Background: an optimization exercise with open tools, aiming at small area and a short achievable clock period. Do not read the settings as production practice. Where RTL was checked, it was by simulation tests only, not by an equivalence proof against the original. Not every run is shown, and edits may drop behaviour that the tests do not exercise. For runs 7 and 8, only the layout was checked, not whether the RTL still works.

===== design/flow/config.mk =====
export PLATFORM = sky130hd
export DESIGN_NAME = Cordic_Machine
export DESIGN_NICKNAME = Cordic_Machine
export VERILOG_FILES = /design/flow/design.v
export SDC_FILE = /design/flow/constraint.sdc
export NUM_CORES = 4
export LEC_CHECK = 0
export CAP_MARGIN = 20
export CORE_MARGIN = 2
export CORE_UTILIZATION = 40
export SLEW_MARGIN = 20

===== design/flow/constraint.sdc =====
create_clock -name core_clock -period 6.0 [get_ports {clock_pulse}]
set_input_delay 1.2000 -clock core_clock [delete_from_list [all_inputs] [get_ports {clock_pulse}]]
set_output_delay 1.2000 -clock core_clock [all_outputs]
set_load 0.01 [all_outputs]

===== design/flow/design.v =====
`timescale 1ns / 1ps
module Cordic_Machine(clock_pulse, reset, x_input, y_input, z_input, x_output, y_output, z_output, flag);
	input clock_pulse;
	input reset;  
	parameter fractional_bit = 22;
	parameter iteration_number = 22;
	input signed [fractional_bit+2:0] x_input;
	input signed [fractional_bit+2:0] y_input;
	input signed [fractional_bit+2:0] z_input;
	output signed [fractional_bit+2:0] x_output;
	output signed [fractional_bit+2:0] y_output;
	output signed [fractional_bit+2:0] z_output;
	output flag;  
	reg signed [fractional_bit+2:0] x_temp_result;
	reg signed [fractional_bit+2:0] y_temp_result;
	reg signed [fractional_bit+2:0] z_temp_result;
	reg [5:0] counter;  
	wire signed [fractional_bit+2:0] LUT_Atan [0:iteration_number];
	assign LUT_Atan[00] = 25'b000_0010000000000000000000;    
	assign LUT_Atan[01] = 25'b000_0001001011100100000000;   
	assign LUT_Atan[02] = 25'b000_0000100111111011001110;  
	assign LUT_Atan[03] = 25'b000_0000010100010001000100;
	assign LUT_Atan[04] = 25'b000_0000001010001011000011;
	assign LUT_Atan[05] = 25'b000_0000000101000101110101;
	assign LUT_Atan[06] = 25'b000_0000000010100010111101;
	assign LUT_Atan[07] = 25'b000_0000000001010001011111;
	assign LUT_Atan[08] = 25'b000_0000000000101000101111;
	assign LUT_Atan[09] = 25'b000_0000000000010100010111;
	assign LUT_Atan[10] = 25'b000_0000000000001010001011;
	assign LUT_Atan[11] = 25'b000_0000000000000101000101;
	assign LUT_Atan[12] = 25'b000_0000000000000010100010;
	assign LUT_Atan[13] = 25'b000_0000000000000001010001;
	assign LUT_Atan[14] = 25'b000_0000000000000000101000;
	assign LUT_Atan[15] = 25'b000_0000000000000000010100;
	assign LUT_Atan[16] = 25'b000_0000000000000000001010;
	assign LUT_Atan[17] = 25'b000_0000000000000000000101;
	assign LUT_Atan[18] = 25'b000_0000000000000000000010;
	assign LUT_Atan[19] = 25'b000_0000000000000000000001;
	assign LUT_Atan[20] = 25'b000_0000000000000000000000;
	assign LUT_Atan[21] = 25'b000_0000000000000000000000;
	assign LUT_Atan[22] = 25'b000_0000000000000000000000;
	always @(posedge clock_pulse) 
		begin
			if (reset)
				begin
					counter <= 0;
				end
			else if (counter == 0) 
				begin
					x_temp_result <= x_input;
					y_temp_result <= y_input;
					z_temp_result <= z_input;
					counter <= counter +1;
				end
			else 
				begin
					x_temp_result <= z_temp_result[fractional_bit+2] ? x_temp_result + (y_temp_result >>> (counter-1))
																					 : x_temp_result - (y_temp_result >>> (counter-1));
					y_temp_result <= z_temp_result[fractional_bit+2] ? y_temp_result - (x_temp_result >>> (counter-1))
																					 : y_temp_result + (x_temp_result >>> (counter-1));
					z_temp_result <= z_temp_result[fractional_bit+2] ? z_temp_result + LUT_Atan[counter-1]
																					 : z_temp_result - LUT_Atan[counter-1];
					counter <= (counter + 1) % (iteration_number);
				end
		end
	assign flag  = (counter == iteration_number-1) ? 1: 0;
	assign x_output = x_temp_result;
	assign y_output = y_temp_result;
	assign z_output = z_temp_result;
endmodule

===== design/flow/run.sh =====
#!/bin/bash
# synth_recipe.tcl (not shown) runs the flow's synth.tcl, then flattens the netlist and writes it again
# the make line also repeats each setting of config.mk as NAME=value (left out here)
make -C /OpenROAD-flow-scripts/flow DESIGN_CONFIG=/design/flow/config.mk WORK_HOME=/design/flow/orfs CLKGATE_MAP_FILE= SYNTH_SCRIPT=/design/flow/synth_recipe.tcl finish

Fig. 1: run 1, wires at chosen ports, followed through buffers
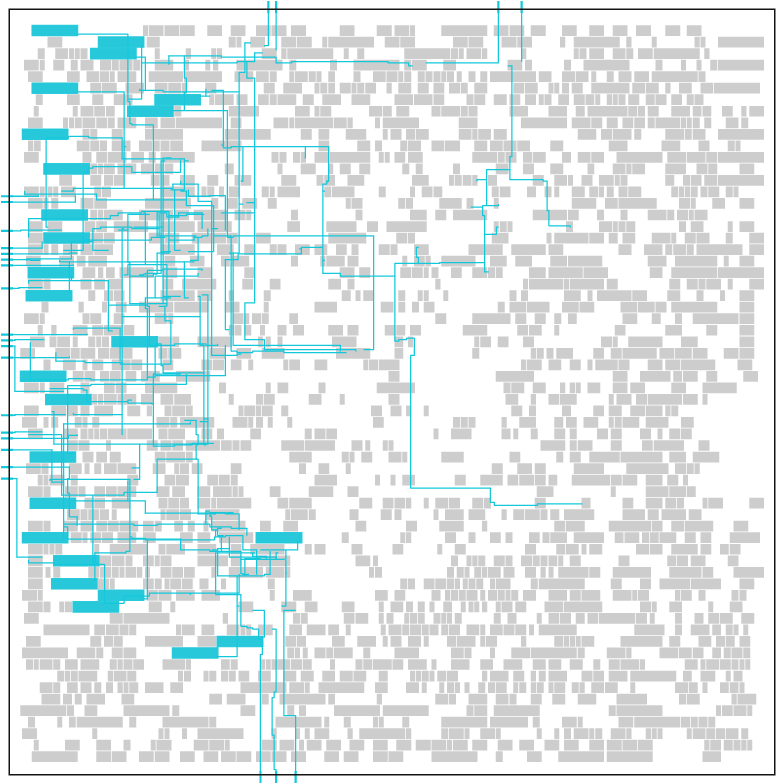
- cyan: y_output (direction output; edge 18 left, 4 top, 3 bottom; end cells 25; buffers 29; wire 3460 um)

Fig. 2: run 1, layout detail
Window x 33 to 58, y 123 to 148 um. Cells in gray, sequential cells in the stronger gray; small squares are vias.
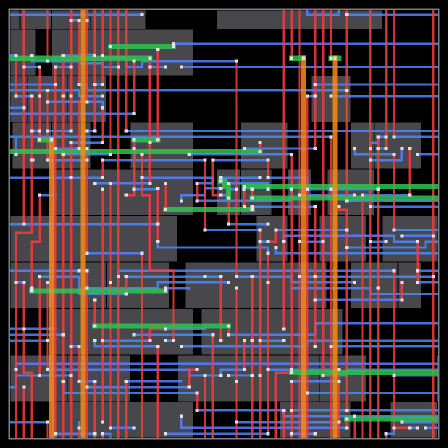
- blue: metal 1
- green: metal 3
- red: metal 2
- orange: metal 4
- sequential cells in the window: 0
- cells with their middle in the window: 34
- most frequent: mux4_2 (8), mux2i_1 (5)

Fig. 3: run 1, metal 1
Scale bar: 50 um. Cells faint in the background.
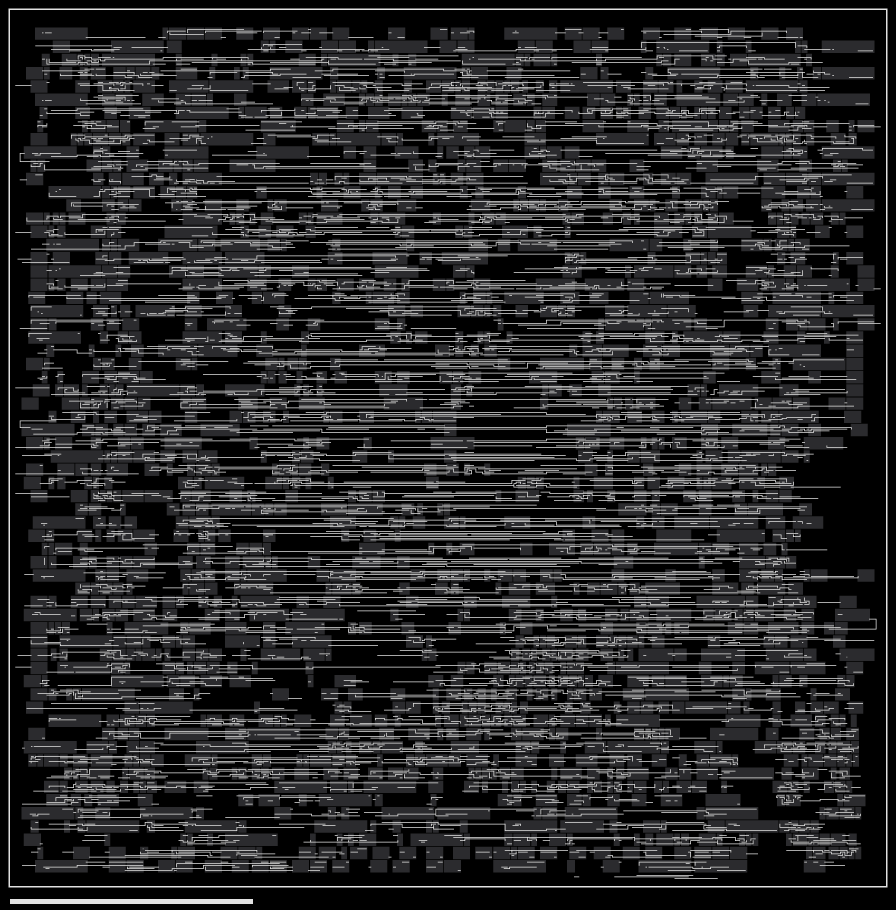
- main direction: horizontal
- share of all routed wire: 47%
- wire length on this layer: 23.9 mm

Fig. 4: run 1, routing congestion
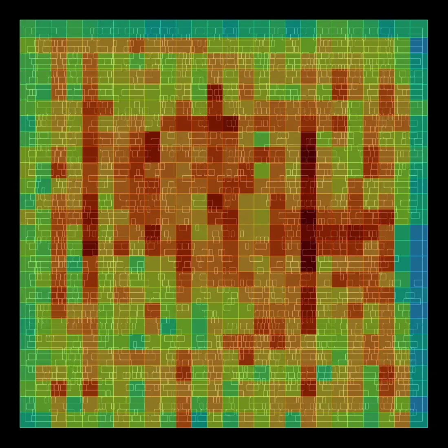
M3 GR Usage: 5.618%
M2 GR Usage: 47.02%
gr busiest metal: met2
GR Util met1: 42.31%

-- run 1: sequential cells by signal, indices dropped and copies added, names as in the netlist --
signal         flops
x_temp_result     25
counter            6
z_temp_result     25
y_temp_result     25
-- run 1: logic make-up after synthesis --
logic type,count (synthesis),synth area share [%]
muxes,94,11.85
AOI/OAI and AO/OA,492,26.14
and+or+nand+nor,477,18.45
adders and majority gates,88,9.018
DFF,81,19.08
buffers and inverters,133,5.233
xor gates and xnor gates,142,10.24
-- run 1: layout by cell type (no fill, tap or decap), drive strengths merged, types with 14 or more instances in the layout --
master / n
nand3: 40
o22ai: 15
a21oi: 157
buf: 226
nand2: 174
nor2: 135
inv: 40
nor2b: 16
o21ai: 109
mux4: 41
clkdlybuf4s50: 152
a31oi: 32
and3: 19
xnor2: 73
xor2: 68
a21o: 31
o211ai: 14
edfxtp: 75
clkbuf: 17
mux2i: 38
ha: 84
nor3: 20
mux2: 15
-- run 1: synthesized netlist by cell type, drive strengths merged (8+ instances only) --
cell	instances
a21oi	157
nand2b	10
ha	84
mux2	15
buf	50
o21a	12
mux2i	38
a221oi	11
o211ai	14
a31oi	32
o21bai	11
xnor2	73
nand4	10
a21o	31
nor3	20
edfxtp	75
nand2	174
or2	13
clkbuf	40
o21ai	109
xor2	68
and3	19
mux4	41
nor2b	16
and2	8
inv	41
nor2	135
o22ai	15
nand3	40
a21boi	10
a211oi	13
-- run 1: layer usage --
metal	vias up	wire [um]	GRT usage, %
li1	6246	-	-
met1	6352	23860	42.31
met2	460	22900	47.02
met3	77	3119	5.618
met4	0	1218	9.645
met5	-	0	0
-- run 1: worst register-to-register path, delay by kind of cell, from the launching register on --
| kind | cells | cell delay (ns) |
|---|---|---|
| compound gates | 11 | 1.96 |
| xor+xnor | 2 | 0.42 |
| fa+ha+maj | 3 | 0.74 |
| buf+inv | 7 | 1.07 |
| flops | 1 | 0.35 |
| simple gates | 6 | 1.14 |
-- run 1: path summary, 6_finish.rpt --
path / slack [ns] / cells after the start / end / start
setup reg to reg: 0.19 / 29 / y_temp_result[24] / counter[0]
setup / recovery: 0.19 / 29 / y_temp_result[24] / counter[0]
hold / removal: 0.73 / 3 / z_temp_result[0] / z_temp_result[0]
hold reg to reg: 0.73 / 3 / z_temp_result[0] / z_temp_result[0]
-- run 1: layout make-up --
class / instances / area, um2
inverter: 43 / 165.2
clock inverter: 3 / 90.09
multi-input combinational: 1293 / 9872
timing repair buffer: 383 / 3463
fill: 2901 / 13890
tap: 396 / 495.5
sequential: 81 / 2376
clock buffer: 12 / 236.5
-- run 1: through the flow --
step / setup slack [ns] / std cells / TNS (ns) / hold WS, ns
floorplan: -0.07530 / 1507 / -0.09623 / 0.7100
global placement: -0.08319 / 2161 / -0.2173 / 0.6937
detailed placement: -0.08500 / 2161 / -0.2081 / 0.7011
CTS: 0.003507 / 2176 / 0 / 0.7293
global route: -0.05718 / 2211 / -0.1328 / 0.7709
finish: 0.1949 / 2211 / 0 / 0.7254
-- run 1: timing repair --
action,4_1_cts,5_1_grt
pin swaps,0,35
setup buffers,0,31
setup endpoints to repair,3,19
gates cloned,0,4
resized for setup,2,78
==> impl_metrics.py, run 1 <==
metrics = {
    "routing": {
        "drc": 0,
        "viasPerCell": 5.941,
        "wl_mm": 51.10,
        "dr.pass1.iters": 5,
        "vias": 13140,
        "wl_per_cell_um": 23.11,
        "drt-initial-drc-count": 1201,
        "drtAntennaViolNets": 0,
    },
    "final_layout": {
        "area_growth_pct": 34.32,
        "drive_above_1_share_pct": 22.98,
        "final_area_um2": 16700,
        "diodes": 0,
        "nNetsFinal": 1975,
        "fin_util_pct": 54.59,
    },
    "worst_setup_path": {
        "max_stage_delay_ns": 0.45,
        "crit_required_ns": 6.25,
        "end_kind": "register",
        "startpoint_type": "register",
        "crit_arrival_ns": 6.05,
        "crit_path_frequent_cell": "a21oi_2",
        "cpMaxStageDelayCell": "or3b_4",
        "critPathBufInv": 7,
        "crit_type": "register to register",
        "cp_max_fo": 7,
        "critical-path-top-delay-family": "compound AO/OA/AOI/OAI gates",
    },
    "place": {
        "port_buffers": 152,
        "hpwlAfterDp_mm": 39.21,
        "place_area_um2": 15660,
        "place.gp.congestion": 0.9673,
    },
    "floorplan": {
        "die_w_um": 180.3,
        "rows": 64,
        "coreArea_um2": 30590,
        "ios": 153,
        "die-area_um2": 32510,
        "start_util_pct": 40.64,
        "die_y_um": 180.3,
    },
    "clocking": {
        "hold_buffers": 0,
        "cts_buffers": 9,
        "cts_max_path_buffers": 2,
        "clock_latency_ns": 0.39,
        "cts_sinks": 81,
        "cts_tree": "built",
        "cts_root_buf": "clkbuf_16",
        "htree_levels": 3,
        "clk_pin_slew_worst_paths_ns": 0.06,
    },
    "grt": {
        "grt_overflow": 0,
        "antenna_found_initial": 0,
        "grt_pass1_wl_mm": 75.93,
        "grt_pass1_vias": 12670,
        "grt_max_degree": 83,
        "grt_util_all_layers_pct": 30.21,
    },
    "sta": {
        "max_freq_mhz": 172.3,
        "hold_viol": 0,
        "grt_setup_unrepaired": "true",
        "worst_pin_slew_ns": 1.072,
        "slew_headroom_pct": 28.52,
        "setup_violations": 0,
        "fin_crit_ns": 5.805,
        "period_share_pct": 96.75,
        "finClkSkew_ns": 0.008977,
        "finalMaxSlewViolations": 0,
    },
    "synth": {
        "synth_edf_count": 75,
        "async_reset_ff_share_pct": 0,
        "yosysSeqAreaShare_pct": 19.08,
        "syn_nets": 1671,
        "avgSynthCellArea_um2": 8.249,
        "synth_area_leaders": "edfxtp_1, ha_1, mux4_2",
        "yosysUniqueCellTypes": 112,
        "synth.top_cell.area_share_pct": 18.12,
        "syn_inst": 1507,
        "ys.flop_type": "edfxtp_1",
        "yosysTopAreaCell": "edfxtp_1",
        "synth_seq_cells": 81,
        "yosysWarnings": 1,
        "synth_area_um2": 12430,
    },
    "worst_hold_path": {
        "hp-class": "register to register",
    },
    "run_status": {
        "run_status": "no timing/DRC/antenna violations",
    },
    "job": {
        "cap_violations": 0,
    },
}
Fig. 5: run 1, local utilization
18 x 18 tiles, from dark purple (low) to yellow (high), 0 to 100% covered.
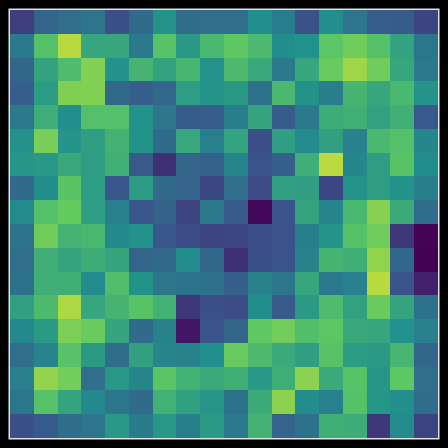

==> run 1 -> run 2 <==
==> design/flow/design.v (replaced) <==
`timescale 1ns / 1ps
module Cordic_Machine(clock_pulse, reset, x_input, y_input, z_input, x_output, y_output, z_output, flag);
	input clock_pulse;
	input reset;  
	input signed [24:0] x_input;
	input signed [24:0] y_input;
	input signed [24:0] z_input;
	output signed [24:0] x_output;
	output signed [24:0] y_output;
	output signed [24:0] z_output;
	output flag;
	reg signed [24:0] x, y, z;
	reg [4:0] k;
	wire load = (k == 5'd21);
	reg [24:0] atan;
	always @(*) begin
		case (k)
			5'd0:  atan = 25'b000_0010000000000000000000;
			5'd1:  atan = 25'b000_0001001011100100000000;
			5'd2:  atan = 25'b000_0000100111111011001110;
			5'd3:  atan = 25'b000_0000010100010001000100;
			5'd4:  atan = 25'b000_0000001010001011000011;
			5'd5:  atan = 25'b000_0000000101000101110101;
			5'd6:  atan = 25'b000_0000000010100010111101;
			5'd7:  atan = 25'b000_0000000001010001011111;
			5'd8:  atan = 25'b000_0000000000101000101111;
			5'd9:  atan = 25'b000_0000000000010100010111;
			5'd10: atan = 25'b000_0000000000001010001011;
			5'd11: atan = 25'b000_0000000000000101000101;
			5'd12: atan = 25'b000_0000000000000010100010;
			5'd13: atan = 25'b000_0000000000000001010001;
			5'd14: atan = 25'b000_0000000000000000101000;
			5'd15: atan = 25'b000_0000000000000000010100;
			5'd16: atan = 25'b000_0000000000000000001010;
			5'd17: atan = 25'b000_0000000000000000000101;
			5'd18: atan = 25'b000_0000000000000000000010;
			5'd19: atan = 25'b000_0000000000000000000001;
			default: atan = 25'b0;
		endcase
	end
	wire neg = z[24];
	wire signed [24:0] xs = x >>> k;
	wire signed [24:0] ys = y >>> k;
	always @(posedge clock_pulse) begin
		if (reset)
			k <= 5'd21;
		else
			k <= load ? 5'd0 : k + 5'd1;
		if (load) begin
			x <= x_input;
			y <= y_input;
			z <= z_input;
		end else begin
			x <= neg ? x + ys : x - ys;
			y <= neg ? y - xs : y + xs;
			z <= neg ? z + atan : z - atan;
		end
	end
	assign flag = (k == 5'd20);
	assign x_output = x;
	assign y_output = y;
	assign z_output = z;
endmodule
Fig. 6: run 2, local utilization
17 x 17 tiles, from dark purple (low) to yellow (high), 0 to 100% covered.
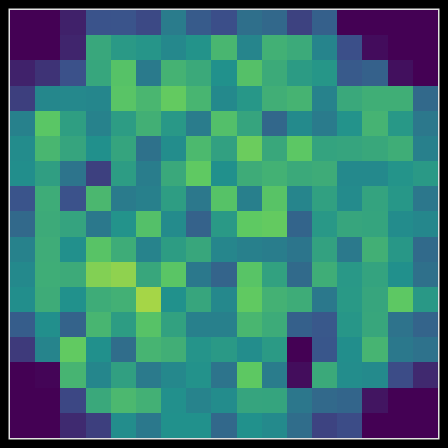
- tiles over 75% full: 3.1%
- nearly empty tiles: 8.0%
- mean over tiles: 45%
- fullest tile: 86%
core box area: 26210 um2
initial cell density of the core: 40.93%
final core utilization: 50.36%

Fig. 7: run 2, wires at chosen ports, followed through buffers
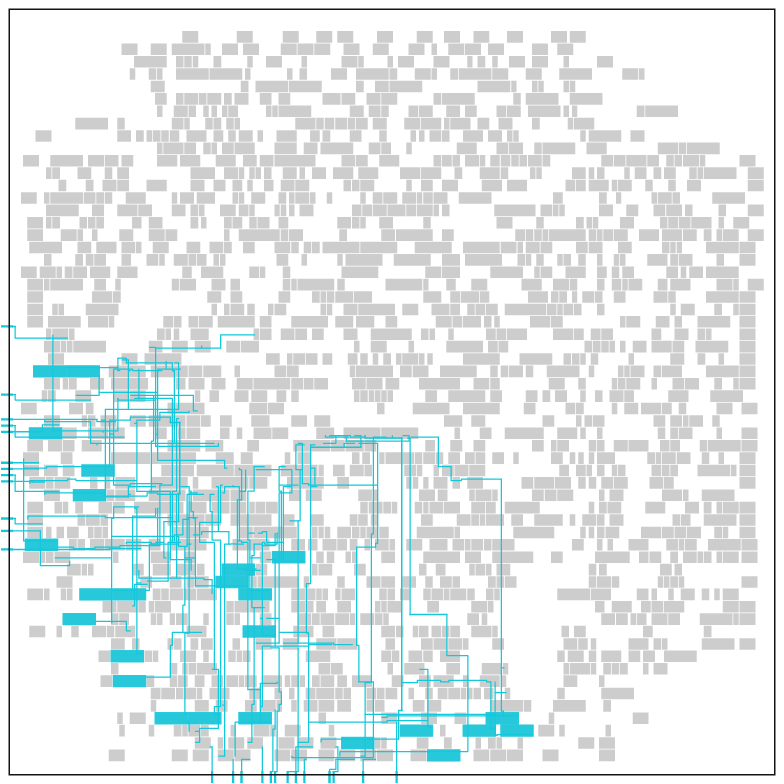
- cyan: y_output (direction output; edge 13 bottom, 12 left; end cells 25; buffers 35; wire 2960 um)
IO buf count: 152
I/O pins: 153

Fig. 8: run 2, metal 1
Scale bar: 50 um. Cells faint in the background.
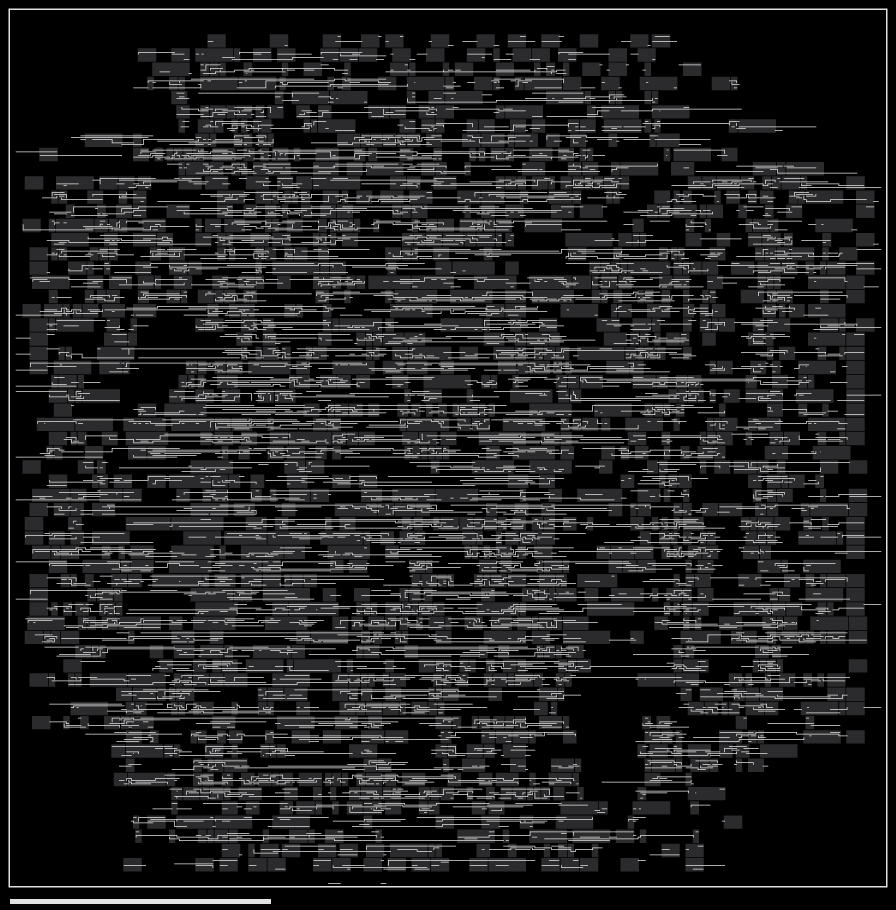
- wire length on this layer: 16500 um
- longest straight run: 46.5 um
- main direction: horizontal

Fig. 9: run 2, routing congestion
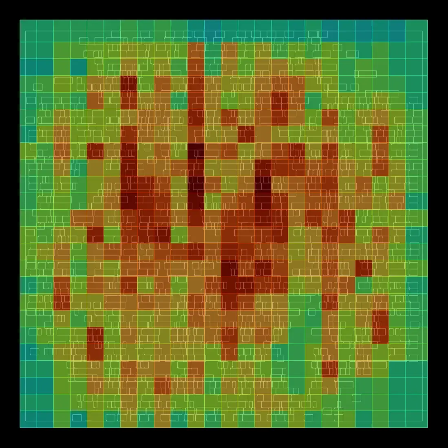
Avg WL per Cell: 20.33 um
M3 GR Usage: 3.262%
All-Layer GR Usage: 26.14%

==> impl_metrics.py, run 2 <==
metrics = {
    "run_status": {
        "run_status": "no timing/DRC/antenna violations",
    },
    "clocking": {
        "cts_root_buf": "clkbuf_16",
        "cts_tree": "built",
        "cts_max_path_buffers": 2,
        "cts_buffers": 9,
        "cts_sinks": 80,
        "hold_buffers": 0,
        "clock_latency_ns": 0.36,
        "htree_levels": 3,
        "clk_pin_slew_worst_paths_ns": 0.07,
    },
    "synth": {
        "synth_area_um2": 10730,
        "yosysTopAreaCell": "dfxtp_1",
        "synthAdderAreaFrac_pct": 10.36,
        "yosysWarnings": 1,
        "synth-compound-area-share_pct": 26.15,
        "syn_inst": 1379,
        "avgSynthCellArea_um2": 7.778,
        "synth_edf_count": 0,
        "yosysUniqueCellTypes": 77,
        "yosysSeqAreaShare_pct": 14.93,
        "synth_common_cells": "a21oi_1, nor2_1, nand2_1, o21ai_0, ha_1",
        "yosys.area_share.simple_pct": 19.12,
        "ys.flop_type": "dfxtp_1",
        "synth_top_family_by_area": "compound AO/OA/AOI/OAI gates",
        "synth_seq_cells": 80,
        "synth.top_cell.area_share_pct": 14.93,
        "synth-xor-area-share_pct": 9.146,
        "async_reset_ff_share_pct": 0,
        "synth.mux.area_fraction_pct": 15.94,
        "synth_area_leaders": "dfxtp_1, ha_1, mux4_2",
        "syn_nets": 1543,
        "yosysMostFrequentCell": "a21oi_1",
    },
    "sta": {
        "finalMaxSlewViolations": 0,
        "fin_crit_ns": 5.672,
        "period_share_pct": 94.54,
        "finClkSkew_ns": 0.009606,
        "setup_tns_ns": 0,
        "hold_viol": 0,
        "max_freq_mhz": 176.3,
        "setup_violations": 0,
        "grt_setup_unrepaired": "false",
        "fin_hold_ws_ns": 0.5978,
        "worst_pin_slew_ns": 0.8883,
        "slew_headroom_pct": 40.78,
    },
    "grt": {
        "grt_max_degree": 56,
        "grt_overflow": 0,
        "grt_pass1_wl_mm": 58.68,
        "grt_pass1_vias": 10660,
        "antenna_found_initial": 0,
    },
    "final_layout": {
        "area_growth_pct": 23.05,
        "final_area_um2": 13200,
        "most-common-layout-cells": "clkdlybuf4s50_1, a21oi_1, nor2_1, nand2_1, o21ai_0",
        "reg.largest.list": "x: 25 flops, y: 25 flops, z: 25 flops",
        "final_common_cell": "clkdlybuf4s50_1",
        "nNetsFinal": 1684,
        "diodes": 0,
        "drive_above_1_share_pct": 11.48,
    },
    "job": {
        "cap_violations": 0,
    },
    "worst_setup_path": {
        "startpoint_type": "register",
        "crit_required_ns": 6.29,
        "crit_arrival_ns": 5.96,
        "cp_max_fo": 11,
        "crit_type": "register to register",
        "reg2reg_depth": 18,
        "end_kind": "register",
    },
    "routing": {
        "drtAntennaViolNets": 0,
        "drc": 0,
        "drt-initial-drc-count": 1250,
        "dr.pass1.iters": 6,
        "vias": 11270,
        "viasPerCell": 6.060,
        "wl_mm": 37.81,
    },
    "floorplan": {
        "die_y_um": 167.7,
        "rows": 59,
        "die_w_um": 167.7,
        "die-area_um2": 28140,
    },
    "worst_hold_path": {
        "hp-class": "register to register",
        "min_path_cells": 3,
    },
    "place": {
        "place_area_um2": 12830,
        "hpwlAfterDp_mm": 29.05,
        "place.gp.congestion": 1.028,
    },
}
## run 2: final timing paths
check,start,endpoint,slack [ns]
worst min register to register,z[0],z[0],0.60
worst max-delay path,k[0],x[24],0.33
worst max register to register,k[0],x[24],0.33
worst min-delay path,z[0],z[0],0.60
## run 2: cell type report
| cell class | instances | area [um2] |
|---|---|---|
| Fill cell | 2588 | 13010 |
| Multi-Input combinational cell | 1181 | 8700 |
| Timing Repair Buffer | 211 | 2043 |
| Sequential cell | 80 | 1612 |
| Tap cell | 335 | 419.2 |
| Clock buffer | 12 | 256.5 |
| Inverter | 37 | 138.9 |
| Clock inverter | 4 | 28.78 |
## run 2: metrics by stage
stage               cells  setup WS, ns  util, %
floorplan            1379       0.07939        -
global placement     1841        0.1958    48.98
detailed placement   1841       0.02754    48.98
CTS                  1857       0.01807    50.06
global route         1860      0.002973    50.36
finish               1860        0.3276    50.36
## run 2: cells by family after synthesis
family          after synthesis
simple gates                438
mux                         107
compound gates              437
fa+ha+maj                    87
flops                        80
buf+inv                     118
xor+xnor                    112
## run 2: what timing repair did
item / 4_1_cts / 5_1_grt
buffers inserted: 0 / 2
gates resized for setup: 0 / 9
endpoints found under the hold margin: 0 / 0
setup endpoints to repair: 0 / 17
## run 2: critical path: stages, from the launching register on
cell	delay [ns]
dfxtp_4	0.48
mux4_1	0.63
mux2_2	0.28
mux4_2	0.54
or4b_4	0.60
nor3_2	0.20
and2_1	0.21
a31oi_1	0.11
xor2_1	0.18
ha_1	0.39
a21o_1	0.21
a21o_1	0.17
a21oi_1	0.20
o21a_1	0.17
o21ai_0	0.12
a211oi_2	0.27
mux2_2	0.36
a211o_1	0.31
nor3_2	0.16
## run 2: routing by layer
metal / vias to the layer above / GRT usage [%] / share of wire [%]
li1: 5449 / - / -
met1: 5307 / 34.54 / 44
met2: 435 / 43.32 / 46
met3: 80 / 3.262 / 6.5
met4: 0 / 10.51 / 3.5
met5: - / 0 / 0
Fig. 10: run 2, layout detail
Window x 29 to 54, y 113 to 138 um. Cells in gray, sequential cells in the stronger gray; small squares are vias.
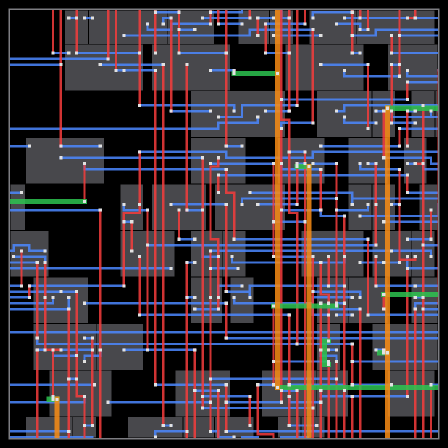

==> run 2 -> run 3 <==
--- a/design/flow/design.v
+++ b/design/flow/design.v
@@ -13,3 +13,3 @@
 	reg [4:0] k;
-	wire load = (k == 5'd21);
+	reg load;  
 	reg [24:0] atan;
@@ -41,18 +41,26 @@
 	wire neg = z[24];
-	wire signed [24:0] xs = x >>> k;
-	wire signed [24:0] ys = y >>> k;
+	wire signed [25:0] xg = {x[24] & ~load, x};
+	wire signed [25:0] yg = {y[24] & ~load, y};
+	wire signed [25:0] xsh = xg >>> k;
+	wire signed [25:0] ysh = yg >>> k;
+	wire [24:0] xs = xsh[24:0];
+	wire [24:0] ys = ysh[24:0];
+	wire [24:0] xa = load ? x_input : x;
+	wire [24:0] ya = load ? y_input : y;
+	wire [24:0] za = load ? z_input : z;
+	wire [24:0] xn, yn, zn;
+	bk_add25 ax (.a(xa), .b(ys ^ {25{~neg}}), .ci(~neg), .s(xn));
+	bk_add25 ay (.a(ya), .b(xs ^ {25{neg}}), .ci(neg), .s(yn));
+	bk_add25 az (.a(za), .b(atan ^ {25{~neg}}), .ci(~neg), .s(zn));
 	always @(posedge clock_pulse) begin
-		if (reset)
-			k <= 5'd21;
-		else
-			k <= load ? 5'd0 : k + 5'd1;
-		if (load) begin
-			x <= x_input;
-			y <= y_input;
-			z <= z_input;
+		if (reset) begin
+			k <= 5'd31;
+			load <= 1'b1;
 		end else begin
-			x <= neg ? x + ys : x - ys;
-			y <= neg ? y - xs : y + xs;
-			z <= neg ? z + atan : z - atan;
+			k <= (k == 5'd20) ? 5'd31 : k + 5'd1;
+			load <= (k == 5'd20);
 		end
+		x <= xn;
+		y <= yn;
+		z <= zn;
 	end
@@ -63 +71,27 @@
 endmodule
+module bk_add25(a, b, ci, s);
+	input [24:0] a, b;
+	input ci;
+	output [24:0] s;
+	reg [25:0] g, p, G, P;
+	integer j, d;
+	always @(*) begin
+		g[0] = ci; p[0] = 1'b0;
+		for (j = 0; j < 25; j = j + 1) begin
+			g[j+1] = a[j] & b[j];
+			p[j+1] = a[j] ^ b[j];
+		end
+		G = g; P = p;
+		for (d = 1; d < 26; d = d * 2)
+			for (j = 2*d-1; j < 26; j = j + 2*d) begin
+				G[j] = G[j] | (P[j] & G[j-d]);
+				P[j] = P[j] & P[j-d];
+			end
+		for (d = 8; d >= 1; d = d / 2)
+			for (j = 3*d-1; j < 26; j = j + 2*d) begin
+				G[j] = G[j] | (P[j] & G[j-d]);
+				P[j] = P[j] & P[j-d];
+			end
+	end
+	assign s = p[25:1] ^ G[24:0];
+endmodule
==> design/flow/flow/run.sh (new file) <==
#!/bin/bash
# Standard layout, with the port buffers made of the smallest buffer cell.
export BUFFER_PORTS_ARGS="-buffer_cell sky130_fd_sc_hd__buf_1"

bash standard.sh > standard.log 2>&1
==> design/flow/standard.sh (new file) <==
#!/bin/bash
# synth_recipe.tcl (not shown) runs the flow's synth.tcl, then flattens the netlist and writes it again
# the make line also repeats each setting of config.mk as NAME=value (left out here)
make -C /OpenROAD-flow-scripts/flow DESIGN_CONFIG=/design/flow/config.mk WORK_HOME=/design/flow/orfs CLKGATE_MAP_FILE= SYNTH_SCRIPT=/design/flow/synth_recipe.tcl "${@:-finish}"
--- a/design/flow/config.mk
+++ b/design/flow/config.mk
@@ -10,2 +10,3 @@
 export CORE_UTILIZATION = 40
+export SETUP_SLACK_MARGIN = 1.0
 export SLEW_MARGIN = 20
removed: design/flow/run.sh
Fig. 11: run 3, layout detail
Window x 28 to 53, y 108 to 133 um. Cells in gray, sequential cells in the stronger gray; small squares are vias.
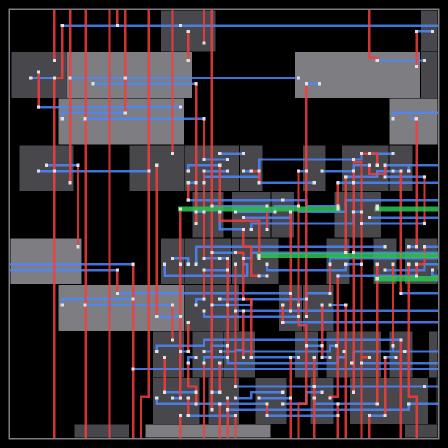

Fig. 12: run 3, routing congestion
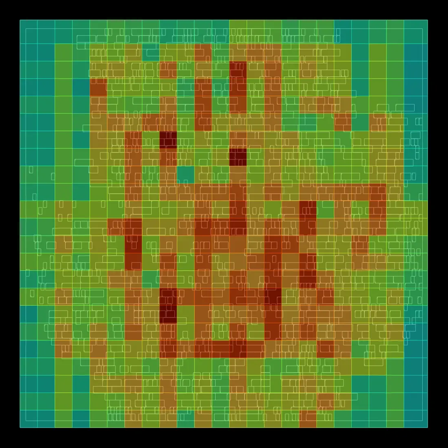
All-Layer GR Usage: 22.06%
M3 GR Usage: 3.929%
final core utilization: 46.06%
M2 GR Usage: 34.76%
GR Util met1: 31.56%

Fig. 13: run 3, wires at chosen ports, followed through buffers
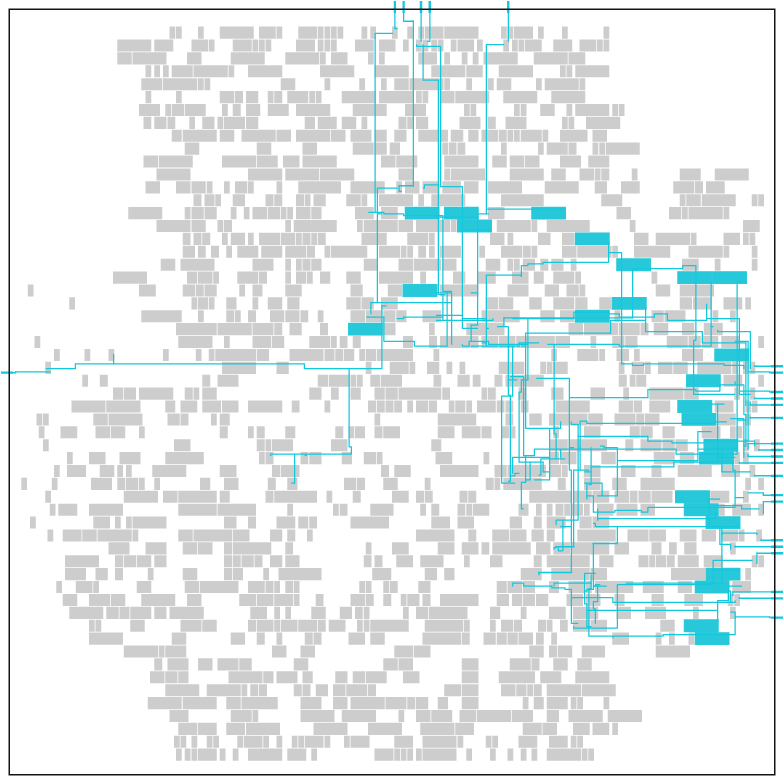

Fig. 14: run 3, local utilization
16 x 16 tiles, from dark purple (low) to yellow (high), 0 to 100% covered.
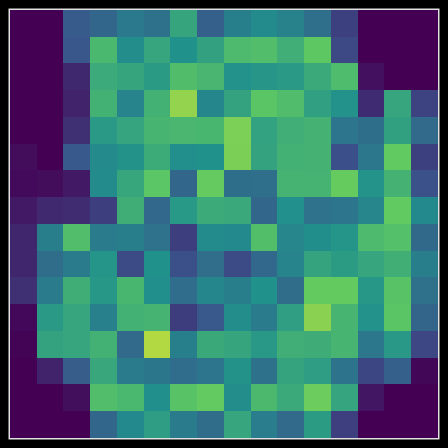
- mean over tiles: 42%
- tiles over 75% full: 5.1%
- nearly empty tiles: 13%
- emptiest ninth of the die: top left

==> impl_metrics.py, run 3 <==
metrics = {
    "run_status": {
        "run_status": "no timing/DRC/antenna violations",
    },
    "final_layout": {
        "diodes": 0,
        "final_area_um2": 11200,
        "final_common_cell": "buf_1",
        "drive_above_1_share_pct": 13.29,
        "nNetsFinal": 1386,
        "layoutNonFillerInstCount": 1528,
    },
    "worst_setup_path": {
        "crit_path_frequent_cell": "xnor2_1",
        "crit_required_ns": 6.27,
        "path_cells": "buf_8, buf_6, a211oi_1, a21oi_2, mux2i_1, mux4_2, xnor2_1, ha_1, a21oi_1, nor2_1, a31oi_4, o41a_4, o31a_1, o21a_1, fa_1, xor2_1, xnor2_1, xnor2_1",
        "max_stage_delay_ns": 0.54,
        "cp_max_fo": 25,
        "end_kind": "register",
    },
    "routing": {
        "vias": 8263,
        "drtAntennaViolNets": 0,
        "wl_mm": 28.75,
        "viasPerCell": 5.408,
        "dr.pass1.iters": 5,
    },
    "sta": {
        "finalMaxSlewViolations": 0,
        "period_share_pct": 80.08,
        "worst_pin_slew_ns": 0.8575,
        "setup_slack_ns": 1.195,
        "fin_crit_ns": 4.805,
        "slew_headroom_pct": 42.63,
        "setup_violations": 0,
        "hold_viol": 0,
    },
    "floorplan": {
        "rows": 57,
        "ios": 153,
        "die_y_um": 161.2,
        "die_w_um": 161.2,
        "start_util_pct": 40.63,
    },
    "synth": {
        "yosysMostFrequentCell": "dfxtp_1",
        "async_reset_ff_share_pct": 0,
        "synth_seq_cells": 101,
        "synth_area_leaders": "dfxtp_1, ha_1, xnor2_1",
        "syn_inst": 1070,
        "synth.top_cell.area_share_pct": 20.46,
        "yosysUniqueCellTypes": 64,
        "yosysTopAreaCell": "dfxtp_1",
        "synth_edf_count": 0,
        "synth_common_cells": "dfxtp_1, xnor2_1, mux2i_1, inv_1, nand2_1",
        "yosysWarnings": 2,
    },
    "worst_hold_path": {
        "hp-class": "register to register",
    },
    "place": {
        "place_area_um2": 10740,
        "dpl_worst_slack_ns": 0.8737,
        "place.gp.congestion": 0.9643,
        "hpwlAfterDp_mm": 22.48,
    },
    "clocking": {
        "cts_buffers": 9,
        "clk_pin_slew_worst_paths_ns": 0.09,
        "hold_buffers": 0,
        "cts_root_buf": "clkbuf_16",
        "cts_max_path_buffers": 2,
    },
    "grt": {
        "grt_max_degree": 41,
        "grt_overflow": 0,
        "grt_pass1_wl_mm": 45.03,
    },
}
-- run 3: cell types whose count changed after synthesis, moves of 21 or more --
cell / before / now
dfxtp_1: 80 / 101
mux2i_1: 35 / 82
nor2_1: 142 / 48
o21ai_0: 86 / 54
mux2_2: 24 / 59
clkbuf_1: 52 / 29
xor2_1: 68 / 19
nand2_1: 137 / 75
fa_1: 3 / 36
a21oi_1: 144 / 66
inv_1: 34 / 76
xnor2_1: 44 / 94
-- run 3: final timing paths --
path | startpoint | end | slack (ns) | cells past startpoint
worst min register to register | atan[0] | z[0] | 0.56 | 1
worst min-delay path | atan[0] | z[0] | 0.56 | 1
worst max register to register | k[1] | x[24] | 1.20 | 18
worst max-delay path | k[1] | x[24] | 1.20 | 18
-- run 3: cell type report --
class                   instances  area [um2]
clock inverters                 6       56.30
inverters                      79       306.5
well taps                     324       405.4
repair buffers                179       845.8
multi-input cells             829        7323
fillers                      2430       13120
clock buffers                  10       229.0
flip-flops and latches        101        2036
-- run 3: kinds of logic (layout without fill, tap and decap cells) --
kind of cell             after synthesis  after routing  share of synthesized area [%]
AO/OA/AOI/OAI                        235            235                          15.60
AND/OR/NAND/NOR                      198            198                          9.193
multiplexers                         173            173                          22.24
buffers and inverters                140            274                          5.825
XOR/XNOR                             113            113                          10.02
adder cells (fa/ha/maj)              110            110                          16.66
flip-flops                           101            101                          20.46
-- run 3: what timing repair did --
action,in CTS,in global routing
endpoints found under the setup margin,2,13
endpoints found under the hold margin,0,0
pin swaps,0,3
gates resized for setup,3,19
buffers inserted,0,10
-- run 3: per-layer routing --
metal | track usage, % | up-vias | share of wire, %
met5 | 0 | - | 0
met4 | 5.032 | 0 | 1.5
met2 | 34.76 | 222 | 45
met3 | 3.929 | 31 | 5.3
li1 | - | 4036 | -
met1 | 31.56 | 3974 | 48
-- run 3: worst max-delay path: cells and delay by family (launching register included) --
| family | cells | cell delay (ns) |
|---|---|---|
| AOI/OAI and AO/OA | 7 | 1.54 |
| muxes | 2 | 0.76 |
| xor gates and xnor gates | 4 | 0.72 |
| adders and majority gates | 2 | 0.63 |
| buffers and inverters | 2 | 0.49 |
| DFF | 1 | 0.37 |
| and+or+nand+nor | 1 | 0.18 |
Fig. 15: run 3, metal 1
Scale bar: 50 um. Cells faint in the background.
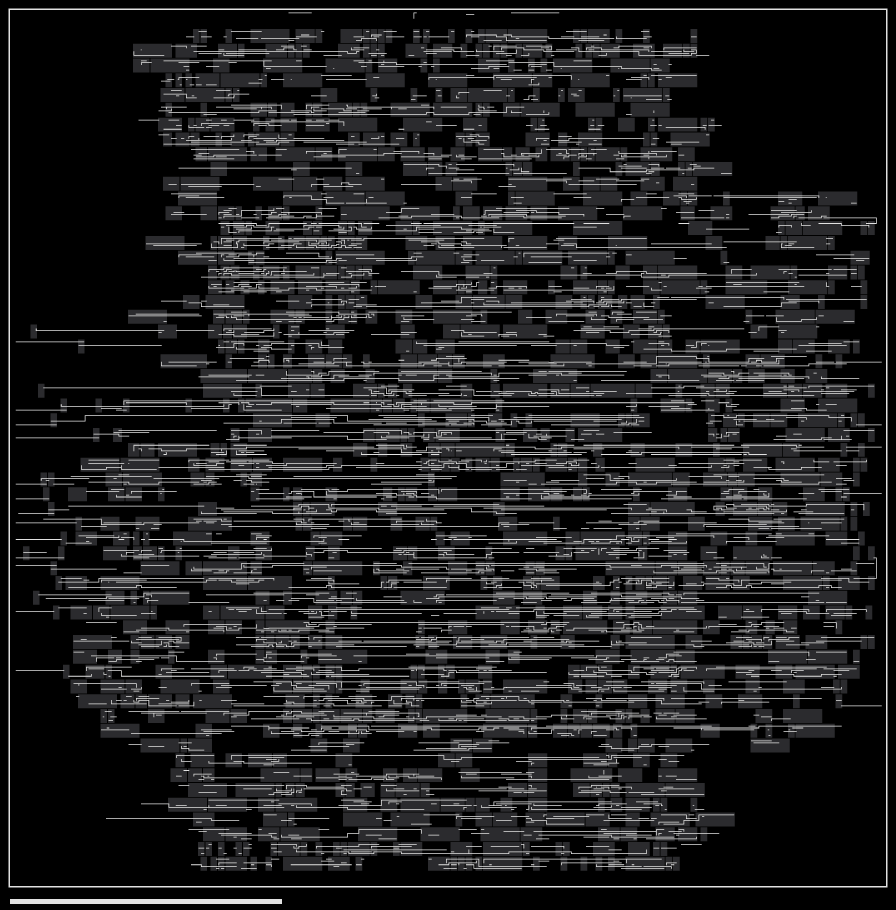

==> run 3 -> run 4 <==
--- a/design/flow/flow/run.sh
+++ b/design/flow/flow/run.sh
@@ -3,3 +3,3 @@
 export BUFFER_PORTS_ARGS="-buffer_cell sky130_fd_sc_hd__buf_1"
-
+export RECOVER_POWER=100
 bash standard.sh > standard.log 2>&1
--- a/design/flow/config.mk
+++ b/design/flow/config.mk
@@ -10,3 +10,2 @@
 export CORE_UTILIZATION = 40
-export SETUP_SLACK_MARGIN = 1.0
 export SLEW_MARGIN = 20
Fig. 16: run 4, metal 1
Scale bar: 50 um. Cells faint in the background.
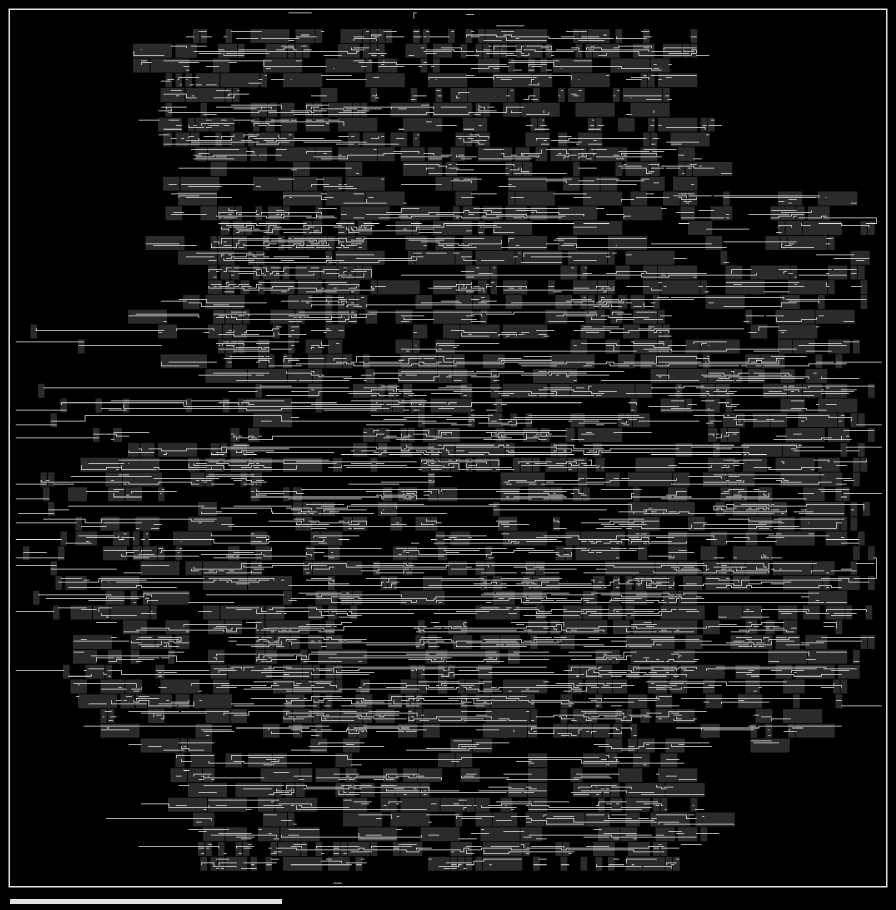
- main direction: horizontal
- share of all routed wire: 48%

Fig. 17: run 4, local utilization
16 x 16 tiles, from dark purple (low) to yellow (high), 0 to 100% covered.
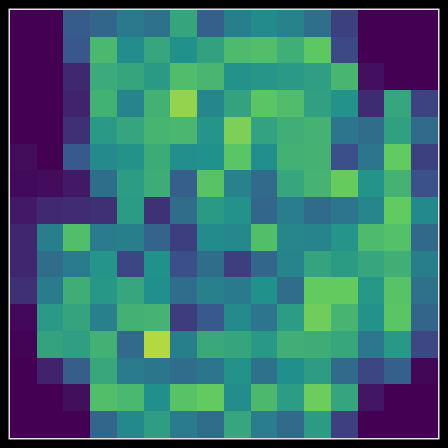
- mean over tiles: 41%
- nearly empty tiles: 13%
- tiles over 75% full: 4.3%
- densest ninth of the die: top middle
- fullest tile: 88%
- emptiest ninth of the die: top left

==> impl_metrics.py, run 4 <==
metrics = {
    "clocking": {
        "cts_sinks": 101,
        "clk_pin_slew_worst_paths_ns": 0.09,
        "cts_resized": 0,
        "cts_root_buf": "clkbuf_16",
        "cts_max_path_buffers": 2,
        "hold_buffers": 0,
        "cts_setup_buffers": 0,
        "cts_buffers": 9,
        "clock_latency_ns": 0.37,
        "htree_levels": 3,
    },
    "final_layout": {
        "diodes": 0,
        "drive_above_1_share_pct": 11.06,
        "final_common_cell": "buf_1",
        "area_growth_pct": 11.17,
        "most-common-layout-cells": "buf_1, dfxtp_1, xnor2_1, mux2i_1, inv_1",
        "nNetsFinal": 1376,
        "reg.largest.list": "x: 25 flops, y: 25 flops, z: 25 flops",
    },
    "worst_hold_path": {
        "hp-class": "register to register",
    },
    "synth": {
        "synth_edf_count": 0,
        "synth_seq_cells": 101,
        "yosysSeqAreaShare_pct": 20.46,
        "yosysUniqueCellTypes": 64,
        "async_reset_ff_share_pct": 0,
        "syn_nets": 1257,
        "synth_common_cells": "dfxtp_1, xnor2_1, mux2i_1, inv_1, nand2_1",
        "synth_area_leaders": "dfxtp_1, ha_1, xnor2_1",
        "yosysTopAreaCell": "dfxtp_1",
        "ys.flop_type": "dfxtp_1",
        "yosysMostFrequentCell": "dfxtp_1",
        "syn_inst": 1070,
        "synth_area_um2": 9881,
    },
    "worst_setup_path": {
        "crit_type": "register to register",
        "crit_arrival_ns": 5.44,
        "cpMaxStageDelayCell": "mux4_2",
        "crit_path_frequent_cell": "xnor2_1",
        "critPathBufInv": 2,
        "cp_max_fo": 25,
        "end_kind": "register",
        "crit_required_ns": 6.31,
        "startpoint_type": "register",
        "critical-path-top-delay-family": "compound AO/OA/AOI/OAI gates",
        "max_stage_delay_ns": 0.55,
    },
    "floorplan": {
        "die_w_um": 161.2,
        "die_y_um": 161.2,
        "rows": 57,
        "coreArea_um2": 24320,
        "die-area_um2": 25980,
        "ios": 153,
        "start_util_pct": 40.63,
    },
    "sta": {
        "setup_violations": 0,
        "setup_tns_ns": 0,
        "max_freq_mhz": 194.7,
        "worst_pin_slew_ns": 1.084,
        "fin_crit_ns": 5.135,
        "finalMaxSlewViolations": 0,
        "finClkSkew_ns": 0.01293,
        "grt_setup_unrepaired": "false",
        "hold_viol": 0,
    },
    "routing": {
        "drt-initial-drc-count": 576,
        "vias": 8219,
        "dr.pass1.iters": 5,
        "drc": 0,
        "drtAntennaViolNets": 0,
        "viasPerCell": 5.414,
        "wl_mm": 28.36,
    },
    "grt": {
        "grt_pass1_wl_mm": 45.00,
        "antenna_found_initial": 0,
        "grt_overflow": 0,
        "grt_max_degree": 41,
    },
    "place": {
        "port_buffers": 152,
        "place.gp.congestion": 0.9643,
        "hpwlAfterDp_mm": 22.48,
    },
    "run_status": {
        "run_status": "no timing/DRC/antenna violations",
    },
}
Fig. 18: run 4, routing congestion
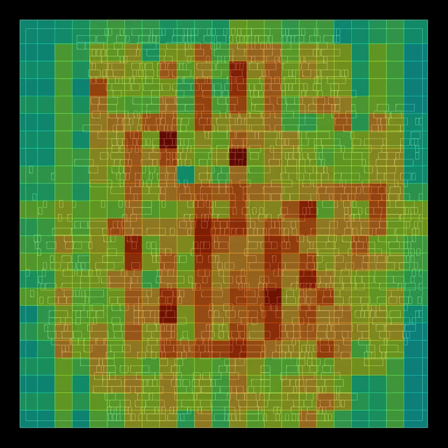
final core utilization: 45.17%
All-Layer GR Usage: 22.04%
M2 GR Usage: 34.71%
Avg WL per Cell: 18.69 um

Fig. 19: run 4, layout detail
Window x 28 to 53, y 108 to 133 um. Cells in gray, sequential cells in the stronger gray; small squares are vias.
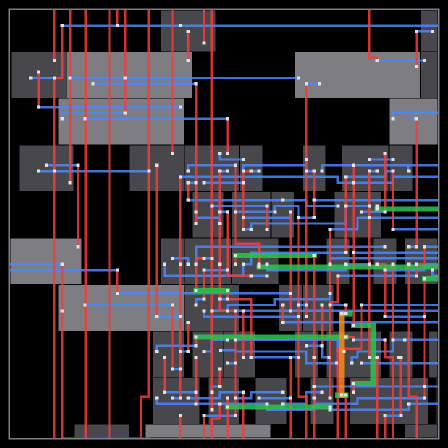
- green: metal 3
- orange: metal 4
- red: metal 2
- blue: metal 1
- netlist names of flops here include: atan (5)
- sequential cells in the window: 5
- most frequent: nand2_1 (5), nor2_1 (5), dfxtp_1 (5)
- cells with their middle in the window: 38

==> run 4: cell counts after synthesis <==
No cell type changed its count.
==> run 4: metal layers <==
layer / up-vias / routed length (um) / GRT usage, %
met1: 3929 / 13670 / 31.56
met5: - / 0 / 0
met4: 0 / 459 / 5.032
met2: 236 / 12660 / 34.71
li1: 4020 / - / -
met3: 34 / 1569 / 3.929
==> run 4: per-stage QoR <==
step	hold WS [ns]	std cells	cell area, um2	setup WS, ns
2_1_floorplan	0.4783	1070	9881	1.133
3_3_place_gp	0.5348	1502	10740	0.8472
3_5_place_dp	0.5346	1502	10740	0.8737
4_1_cts	0.5648	1518	11030	0.8749
5_1_grt	0.5857	1518	10980	0.4316
6_report	0.5605	1518	10980	0.8651
==> run 4: kinds of logic (layout without fill, tap and decap cells) <==
group           after synthesis  in the layout  synth area share [%]
fa+ha+maj                   110            110                 16.66
xor+xnor                    113            113                 10.02
simple gates                198            198                 9.193
buf+inv                     140            264                 5.825
mux                         173            173                 22.24
compound gates              235            235                 15.60
flops                       101            101                 20.46
==> run 4: path summary, 6_finish.rpt <==
kind / from / slack [ns] / cells after the start / endpoint
max reg2reg: k[1] / 0.87 / 18 / x[24]
min reg2reg: atan[0] / 0.56 / 1 / z[0]
max: k[1] / 0.87 / 18 / x[24]
min: atan[0] / 0.56 / 1 / z[0]
==> run 4: worst reg2reg max path: cells and delay by family (launching register included) <==
kind / cells / cell delay, ns
buffers and inverters: 2 / 0.67
multiplexers: 2 / 0.82
adder cells (fa/ha/maj): 2 / 0.63
XOR/XNOR: 4 / 0.80
flip-flops: 1 / 0.33
AND/OR/NAND/NOR: 1 / 0.12
AO/OA/AOI/OAI: 7 / 1.72
==> run 4: layout make-up <==
| cell class | instances | area, um2 |
|---|---|---|
| sequential | 101 | 2032 |
| multi-input combinational | 829 | 7242 |
| tap | 324 | 405.4 |
| clock buffer | 10 | 229.0 |
| inverter | 79 | 296.5 |
| clock inverter | 6 | 56.30 |
| fill | 2452 | 13340 |
| timing repair buffer | 169 | 723.2 |
Fig. 20: run 4, wires at chosen ports, followed through buffers
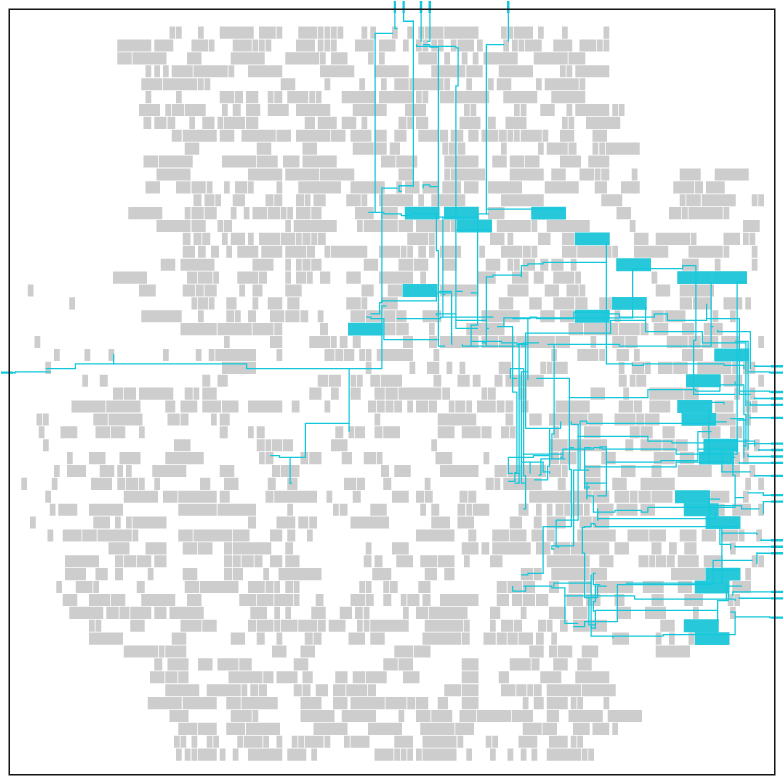

==> run 4 -> run 5 <==
==> design/flow/flow/run.sh (replaced) <==
#!/bin/bash
# Standard layout, with the port buffers made of the smallest buffer cell.
export BUFFER_PORTS_ARGS="-buffer_cell sky130_fd_sc_hd__buf_1"

bash standard.sh > standard.log 2>&1
--- a/design/flow/config.mk
+++ b/design/flow/config.mk
@@ -10,2 +10,3 @@
 export CORE_UTILIZATION = 40
+export SETUP_SLACK_MARGIN = 2.0
 export SLEW_MARGIN = 20
Fig. 21: run 5, wires at chosen ports, followed through buffers
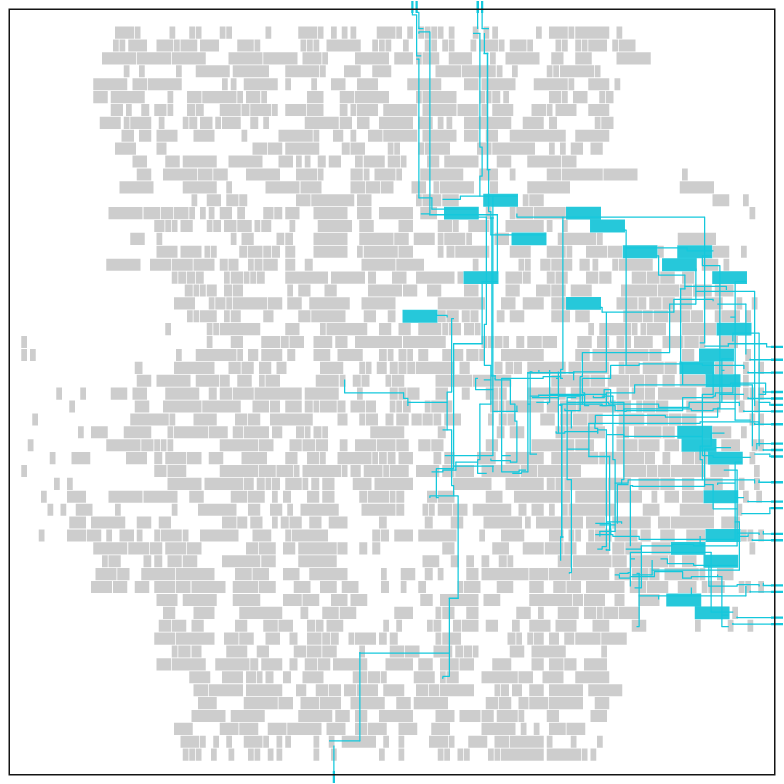
- cyan: y_output (direction output; edge 20 right, 4 top, 1 bottom; end cells 25; buffers 26; wire 2410 um)

Fig. 22: run 5, metal 1
Scale bar: 50 um. Cells faint in the background.
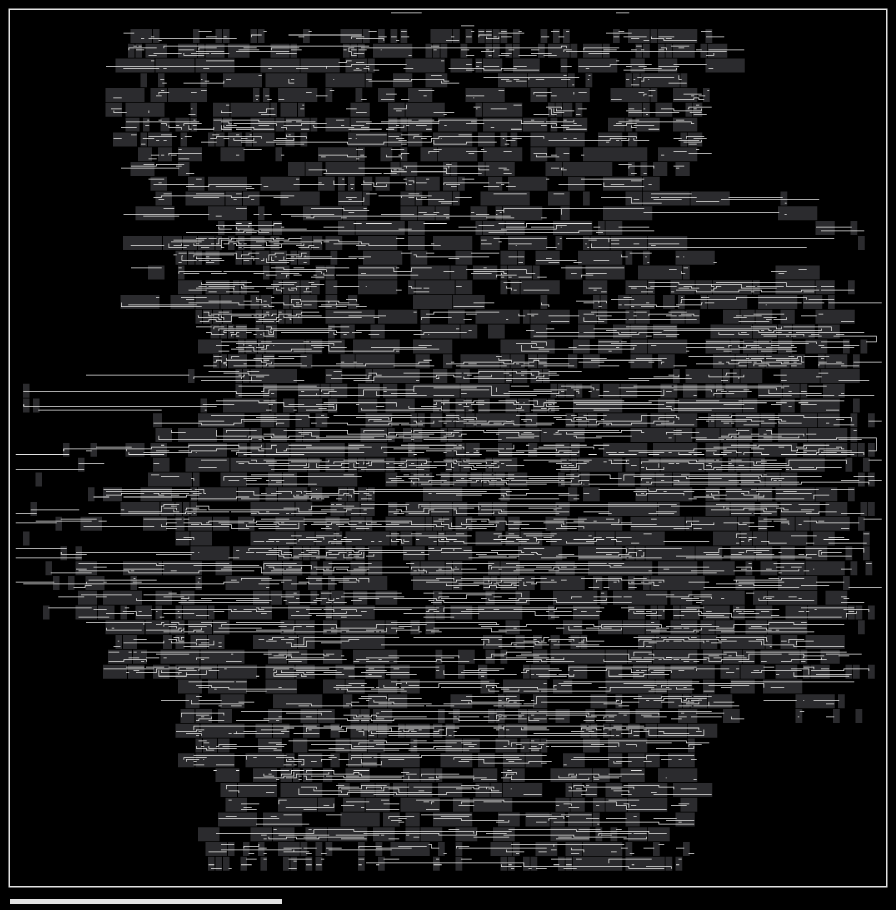
- longest straight run: 52.9 um
- nets with wire on the layer: 1350
- main direction: horizontal
- wire length on this layer: 13800 um
Vias: 8914
Post-Route WL: 31.32 mm

==> impl_metrics.py, run 5 <==
metrics = {
    "place": {
        "hpwlAfterDp_mm": 22.23,
        "place.gp.congestion": 0.9565,
        "port_buffers": 152,
    },
    "clocking": {
        "htree_levels": 3,
        "cts_max_path_buffers": 2,
        "cts_root_buf": "clkbuf_16",
        "clk_pin_slew_worst_paths_ns": 0.08,
        "clock_latency_ns": 0.37,
        "cts_sinks": 101,
        "hold_buffers": 0,
    },
    "synth": {
        "synth.top_cell.area_share_pct": 20.46,
        "yosysSeqAreaShare_pct": 20.46,
        "syn_inst": 1070,
        "yosysUniqueCellTypes": 64,
        "yosysWarnings": 2,
        "synth_edf_count": 0,
        "avgSynthCellArea_um2": 9.234,
        "synth_area_um2": 9881,
        "async_reset_ff_share_pct": 0,
        "syn_nets": 1257,
        "synth_area_leaders": "dfxtp_1, ha_1, xnor2_1",
        "yosysMostFrequentCell": "dfxtp_1",
        "synth_common_cells": "dfxtp_1, xnor2_1, mux2i_1, inv_1, nand2_1",
    },
    "sta": {
        "slew_headroom_pct": 40.69,
        "worst_pin_slew_ns": 0.8883,
        "finalMaxSlewViolations": 0,
        "period_share_pct": 73.92,
        "setup_tns_ns": 0,
        "setup_violations": 0,
        "hold_viol": 0,
        "finClkSkew_ns": 0.01300,
        "max_freq_mhz": 225.5,
        "fin_crit_ns": 4.435,
        "grt_setup_unrepaired": "true",
    },
    "final_layout": {
        "area_growth_pct": 27.93,
        "reg.largest.list": "x: 25 flops, y: 25 flops, z: 25 flops",
        "nNetsFinal": 1464,
        "n_fill_cell": 2243,
        "most-common-layout-cells": "buf_1, dfxtp_1, xnor2_1, nand2_1, inv_1",
        "multiInputGateArea_um2": 7863,
        "drive_above_1_share_pct": 25.66,
        "seqCellArea_um2": 2044,
    },
    "worst_setup_path": {
        "r2r_start": "k[0]",
        "startpoint_type": "register",
        "cp_max_fo": 14,
        "max_stage_delay_ns": 0.53,
        "reg2reg_depth": 18,
        "crit_required_ns": 6.30,
        "r2r_end": "y[24]",
        "crit_type": "register to register",
        "startpoint": "k[0]",
        "cpMaxStageDelayCell": "mux4_2",
        "reg2reg_slack_ns": 1.56,
        "crit_arrival_ns": 4.74,
    },
    "grt": {
        "grt_pass1_wl_mm": 48.33,
        "grt_overflow": 0,
        "grt_max_degree": 54,
        "grt_pass1_vias": 8664,
        "grt_util_all_layers_pct": 23.95,
        "antenna_found_initial": 0,
    },
    "floorplan": {
        "die-area_um2": 25980,
        "die_w_um": 161.2,
        "rows": 57,
        "ios": 153,
    },
    "worst_hold_path": {
        "min_from": "atan[0]",
        "min_path_cells": 1,
        "hold_end": "z[0]",
        "hp-class": "register to register",
    },
    "routing": {
        "dr.pass1.iters": 5,
        "viasPerCell": 5.547,
        "drtAntennaViolNets": 0,
        "drc": 0,
        "wl_per_cell_um": 19.49,
    },
    "job": {
        "cap_violations": 0,
    },
    "run_status": {
        "run_status": "no timing/DRC/antenna violations",
    },
}
Fig. 23: run 5, layout detail
Window x 28 to 53, y 108 to 133 um. Cells in gray, sequential cells in the stronger gray; small squares are vias.
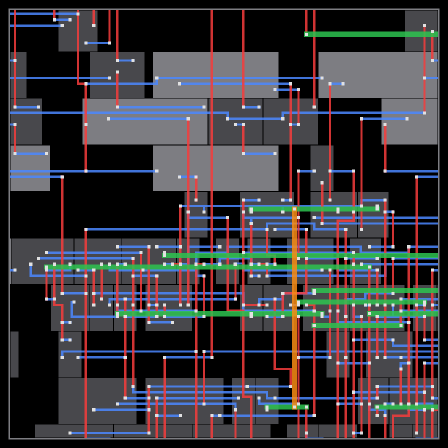
- blue: metal 1
- orange: metal 4
- green: metal 3
- red: metal 2
- sequential cells in the window: 4
- most frequent: nand2_1 (7), xnor2_1 (5), nor2_1 (5)
- netlist names of flops here include: atan (4)
- cells with their middle in the window: 41

Fig. 24: run 5, local utilization
16 x 16 tiles, from dark purple (low) to yellow (high), 0 to 100% covered.
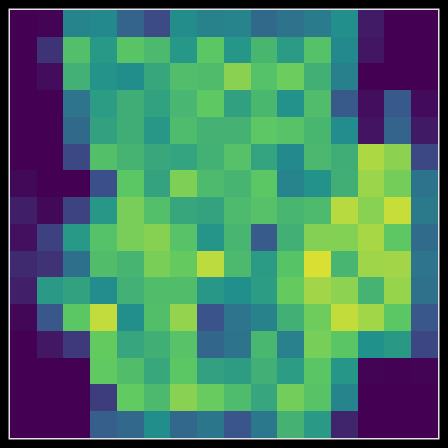
final core utilization: 51.98%
initial cell density of the core: 40.63%
core box area: 24320 um2

==> run 5: changes by cell type in the layout (fill, tap and decap cells not counted), sizes merged <==
cell    before  now
clkinv       3    1
clkbuf      10   12
diode        0    1
buf        169  251
bufbuf       0    3
inv         81   84
==> run 5: cell type report <==
cell class	count	share of cell area [%]
tap	324	3.207
sequential	101	16.17
clock inverter	7	0.4751
multi-input combinational	829	62.20
clock buffer	9	1.782
timing repair buffer	257	13.67
antenna	1	0.01980
inverter	79	2.475
==> run 5: through the flow <==
step                      hold slack, ns  std cells  cell area [um2]  setup WS [ns]  util (%)
after floorplan                   0.4783       1070            10030          1.621         -
after global placement            0.5357       1498            10780         0.8281     44.33
after detailed placement          0.5332       1498            10780         0.8088     44.33
after CTS                         0.5410       1572            12060          1.571     49.61
after global routing              0.5894       1606            12640          1.366     51.97
final                             0.5378       1607            12640          1.565     51.98
==> run 5: repair_timing <==
item | in CTS | in global routing
endpoints found under the hold margin | 0 | 0
gates resized for setup | 99 | 67
setup buffers | 53 | 31
pin swaps | 25 | 32
setup endpoints to repair | 49 | 40
gates cloned | 5 | 3
==> run 5: worst max-delay path: cells and delay by family (launching register included) <==
family          cells  cell delay (ns)
fa+ha+maj           2             0.69
simple gates        1             0.15
xor+xnor            4             0.65
buf+inv             3             0.48
flops               1             0.46
mux                 4             1.22
compound gates      4             0.69
==> run 5: kinds of logic after synthesis <==
kind of cell / count (synthesis) / synth area share [%]
AO/OA/AOI/OAI: 235 / 15.60
adder cells (fa/ha/maj): 110 / 16.66
multiplexers: 173 / 22.24
XOR/XNOR: 113 / 10.02
AND/OR/NAND/NOR: 198 / 9.193
flip-flops: 101 / 20.46
buffers and inverters: 140 / 5.825
==> run 5: worst max path at each step <==
stage / to / slack, ns / cells past startpoint
2_1_floorplan: y[24] / 1.62 / 22
5_1_grt: y[24] / 1.37 / 20
4_1_cts: x[24] / 1.57 / 18
3_5_place_dp: x[24] / 0.81 / 18
3_3_place_gp: x[24] / 0.83 / 19
6_report: y[24] / 1.56 / 18
==> run 5: per-layer routing <==
layer	track usage (%)	part of all wire (%)	vias up
met4	8.239	2.3	0
met2	38.59	47	343
li1	-	-	4217
met1	32.31	44	4309
met5	0	0	-
met3	4.545	6.7	45
Fig. 25: run 5, routing congestion
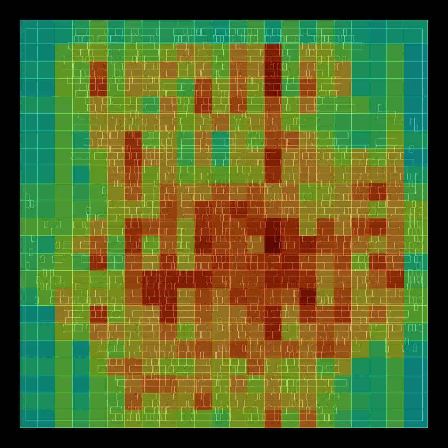

==> run 5 -> run 6 <==
--- a/design/flow/design.v
+++ b/design/flow/design.v
@@ -41,8 +41,6 @@
 	wire neg = z[24];
-	wire signed [25:0] xg = {x[24] & ~load, x};
-	wire signed [25:0] yg = {y[24] & ~load, y};
-	wire signed [25:0] xsh = xg >>> k;
-	wire signed [25:0] ysh = yg >>> k;
-	wire [24:0] xs = xsh[24:0];
-	wire [24:0] ys = ysh[24:0];
+	wire signed [24:0] xg = load ? 25'sd0 : x;
+	wire signed [24:0] yg = load ? 25'sd0 : y;
+	wire signed [24:0] xs = xg >>> k;
+	wire signed [24:0] ys = yg >>> k;
 	wire [24:0] xa = load ? x_input : x;
@@ -56,6 +54,6 @@
 		if (reset) begin
-			k <= 5'd31;
+			k <= 5'd21;
 			load <= 1'b1;
 		end else begin
-			k <= (k == 5'd20) ? 5'd31 : k + 5'd1;
+			k <= load ? 5'd0 : k + 5'd1;
 			load <= (k == 5'd20);
==> design/flow/run.sh (new file) <==
#!/bin/bash
# synth_recipe.tcl (not shown) runs the flow's synth.tcl, then flattens the netlist and writes it again
# the make line also repeats each setting of config.mk as NAME=value (left out here)
make -C /OpenROAD-flow-scripts/flow DESIGN_CONFIG=/design/flow/config.mk WORK_HOME=/design/flow/orfs CLKGATE_MAP_FILE= SYNTH_SCRIPT=/design/flow/synth_recipe.tcl finish
--- a/design/flow/config.mk
+++ b/design/flow/config.mk
@@ -10,3 +10,2 @@
 export CORE_UTILIZATION = 40
-export SETUP_SLACK_MARGIN = 2.0
 export SLEW_MARGIN = 20
removed: design/flow/flow/run.sh
removed: design/flow/standard.sh
Fig. 26: run 6, routing congestion
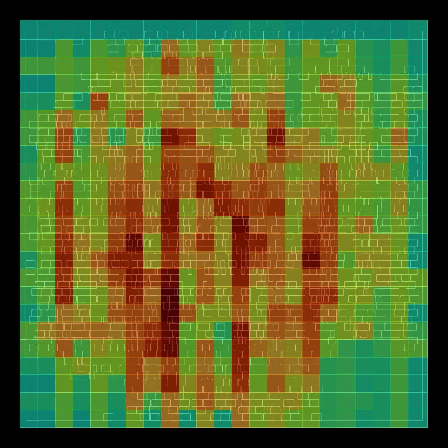
GR Util met1: 29.54%
M2 GR Usage: 41.80%
final core utilization: 49.75%

Fig. 27: run 6, layout detail
Window x 27 to 52, y 107 to 132 um. Cells in gray, sequential cells in the stronger gray; small squares are vias.
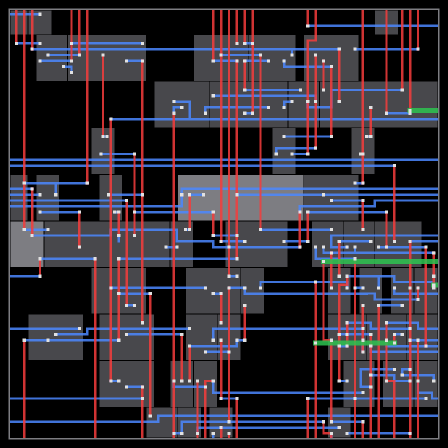
- red: metal 2
- green: metal 3
- blue: metal 1
- cells with their middle in the window: 48
- sequential cells in the window: 1
- netlist names of flops here include: x (1)
- most frequent: nor2_1 (10), xnor2_1 (9), nand2_1 (6)

==> impl_metrics.py, run 6 <==
metrics = {
    "run_status": {
        "run_status": "no timing/DRC/antenna violations",
    },
    "sta": {
        "fin_hold_ws_ns": 0.5868,
        "max_freq_mhz": 186.7,
        "fin_crit_ns": 5.356,
        "finClkSkew_ns": 0.01016,
        "period_share_pct": 89.26,
        "grt_setup_unrepaired": "false",
        "setup_violations": 0,
        "slew_headroom_pct": 39.73,
        "finalMaxSlewViolations": 0,
        "worst_pin_slew_ns": 0.9031,
        "setup_tns_ns": 0,
    },
    "routing": {
        "vias": 8725,
        "wl_per_cell_um": 19.39,
        "highest_layer": "met4",
        "drc": 0,
        "viasPerCell": 5.633,
        "drtAntennaViolNets": 0,
        "drt-initial-drc-count": 742,
        "wl_mm": 30.04,
        "met2_length_mm": 14.79,
    },
    "synth": {
        "ys.flop_type": "dfxtp_1",
        "synth.top_cell.area_share_pct": 16.80,
        "syn_nets": 1298,
        "synth_edf_count": 0,
        "yosysTopAreaCell": "dfxtp_1",
        "yosysWarnings": 2,
        "async_reset_ff_share_pct": 0,
        "yosysUniqueCellTypes": 84,
        "synth_seq_cells": 81,
        "synth_area_um2": 9654,
        "yosysMostFrequentCell": "nand2_1",
        "synth_common_cells": "nand2_1, xnor2_1, dfxtp_1, nor2_1, o21ai_0",
    },
    "place": {
        "dpl_worst_slack_ns": 0.6892,
        "port_buffers": 152,
        "place.gp.congestion": 0.9393,
        "post-place-cells": 1534,
        "place_area_um2": 11400,
        "hpwlAfterDp_mm": 23.14,
    },
    "clocking": {
        "cts_tree": "built",
        "cts_root_buf": "clkbuf_16",
        "cts_sinks": 81,
        "clock_latency_ns": 0.36,
        "hold_buffers": 0,
        "clk_pin_slew_worst_paths_ns": 0.06,
        "htree_levels": 3,
        "cts_buffers": 9,
    },
    "floorplan": {
        "ios": 153,
        "die-area_um2": 25390,
        "die_w_um": 159.4,
        "die_y_um": 159.4,
    },
    "worst_hold_path": {
        "min_path_cells": 2,
        "hp-class": "register to register",
    },
    "worst_setup_path": {
        "crit_required_ns": 6.27,
        "crit_type": "register to register",
        "crit_arrival_ns": 5.62,
        "startpoint_type": "register",
        "end_kind": "register",
    },
    "final_layout": {
        "multiInputGateArea_um2": 7406,
        "n_fill_cell": 2303,
        "final_common_cell": "clkdlybuf4s50_1",
        "seqCellArea_um2": 1635,
        "final_area_um2": 11750,
        "drive_above_1_share_pct": 12.93,
        "diodes": 0,
        "area_growth_pct": 21.68,
        "reg.largest.list": "x: 25 flops, y: 25 flops, z: 25 flops",
    },
    "grt": {
        "grt_overflow": 0,
        "grt_util_all_layers_pct": 23.71,
        "grt_pass1_vias": 8901,
        "antenna_found_initial": 0,
        "grt_max_degree": 63,
    },
}
Fig. 28: run 6, metal 1
Scale bar: 50 um. Cells faint in the background.
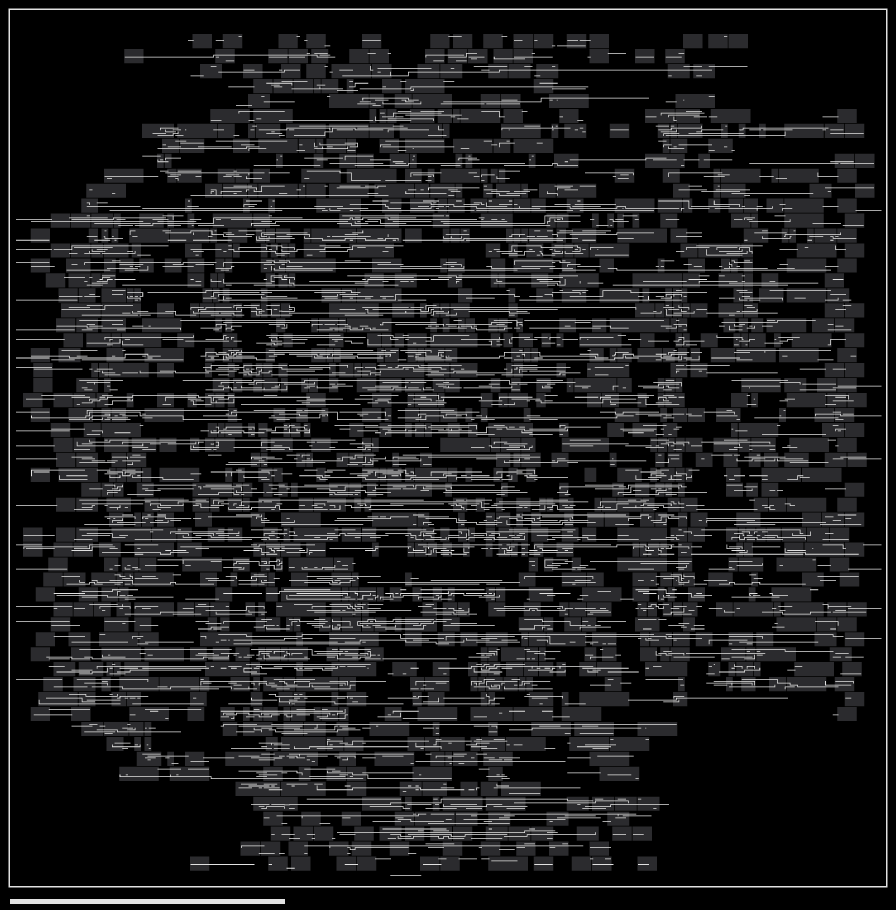
- nets with wire on the layer: 1290
- longest straight run: 73.6 um
- share of all routed wire: 42%
- wire length on this layer: 12500 um

Fig. 29: run 6, local utilization
16 x 16 tiles, from dark purple (low) to yellow (high), 0 to 100% covered.
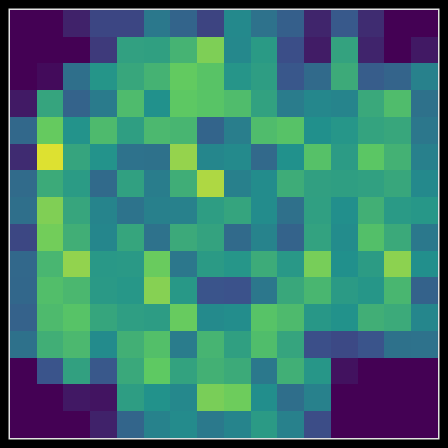
initial cell density of the core: 40.89%
core box area: 23610 um2

==> run 6: changes by cell type after synthesis, sizes merged, moves of 11 or more <==
cell,delta
o21ai,+21
nand3,+14
dfxtp,-20
mux2i,-22
a21oi,-11
nor2,+29
nand2,+27
inv,-19
a31oi,+13
==> run 6: worst max-delay path, stage by stage, from the launching register on <==
cell	delay [ns]
dfxtp_2	0.75
clkinv_1	0.60
ha_1	0.37
nor2_1	0.12
a21oi_1	0.05
a2111oi_0	0.55
a31oi_1	0.11
xnor2_1	0.17
ha_1	0.37
nand2_1	0.06
o31a_1	0.35
o31a_1	0.42
o31ai_4	0.33
o221ai_2	0.19
o21a_1	0.23
fa_1	0.40
xnor2_1	0.20
==> run 6: final timing paths <==
kind / slack (ns) / start / end
setup / recovery: 0.64 / k[1] / z[24]
hold / removal: 0.59 / z[0] / z[0]
setup reg to reg: 0.64 / k[1] / z[24]
hold reg to reg: 0.59 / z[0] / z[0]
==> run 6: metal layers <==
| layer | GRT usage (%) | vias to the layer above |
|---|---|---|
| met5 | 0 | - |
| met4 | 9.793 | 0 |
| met3 | 2.527 | 69 |
| met2 | 41.80 | 343 |
| met1 | 29.54 | 4142 |
| li1 | - | 4171 |
==> run 6: per-stage QoR <==
step / utilization (%)
detailed placement: 48.28
CTS: 49.75
floorplan: -
finish: 49.75
global route: 49.75
global placement: 48.28
==> run 6: final cells by class <==
type	instances	share of cell area (%)
multi-input cells	896	63.04
clock inverters	3	0.5858
repair buffers	178	14.72
flip-flops and latches	81	13.92
well taps	319	3.398
clock buffers	12	2.375
inverters	60	1.960
==> run 6: logic make-up (layout without fill, tap and decap cells) <==
group / count (synthesis) / count (layout) / share of synthesized area [%]
simple gates: 265 / 265 / 12.43
compound gates: 263 / 263 / 18.13
mux: 148 / 148 / 19.12
buf+inv: 134 / 253 / 6.493
fa+ha+maj: 110 / 110 / 17.06
xor+xnor: 110 / 110 / 9.979
flops: 81 / 81 / 16.80
Fig. 30: run 6, wires at chosen ports, followed through buffers
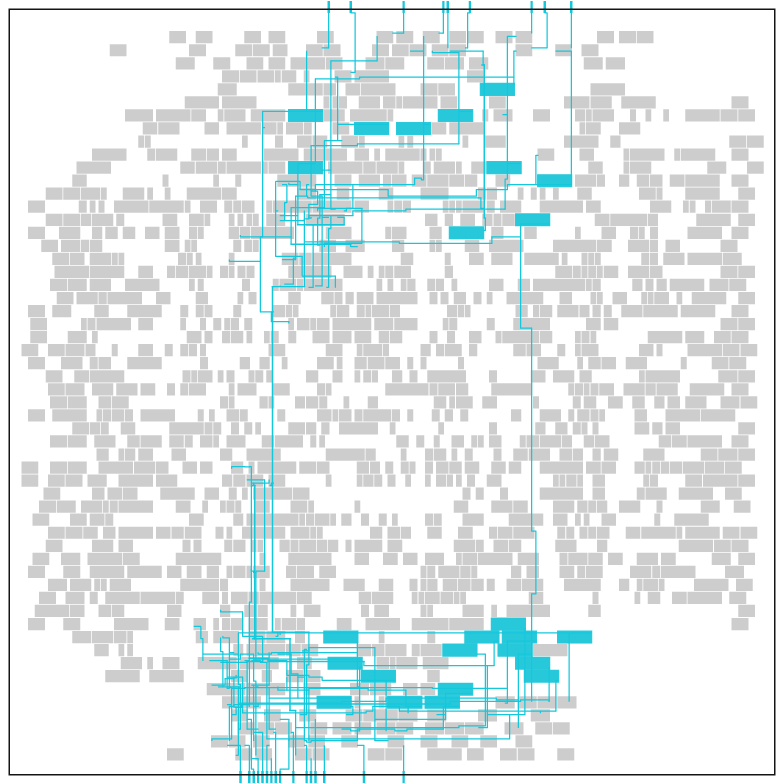

## Run 7: files that changed since run 6, shown whole
removed: design/flow/run.sh
==> design/flow/design.v <==
`timescale 1ns / 1ps
module Cordic_Machine(clock_pulse, reset, x_input, y_input, z_input, x_output, y_output, z_output, flag);
	input clock_pulse;
	input reset;  
	input signed [24:0] x_input;
	input signed [24:0] y_input;
	input signed [24:0] z_input;
	output signed [24:0] x_output;
	output signed [24:0] y_output;
	output signed [24:0] z_output;
	output flag;
	reg signed [24:0] x, y, z;
	reg [4:0] k;
	reg load;  
	reg [24:0] atan;
	always @(*) begin
		case (k)
			5'd0:  atan = 25'b000_0010000000000000000000;
			5'd1:  atan = 25'b000_0001001011100100000000;
			5'd2:  atan = 25'b000_0000100111111011001110;
			5'd3:  atan = 25'b000_0000010100010001000100;
			5'd4:  atan = 25'b000_0000001010001011000011;
			5'd5:  atan = 25'b000_0000000101000101110101;
			5'd6:  atan = 25'b000_0000000010100010111101;
			5'd7:  atan = 25'b000_0000000001010001011111;
			5'd8:  atan = 25'b000_0000000000101000101111;
			5'd9:  atan = 25'b000_0000000000010100010111;
			5'd10: atan = 25'b000_0000000000001010001011;
			5'd11: atan = 25'b000_0000000000000101000101;
			5'd12: atan = 25'b000_0000000000000010100010;
			5'd13: atan = 25'b000_0000000000000001010001;
			5'd14: atan = 25'b000_0000000000000000101000;
			5'd15: atan = 25'b000_0000000000000000010100;
			5'd16: atan = 25'b000_0000000000000000001010;
			5'd17: atan = 25'b000_0000000000000000000101;
			5'd18: atan = 25'b000_0000000000000000000010;
			5'd19: atan = 25'b000_0000000000000000000001;
			default: atan = 25'b0;
		endcase
	end
	wire neg = z[24];
	wire signed [25:0] xg = {x[24] & ~load, x};
	wire signed [25:0] yg = {y[24] & ~load, y};
	wire signed [25:0] xsh = xg >>> k;
	wire signed [25:0] ysh = yg >>> k;
	wire [24:0] xs = xsh[24:0];
	wire [24:0] ys = ysh[24:0];
	wire [24:0] xa = load ? x_input : x;
	wire [24:0] ya = load ? y_input : y;
	wire [24:0] za = load ? z_input : z;
	wire [24:0] xn, yn, zn;
	bk_add25 ax (.a(xa), .b(ys ^ {25{~neg}}), .ci(~neg), .s(xn));
	bk_add25 ay (.a(ya), .b(xs ^ {25{neg}}), .ci(neg), .s(yn));
	bk_add25 az (.a(za), .b(atan ^ {25{~neg}}), .ci(~neg), .s(zn));
	always @(posedge clock_pulse) begin
		if (reset) begin
			k <= 5'd31;
			load <= 1'b1;
		end else begin
			k <= (k == 5'd20) ? 5'd31 : k + 5'd1;
			load <= (k == 5'd20);
		end
		x <= xn;
		y <= yn;
		z <= zn;
	end
	assign flag = (k == 5'd20);
	assign x_output = x;
	assign y_output = y;
	assign z_output = z;
endmodule
module bk_add25(a, b, ci, s);
	input [24:0] a, b;
	input ci;
	output [24:0] s;
	wire [25:0] g0 = {a & b, ci};
	wire [25:0] p0 = {a ^ b, 1'b0};
	wire g_0_1 = g0[1] | (p0[1] & g0[0]);
	wire p_0_1 = p0[1] & p0[0];
	wire g_0_3 = g0[3] | (p0[3] & g0[2]);
	wire p_0_3 = p0[3] & p0[2];
	wire g_0_5 = g0[5] | (p0[5] & g0[4]);
	wire p_0_5 = p0[5] & p0[4];
	wire g_0_7 = g0[7] | (p0[7] & g0[6]);
	wire p_0_7 = p0[7] & p0[6];
	wire g_0_9 = g0[9] | (p0[9] & g0[8]);
	wire p_0_9 = p0[9] & p0[8];
	wire g_0_11 = g0[11] | (p0[11] & g0[10]);
	wire p_0_11 = p0[11] & p0[10];
	wire g_0_13 = g0[13] | (p0[13] & g0[12]);
	wire p_0_13 = p0[13] & p0[12];
	wire g_0_15 = g0[15] | (p0[15] & g0[14]);
	wire p_0_15 = p0[15] & p0[14];
	wire g_0_17 = g0[17] | (p0[17] & g0[16]);
	wire p_0_17 = p0[17] & p0[16];
	wire g_0_19 = g0[19] | (p0[19] & g0[18]);
	wire p_0_19 = p0[19] & p0[18];
	wire g_0_21 = g0[21] | (p0[21] & g0[20]);
	wire p_0_21 = p0[21] & p0[20];
	wire g_0_23 = g0[23] | (p0[23] & g0[22]);
	wire p_0_23 = p0[23] & p0[22];
	wire g_0_25 = g0[25] | (p0[25] & g0[24]);
	wire p_0_25 = p0[25] & p0[24];
	wire g_1_2 = g0[2] | (p0[2] & g_0_1);
	wire p_1_2 = p0[2] & p_0_1;
	wire g_1_3 = g_0_3 | (p_0_3 & g_0_1);
	wire p_1_3 = p_0_3 & p_0_1;
	wire g_1_6 = g0[6] | (p0[6] & g_0_5);
	wire p_1_6 = p0[6] & p_0_5;
	wire g_1_7 = g_0_7 | (p_0_7 & g_0_5);
	wire p_1_7 = p_0_7 & p_0_5;
	wire g_1_10 = g0[10] | (p0[10] & g_0_9);
	wire p_1_10 = p0[10] & p_0_9;
	wire g_1_11 = g_0_11 | (p_0_11 & g_0_9);
	wire p_1_11 = p_0_11 & p_0_9;
	wire g_1_14 = g0[14] | (p0[14] & g_0_13);
	wire p_1_14 = p0[14] & p_0_13;
	wire g_1_15 = g_0_15 | (p_0_15 & g_0_13);
	wire p_1_15 = p_0_15 & p_0_13;
	wire g_1_18 = g0[18] | (p0[18] & g_0_17);
	wire p_1_18 = p0[18] & p_0_17;
	wire g_1_19 = g_0_19 | (p_0_19 & g_0_17);
	wire p_1_19 = p_0_19 & p_0_17;
	wire g_1_22 = g0[22] | (p0[22] & g_0_21);
	wire p_1_22 = p0[22] & p_0_21;
	wire g_1_23 = g_0_23 | (p_0_23 & g_0_21);
	wire p_1_23 = p_0_23 & p_0_21;
	wire g_2_4 = g0[4] | (p0[4] & g_1_3);
	wire p_2_4 = p0[4] & p_1_3;
	wire g_2_5 = g_0_5 | (p_0_5 & g_1_3);
	wire p_2_5 = p_0_5 & p_1_3;
	wire g_2_6 = g_1_6 | (p_1_6 & g_1_3);
	wire p_2_6 = p_1_6 & p_1_3;
	wire g_2_7 = g_1_7 | (p_1_7 & g_1_3);
	wire p_2_7 = p_1_7 & p_1_3;
	wire g_2_12 = g0[12] | (p0[12] & g_1_11);
	wire p_2_12 = p0[12] & p_1_11;
	wire g_2_13 = g_0_13 | (p_0_13 & g_1_11);
	wire p_2_13 = p_0_13 & p_1_11;
	wire g_2_14 = g_1_14 | (p_1_14 & g_1_11);
	wire p_2_14 = p_1_14 & p_1_11;
	wire g_2_15 = g_1_15 | (p_1_15 & g_1_11);
	wire p_2_15 = p_1_15 & p_1_11;
	wire g_2_20 = g0[20] | (p0[20] & g_1_19);
	wire p_2_20 = p0[20] & p_1_19;
	wire g_2_21 = g_0_21 | (p_0_21 & g_1_19);
	wire p_2_21 = p_0_21 & p_1_19;
	wire g_2_22 = g_1_22 | (p_1_22 & g_1_19);
	wire p_2_22 = p_1_22 & p_1_19;
	wire g_2_23 = g_1_23 | (p_1_23 & g_1_19);
	wire p_2_23 = p_1_23 & p_1_19;
	wire g_3_8 = g0[8] | (p0[8] & g_2_7);
	wire p_3_8 = p0[8] & p_2_7;
	wire g_3_9 = g_0_9 | (p_0_9 & g_2_7);
	wire p_3_9 = p_0_9 & p_2_7;
	wire g_3_10 = g_1_10 | (p_1_10 & g_2_7);
	wire p_3_10 = p_1_10 & p_2_7;
	wire g_3_11 = g_1_11 | (p_1_11 & g_2_7);
	wire p_3_11 = p_1_11 & p_2_7;
	wire g_3_12 = g_2_12 | (p_2_12 & g_2_7);
	wire p_3_12 = p_2_12 & p_2_7;
	wire g_3_13 = g_2_13 | (p_2_13 & g_2_7);
	wire p_3_13 = p_2_13 & p_2_7;
	wire g_3_14 = g_2_14 | (p_2_14 & g_2_7);
	wire p_3_14 = p_2_14 & p_2_7;
	wire g_3_15 = g_2_15 | (p_2_15 & g_2_7);
	wire p_3_15 = p_2_15 & p_2_7;
	wire g_3_24 = g0[24] | (p0[24] & g_2_23);
	wire p_3_24 = p0[24] & p_2_23;
	wire g_3_25 = g_0_25 | (p_0_25 & g_2_23);
	wire p_3_25 = p_0_25 & p_2_23;
	wire g_4_16 = g0[16] | (p0[16] & g_3_15);
	wire p_4_16 = p0[16] & p_3_15;
	wire g_4_17 = g_0_17 | (p_0_17 & g_3_15);
	wire p_4_17 = p_0_17 & p_3_15;
	wire g_4_18 = g_1_18 | (p_1_18 & g_3_15);
	wire p_4_18 = p_1_18 & p_3_15;
	wire g_4_19 = g_1_19 | (p_1_19 & g_3_15);
	wire p_4_19 = p_1_19 & p_3_15;
	wire g_4_20 = g_2_20 | (p_2_20 & g_3_15);
	wire p_4_20 = p_2_20 & p_3_15;
	wire g_4_21 = g_2_21 | (p_2_21 & g_3_15);
	wire p_4_21 = p_2_21 & p_3_15;
	wire g_4_22 = g_2_22 | (p_2_22 & g_3_15);
	wire p_4_22 = p_2_22 & p_3_15;
	wire g_4_23 = g_2_23 | (p_2_23 & g_3_15);
	wire p_4_23 = p_2_23 & p_3_15;
	wire g_4_24 = g_3_24 | (p_3_24 & g_3_15);
	wire p_4_24 = p_3_24 & p_3_15;
	wire g_4_25 = g_3_25 | (p_3_25 & g_3_15);
	wire p_4_25 = p_3_25 & p_3_15;
	assign s = p0[25:1] ^ {g_4_24, g_4_23, g_4_22, g_4_21, g_4_20, g_4_19, g_4_18, g_4_17, g_4_16, g_3_15, g_3_14, g_3_13, g_3_12, g_3_11, g_3_10, g_3_9, g_3_8, g_2_7, g_2_6, g_2_5, g_2_4, g_1_3, g_1_2, g_0_1, g0[0]};
endmodule
==> design/flow/flow/run.sh <==
#!/bin/bash
# Standard layout, with the port buffers made of the smallest buffer cell.
export BUFFER_PORTS_ARGS="-buffer_cell sky130_fd_sc_hd__buf_1"

bash standard.sh > standard.log 2>&1
==> design/flow/standard.sh <==
#!/bin/bash
# synth_recipe.tcl (not shown) runs the flow's synth.tcl, then flattens the netlist and writes it again
# the make line also repeats each setting of config.mk as NAME=value (left out here)
make -C /OpenROAD-flow-scripts/flow DESIGN_CONFIG=/design/flow/config.mk WORK_HOME=/design/flow/orfs CLKGATE_MAP_FILE= SYNTH_SCRIPT=/design/flow/synth_recipe.tcl "${@:-finish}"
==> design/flow/config.mk <==
export PLATFORM = sky130hd
export DESIGN_NAME = Cordic_Machine
export DESIGN_NICKNAME = Cordic_Machine
export VERILOG_FILES = /design/flow/design.v
export SDC_FILE = /design/flow/constraint.sdc
export NUM_CORES = 4
export LEC_CHECK = 0
export CAP_MARGIN = 20
export CORE_MARGIN = 2
export CORE_UTILIZATION = 40
export SETUP_SLACK_MARGIN = 1.0
export SLEW_MARGIN = 20
Fig. 31: run 7, wires at chosen ports, followed through buffers
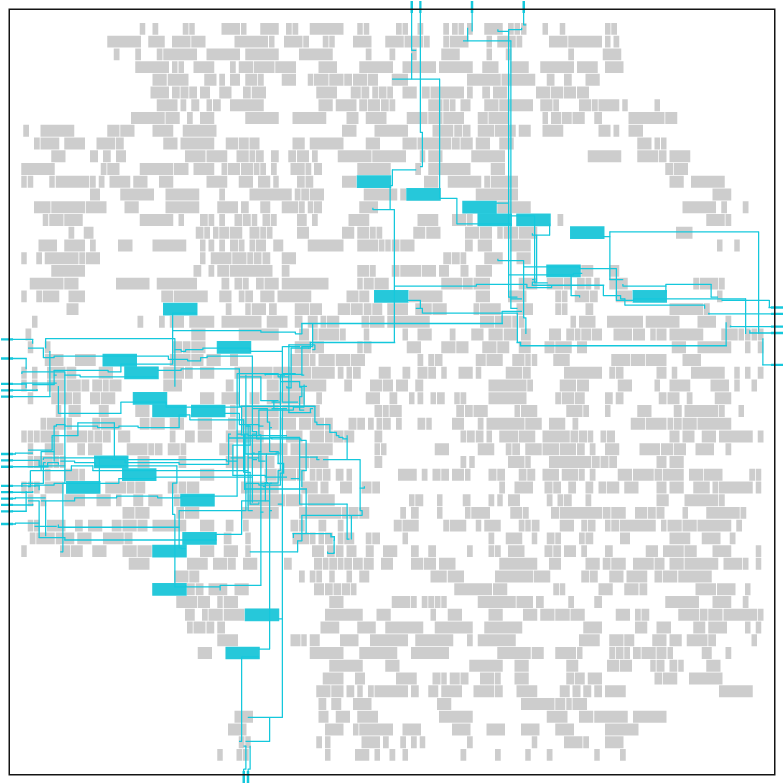
- cyan: y_output (direction output; edge 14 left, 5 right, 4 top, 2 bottom; end cells 25; buffers 25; wire 2630 um)

Fig. 32: run 7, routing congestion
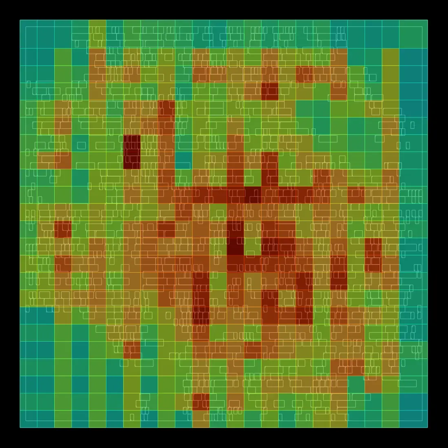
M3 GR Usage: 3.352%
M2 GR Usage: 36.38%

==> impl_metrics.py, run 7 <==
metrics = {
    "synth": {
        "yosysSeqAreaShare_pct": 19.96,
        "avgSynthCellArea_um2": 8.579,
        "yosysUniqueCellTypes": 75,
        "synth_area_leaders": "dfxtp_1, ha_1, xnor2_1",
        "syn_nets": 1347,
        "yosysMostFrequentCell": "xnor2_1",
        "synth_area_um2": 10130,
        "syn_inst": 1181,
        "synth_edf_count": 0,
        "synth_seq_cells": 101,
        "synth.top_cell.area_share_pct": 19.96,
    },
    "sta": {
        "period_share_pct": 78.34,
        "setup_violations": 0,
        "fin_hold_ws_ns": 0.5506,
        "hold_viol": 0,
        "setup_tns_ns": 0,
        "fin_crit_ns": 4.700,
        "finalMaxSlewViolations": 0,
    },
    "clocking": {
        "cts_sinks": 101,
        "cts_root_buf": "clkbuf_16",
        "htree_levels": 3,
    },
    "grt": {
        "grt_pass1_wl_mm": 48.41,
        "grt_pass1_vias": 8721,
        "grt_util_all_layers_pct": 23.23,
    },
    "place": {
        "port_buffers": 152,
        "hpwlAfterDp_mm": 24.26,
        "place_area_um2": 10980,
    },
    "worst_setup_path": {
        "critical-path-top-delay-family": "compound AO/OA/AOI/OAI gates",
        "r2r_end": "y[16]",
        "reg2reg_slack_ns": 1.30,
        "cpMaxStageDelayCell": "dfxtp_4",
        "crit_arrival_ns": 4.95,
        "crit_type": "register to register",
        "r2r_start": "k[1]",
        "critPathBufInv": 0,
        "max_stage_delay_ns": 0.62,
    },
    "final_layout": {
        "area_growth_pct": 11.86,
        "reg.largest.list": "x: 25 flops, y: 25 flops, z: 25 flops",
        "nNetsFinal": 1463,
    },
    "run_status": {
        "run_status": "no timing/DRC/antenna violations",
    },
    "floorplan": {
        "die_y_um": 163.2,
        "ios": 153,
        "rows": 58,
    },
    "routing": {
        "viasPerCell": 5.742,
    },
    "job": {
        "cap_violations": 0,
    },
}
Fig. 33: run 7, layout detail
Window x 28 to 53, y 110 to 135 um. Cells in gray, sequential cells in the stronger gray; small squares are vias.
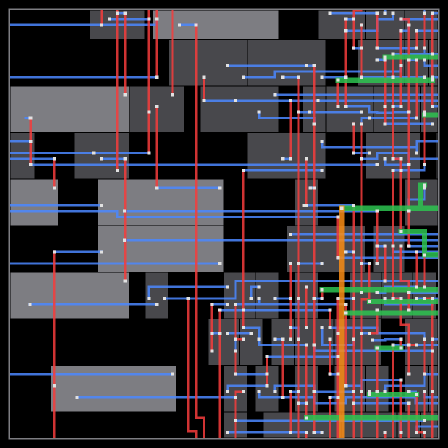
- orange: metal 4
- red: metal 2
- blue: metal 1
- green: metal 3
- most frequent: nand2_1 (8)
- netlist names of flops here include: atan (6)
- cells with their middle in the window: 50
- sequential cells in the window: 6

Fig. 34: run 7, local utilization
16 x 16 tiles, from dark purple (low) to yellow (high), 0 to 100% covered.
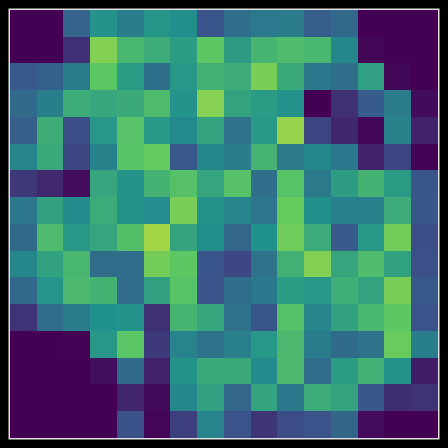
final core utilization: 45.27%
initial cell density of the core: 40.47%
core box area: 25040 um2

run 7: cells by family (layout without fill, tap and decap cells):
group	Yosys count	after routing	synth area share [%]
flops	101	101	19.96
xor+xnor	129	129	11.15
buf+inv	111	232	4.347
mux	154	154	19.91
fa+ha+maj	89	89	11.88
simple gates	295	295	13.58
compound gates	302	302	19.18
run 7: area by class of cell:
type | count | area (um2) | area share [%]
Multi-Input combinational cell | 969 | 7670 | 67.67
Sequential cell | 101 | 2036 | 17.96
Timing Repair Buffer | 169 | 721.9 | 6.370
Tap cell | 330 | 412.9 | 3.643
Clock buffer | 9 | 225.2 | 1.987
Inverter | 47 | 176.4 | 1.557
Clock inverter | 7 | 91.34 | 0.8059
run 7: metrics by stage:
| stage | setup WS [ns] | utilization (%) | cells |
|---|---|---|---|
| 2_1_floorplan | 1.461 | - | 1181 |
| 3_3_place_gp | 0.9217 | 43.86 | 1615 |
| 3_5_place_dp | 0.9196 | 43.86 | 1615 |
| 4_1_cts | 1.028 | 45.13 | 1631 |
| 5_1_grt | 1.015 | 45.27 | 1632 |
| 6_report | 1.300 | 45.27 | 1632 |
run 7: worst max path at each step:
| stage | startpoint | to | slack (ns) | cells past startpoint |
|---|---|---|---|---|
| after floorplan | k[1] | y[16] | 1.46 | 19 |
| after global placement | k[1] | y[16] | 0.92 | 16 |
| after detailed placement | k[1] | y[16] | 0.92 | 16 |
| after CTS | k[0] | y[16] | 1.03 | 14 |
| after global routing | k[0] | y[15] | 1.02 | 17 |
| final | k[1] | y[16] | 1.30 | 17 |
run 7: what timing repair did:
item,in CTS,in global routing
setup endpoints to repair,4,5
pin swaps,0,0
resized for setup,1,3
setup buffers,0,1
run 7: layer usage:
layer | vias up | wire (um) | GRT usage, %
met5 | - | 0 | 0
met4 | 0 | 361 | 4.063
met3 | 31 | 2341 | 3.352
met2 | 402 | 13830 | 36.38
met1 | 4388 | 14650 | 34.14
li1 | 4550 | - | -
Fig. 35: run 7, metal 1
Scale bar: 50 um. Cells faint in the background.
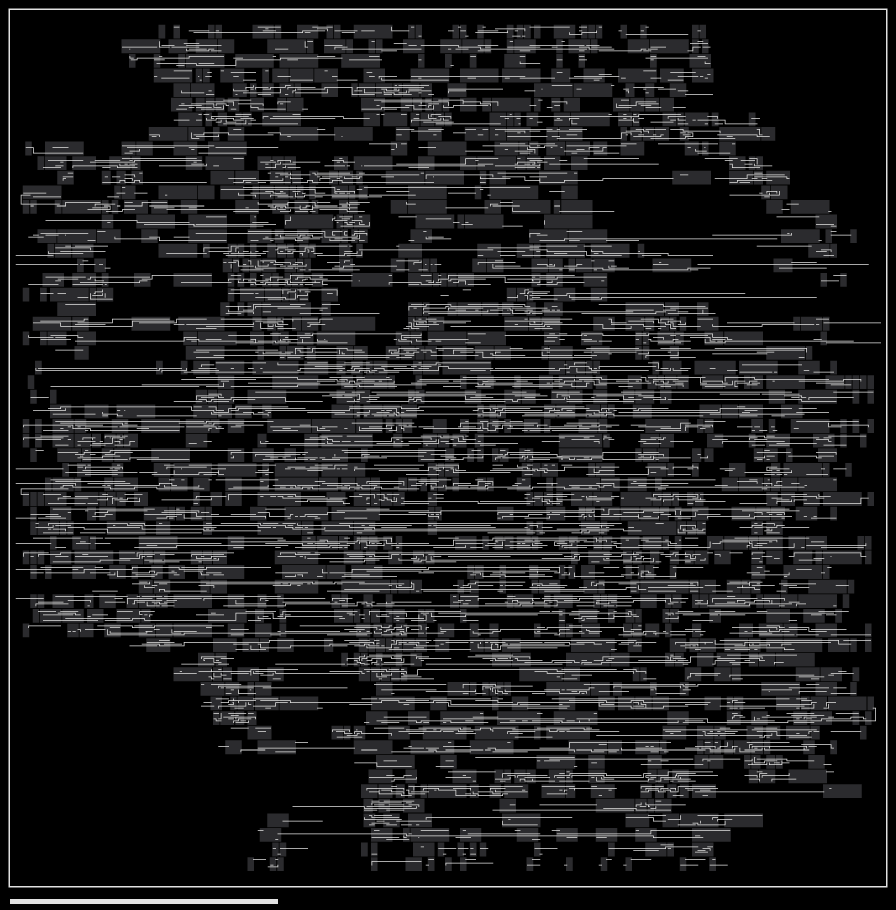

==> run 7 -> run 8 <==
--- a/design/flow/design.v
+++ b/design/flow/design.v
@@ -14,28 +14,24 @@
 	reg load;  
-	reg [24:0] atan;
-	always @(*) begin
-		case (k)
-			5'd0:  atan = 25'b000_0010000000000000000000;
-			5'd1:  atan = 25'b000_0001001011100100000000;
-			5'd2:  atan = 25'b000_0000100111111011001110;
-			5'd3:  atan = 25'b000_0000010100010001000100;
-			5'd4:  atan = 25'b000_0000001010001011000011;
-			5'd5:  atan = 25'b000_0000000101000101110101;
-			5'd6:  atan = 25'b000_0000000010100010111101;
-			5'd7:  atan = 25'b000_0000000001010001011111;
-			5'd8:  atan = 25'b000_0000000000101000101111;
-			5'd9:  atan = 25'b000_0000000000010100010111;
-			5'd10: atan = 25'b000_0000000000001010001011;
-			5'd11: atan = 25'b000_0000000000000101000101;
-			5'd12: atan = 25'b000_0000000000000010100010;
-			5'd13: atan = 25'b000_0000000000000001010001;
-			5'd14: atan = 25'b000_0000000000000000101000;
-			5'd15: atan = 25'b000_0000000000000000010100;
-			5'd16: atan = 25'b000_0000000000000000001010;
-			5'd17: atan = 25'b000_0000000000000000000101;
-			5'd18: atan = 25'b000_0000000000000000000010;
-			5'd19: atan = 25'b000_0000000000000000000001;
-			default: atan = 25'b0;
-		endcase
-	end
+	wire [24:0] atan =
+		(k == 5'd0) ? 25'b000_0010000000000000000000 :
+		(k == 5'd1) ? 25'b000_0001001011100100000000 :
+		(k == 5'd2) ? 25'b000_0000100111111011001110 :
+		(k == 5'd3) ? 25'b000_0000010100010001000100 :
+		(k == 5'd4) ? 25'b000_0000001010001011000011 :
+		(k == 5'd5) ? 25'b000_0000000101000101110101 :
+		(k == 5'd6) ? 25'b000_0000000010100010111101 :
+		(k == 5'd7) ? 25'b000_0000000001010001011111 :
+		(k == 5'd8) ? 25'b000_0000000000101000101111 :
+		(k == 5'd9) ? 25'b000_0000000000010100010111 :
+		(k == 5'd10) ? 25'b000_0000000000001010001011 :
+		(k == 5'd11) ? 25'b000_0000000000000101000101 :
+		(k == 5'd12) ? 25'b000_0000000000000010100010 :
+		(k == 5'd13) ? 25'b000_0000000000000001010001 :
+		(k == 5'd14) ? 25'b000_0000000000000000101000 :
+		(k == 5'd15) ? 25'b000_0000000000000000010100 :
+		(k == 5'd16) ? 25'b000_0000000000000000001010 :
+		(k == 5'd17) ? 25'b000_0000000000000000000101 :
+		(k == 5'd18) ? 25'b000_0000000000000000000010 :
+		(k == 5'd19) ? 25'b000_0000000000000000000001 :
+		25'b0;
 	wire neg = z[24];
Fig. 36: run 8, metal 1
Scale bar: 50 um. Cells faint in the background.
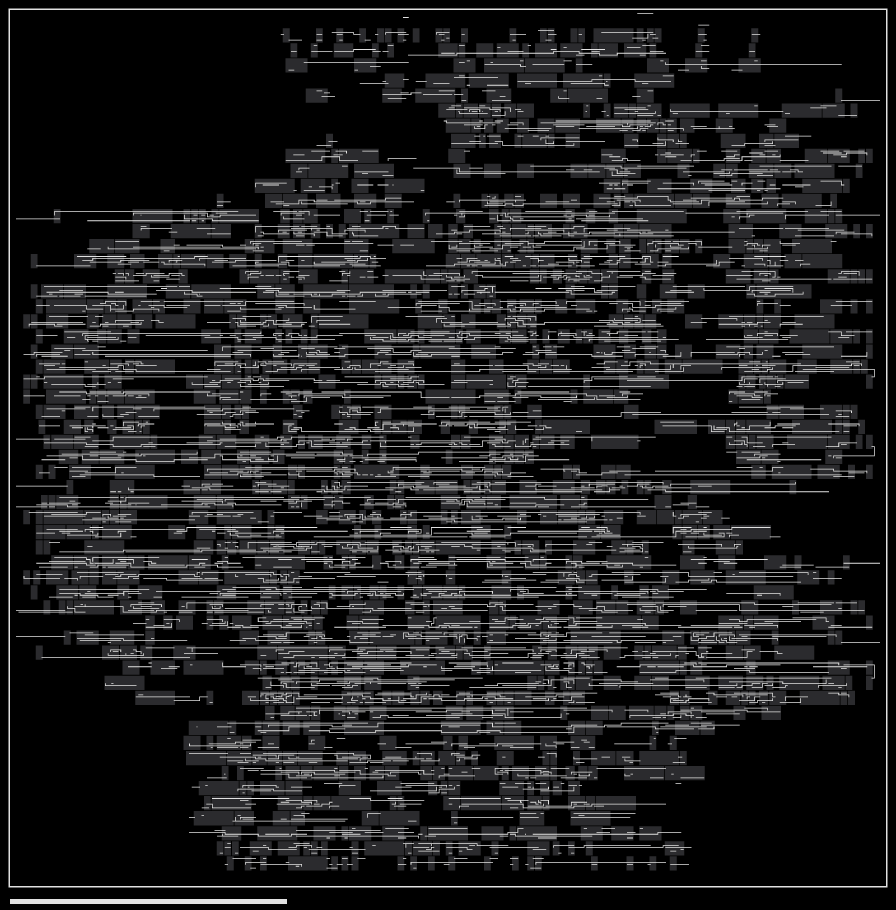
- wire length on this layer: 13300 um
- longest straight run: 52.4 um
- nets with wire on the layer: 1342
- main direction: horizontal
- share of all routed wire: 47%

Fig. 37: run 8, local utilization
16 x 16 tiles, from dark purple (low) to yellow (high), 0 to 100% covered.
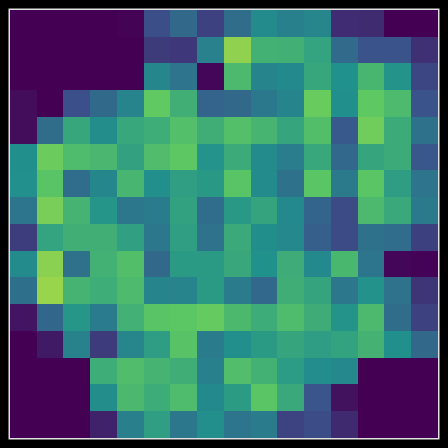
- fullest tile: 84%
- emptiest ninth of the die: top left
- nearly empty tiles: 16%
- mean over tiles: 41%

==> impl_metrics.py, run 8 <==
metrics = {
    "run_status": {
        "run_status": "no timing/DRC/antenna violations",
    },
    "clocking": {
        "htree_levels": 3,
        "cts_root_buf": "clkbuf_16",
        "cts_tree": "built",
        "cts_sinks": 81,
        "cts_buffers": 9,
    },
    "synth": {
        "ys.flop_type": "dfxtp_1",
        "yosysWarnings": 1,
        "synth_common_cells": "nand2_1, xnor2_1, a21oi_1, o21ai_0, nor2_1",
        "synth.top_cell.area_share_pct": 17.03,
        "syn_nets": 1357,
        "async_reset_ff_share_pct": 0,
        "synth_area_leaders": "dfxtp_1, xnor2_1, ha_1",
        "yosysMostFrequentCell": "nand2_1",
        "yosysSeqAreaShare_pct": 17.03,
        "yosysTopAreaCell": "dfxtp_1",
        "synthAdderAreaFrac_pct": 12.04,
        "yosys.area_share.simple_pct": 15.09,
        "synth.mux.area_fraction_pct": 19.03,
        "synth-compound-area-share_pct": 19.90,
    },
    "grt": {
        "grt_pass1_vias": 8388,
        "grt_max_degree": 59,
        "grt_pass1_wl_mm": 44.70,
    },
    "worst_setup_path": {
        "startpoint_type": "register",
        "crit_required_ns": 6.31,
        "max_stage_delay_ns": 0.39,
        "endpoint": "x[15]",
        "crit_cells": 22,
        "path_cells": "buf_12, or2_4, o21ai_0, a21oi_2, nand2_1, o21ai_1, o211ai_1, o21ai_0, xnor2_1, ha_1, a21o_1, a2111oi_2, o21ai_1, nand2_1, mux2i_1, a21bo_2, and2_1, o31a_1, o21ai_0, nor2b_2, fa_1, inv_1",
        "r2r_start": "k[0]",
        "end_kind": "register",
        "critical-path-top-delay-family": "compound AO/OA/AOI/OAI gates",
    },
    "sta": {
        "max_freq_mhz": 208.6,
        "finClkSkew_ns": 0.006694,
        "slew_headroom_pct": 51.45,
        "setup_tns_ns": 0,
        "fin_hold_ws_ns": 0.6563,
    },
    "worst_hold_path": {
        "hp-class": "register to register",
    },
    "final_layout": {
        "reg.largest.list": "x: 25 flops, y: 25 flops, z: 25 flops",
        "final_area_um2": 10770,
    },
    "routing": {
        "dr.pass1.iters": 6,
    },
    "floorplan": {
        "die-area_um2": 25050,
    },
    "place": {
        "hpwlAfterDp_mm": 22.05,
    },
}
Fig. 38: run 8, routing congestion
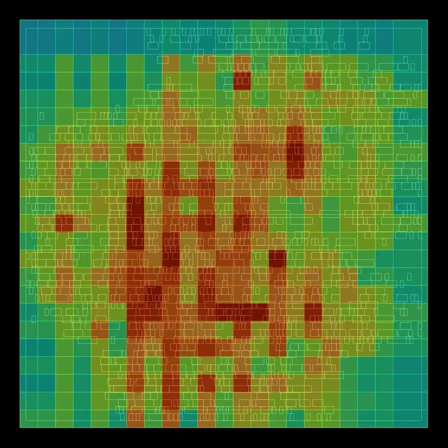
GR Util met1: 32.12%
All-Layer GR Usage: 22.81%
Avg WL per Cell: 17.48 um
M3 GR Usage: 4.219%

Fig. 39: run 8, wires at chosen ports, followed through buffers
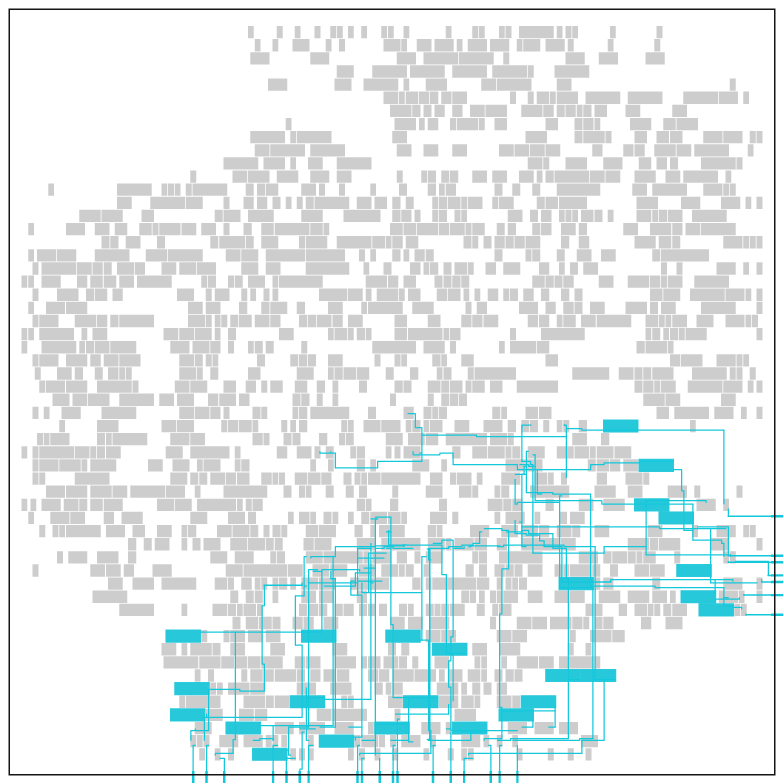

## run 8: cell count changes after synthesis, sizes merged, moves of 7 or more
cell	before	now
clkbuf	43	51
dfxtp	101	81
inv	44	52
mux2i	47	70
mux4	30	11
nand2	101	108
nand3	22	14
o21ai	68	91
## run 8: layer usage
| layer | share of wire (%) | routed length (um) | GRT usage (%) | vias to the layer above |
|---|---|---|---|---|
| met4 | 2.6 | 749 | 6.735 | 0 |
| met1 | 47 | 13340 | 32.12 | 4174 |
| met5 | 0 | 0 | 0 | - |
| li1 | - | - | - | 4480 |
| met3 | 7.6 | 2172 | 4.219 | 47 |
| met2 | 43 | 12330 | 35.49 | 389 |
## run 8: worst reg2reg max path, cell delays in order, from the launching register on
cell and delay (ns):
dfxtp_1 0.36, buf_12 0.19, or2_4 0.36, o21ai_0 0.24, a21oi_2 0.09, nand2_1 0.08
o21ai_1 0.12, o211ai_1 0.19, o21ai_0 0.12, xnor2_1 0.25, ha_1 0.31, a21o_1 0.21
a2111oi_2 0.32, o21ai_1 0.16, nand2_1 0.11, mux2i_1 0.13, a21bo_2 0.25, and2_1 0.16
o31a_1 0.31, o21ai_0 0.15, nor2b_2 0.19, fa_1 0.39, inv_1 0.06
## run 8: kinds of logic after synthesis
kind of cell	after synthesis
muxes	157
xor gates and xnor gates	126
and+or+nand+nor	309
adders and majority gates	85
buffers and inverters	128
DFF	81
AOI/OAI and AO/OA	309
## run 8: final cells by class
class | instances | area, um2 | share of cell area [%]
Clock buffer | 9 | 225.2 | 2.090
Clock inverter | 7 | 52.55 | 0.4877
Timing Repair Buffer | 180 | 808.3 | 7.502
Inverter | 53 | 202.7 | 1.881
Sequential cell | 81 | 1635 | 15.18
Multi-Input combinational cell | 986 | 7451 | 69.16
Tap cell | 319 | 399.1 | 3.705
## run 8: stage by stage
stage	utilization, %
4_1_cts	45.61
3_5_place_dp	44.25
3_3_place_gp	44.25
2_1_floorplan	-
6_report	46.04
5_1_grt	46.04
## run 8: timing repair
| item | 4_1_cts | 5_1_grt |
|---|---|---|
| hold buffers | 0 | 0 |
| pin swaps | 1 | 2 |
| resized for setup | 12 | 17 |
| endpoints found under the setup margin | 9 | 22 |
| setup buffers | 0 | 6 |
## run 8: worst min-delay path by stage
stage | start | to | slack [ns] | cells past startpoint
floorplan | load | z[0] | 0.63 | 2
global placement | z[0] | z[0] | 0.67 | 2
detailed placement | z[0] | z[0] | 0.66 | 2
CTS | z[0] | z[0] | 0.67 | 2
global route | k[0] | k[0] | 0.69 | 2
finish | k[0] | k[0] | 0.66 | 2

port drivers added, routing unchanged:
Ports are ideal in the flow. The routed layouts listed here were re-timed in OpenROAD.
Step 1, drivers: a clkbuf_16 drives clock_pulse and a buf_2 each remaining input, both assumed.
Step 2, shift: input delay + t, output delay - t, t = (earliest + latest rising clock arrival at the registers) / 2. This alone moves slack from input paths to output paths.
a / b / c = no drivers / after step 1 / after step 2; a / b = the first two.
run | t, ns | slack for setup (ns) | worst register clock-pin slew, ns
run 1 | 0.437 | 0.195 / 0.195 / 0.195 | 0.07 / 0.07
run 2 | 0.401 | 0.328 / 0.328 / 0.328 | 0.07 / 0.07
run 3 | 0.412 | 1.195 / 1.195 / 1.195 | 0.09 / 0.09
run 4 | 0.411 | 0.865 / 0.865 / 0.865 | 0.09 / 0.09
run 5 | 0.412 | 1.565 / 1.565 / 1.565 | 0.08 / 0.08
run 6 | 0.402 | 0.644 / 0.644 / 0.644 | 0.07 / 0.07
run 7 | 0.410 | 1.300 / 1.300 / 1.300 | 0.09 / 0.09
run 8 | 0.401 | 1.207 / 1.207 / 1.207 | 0.07 / 0.07
After both steps setup and hold are still met in every run listed.
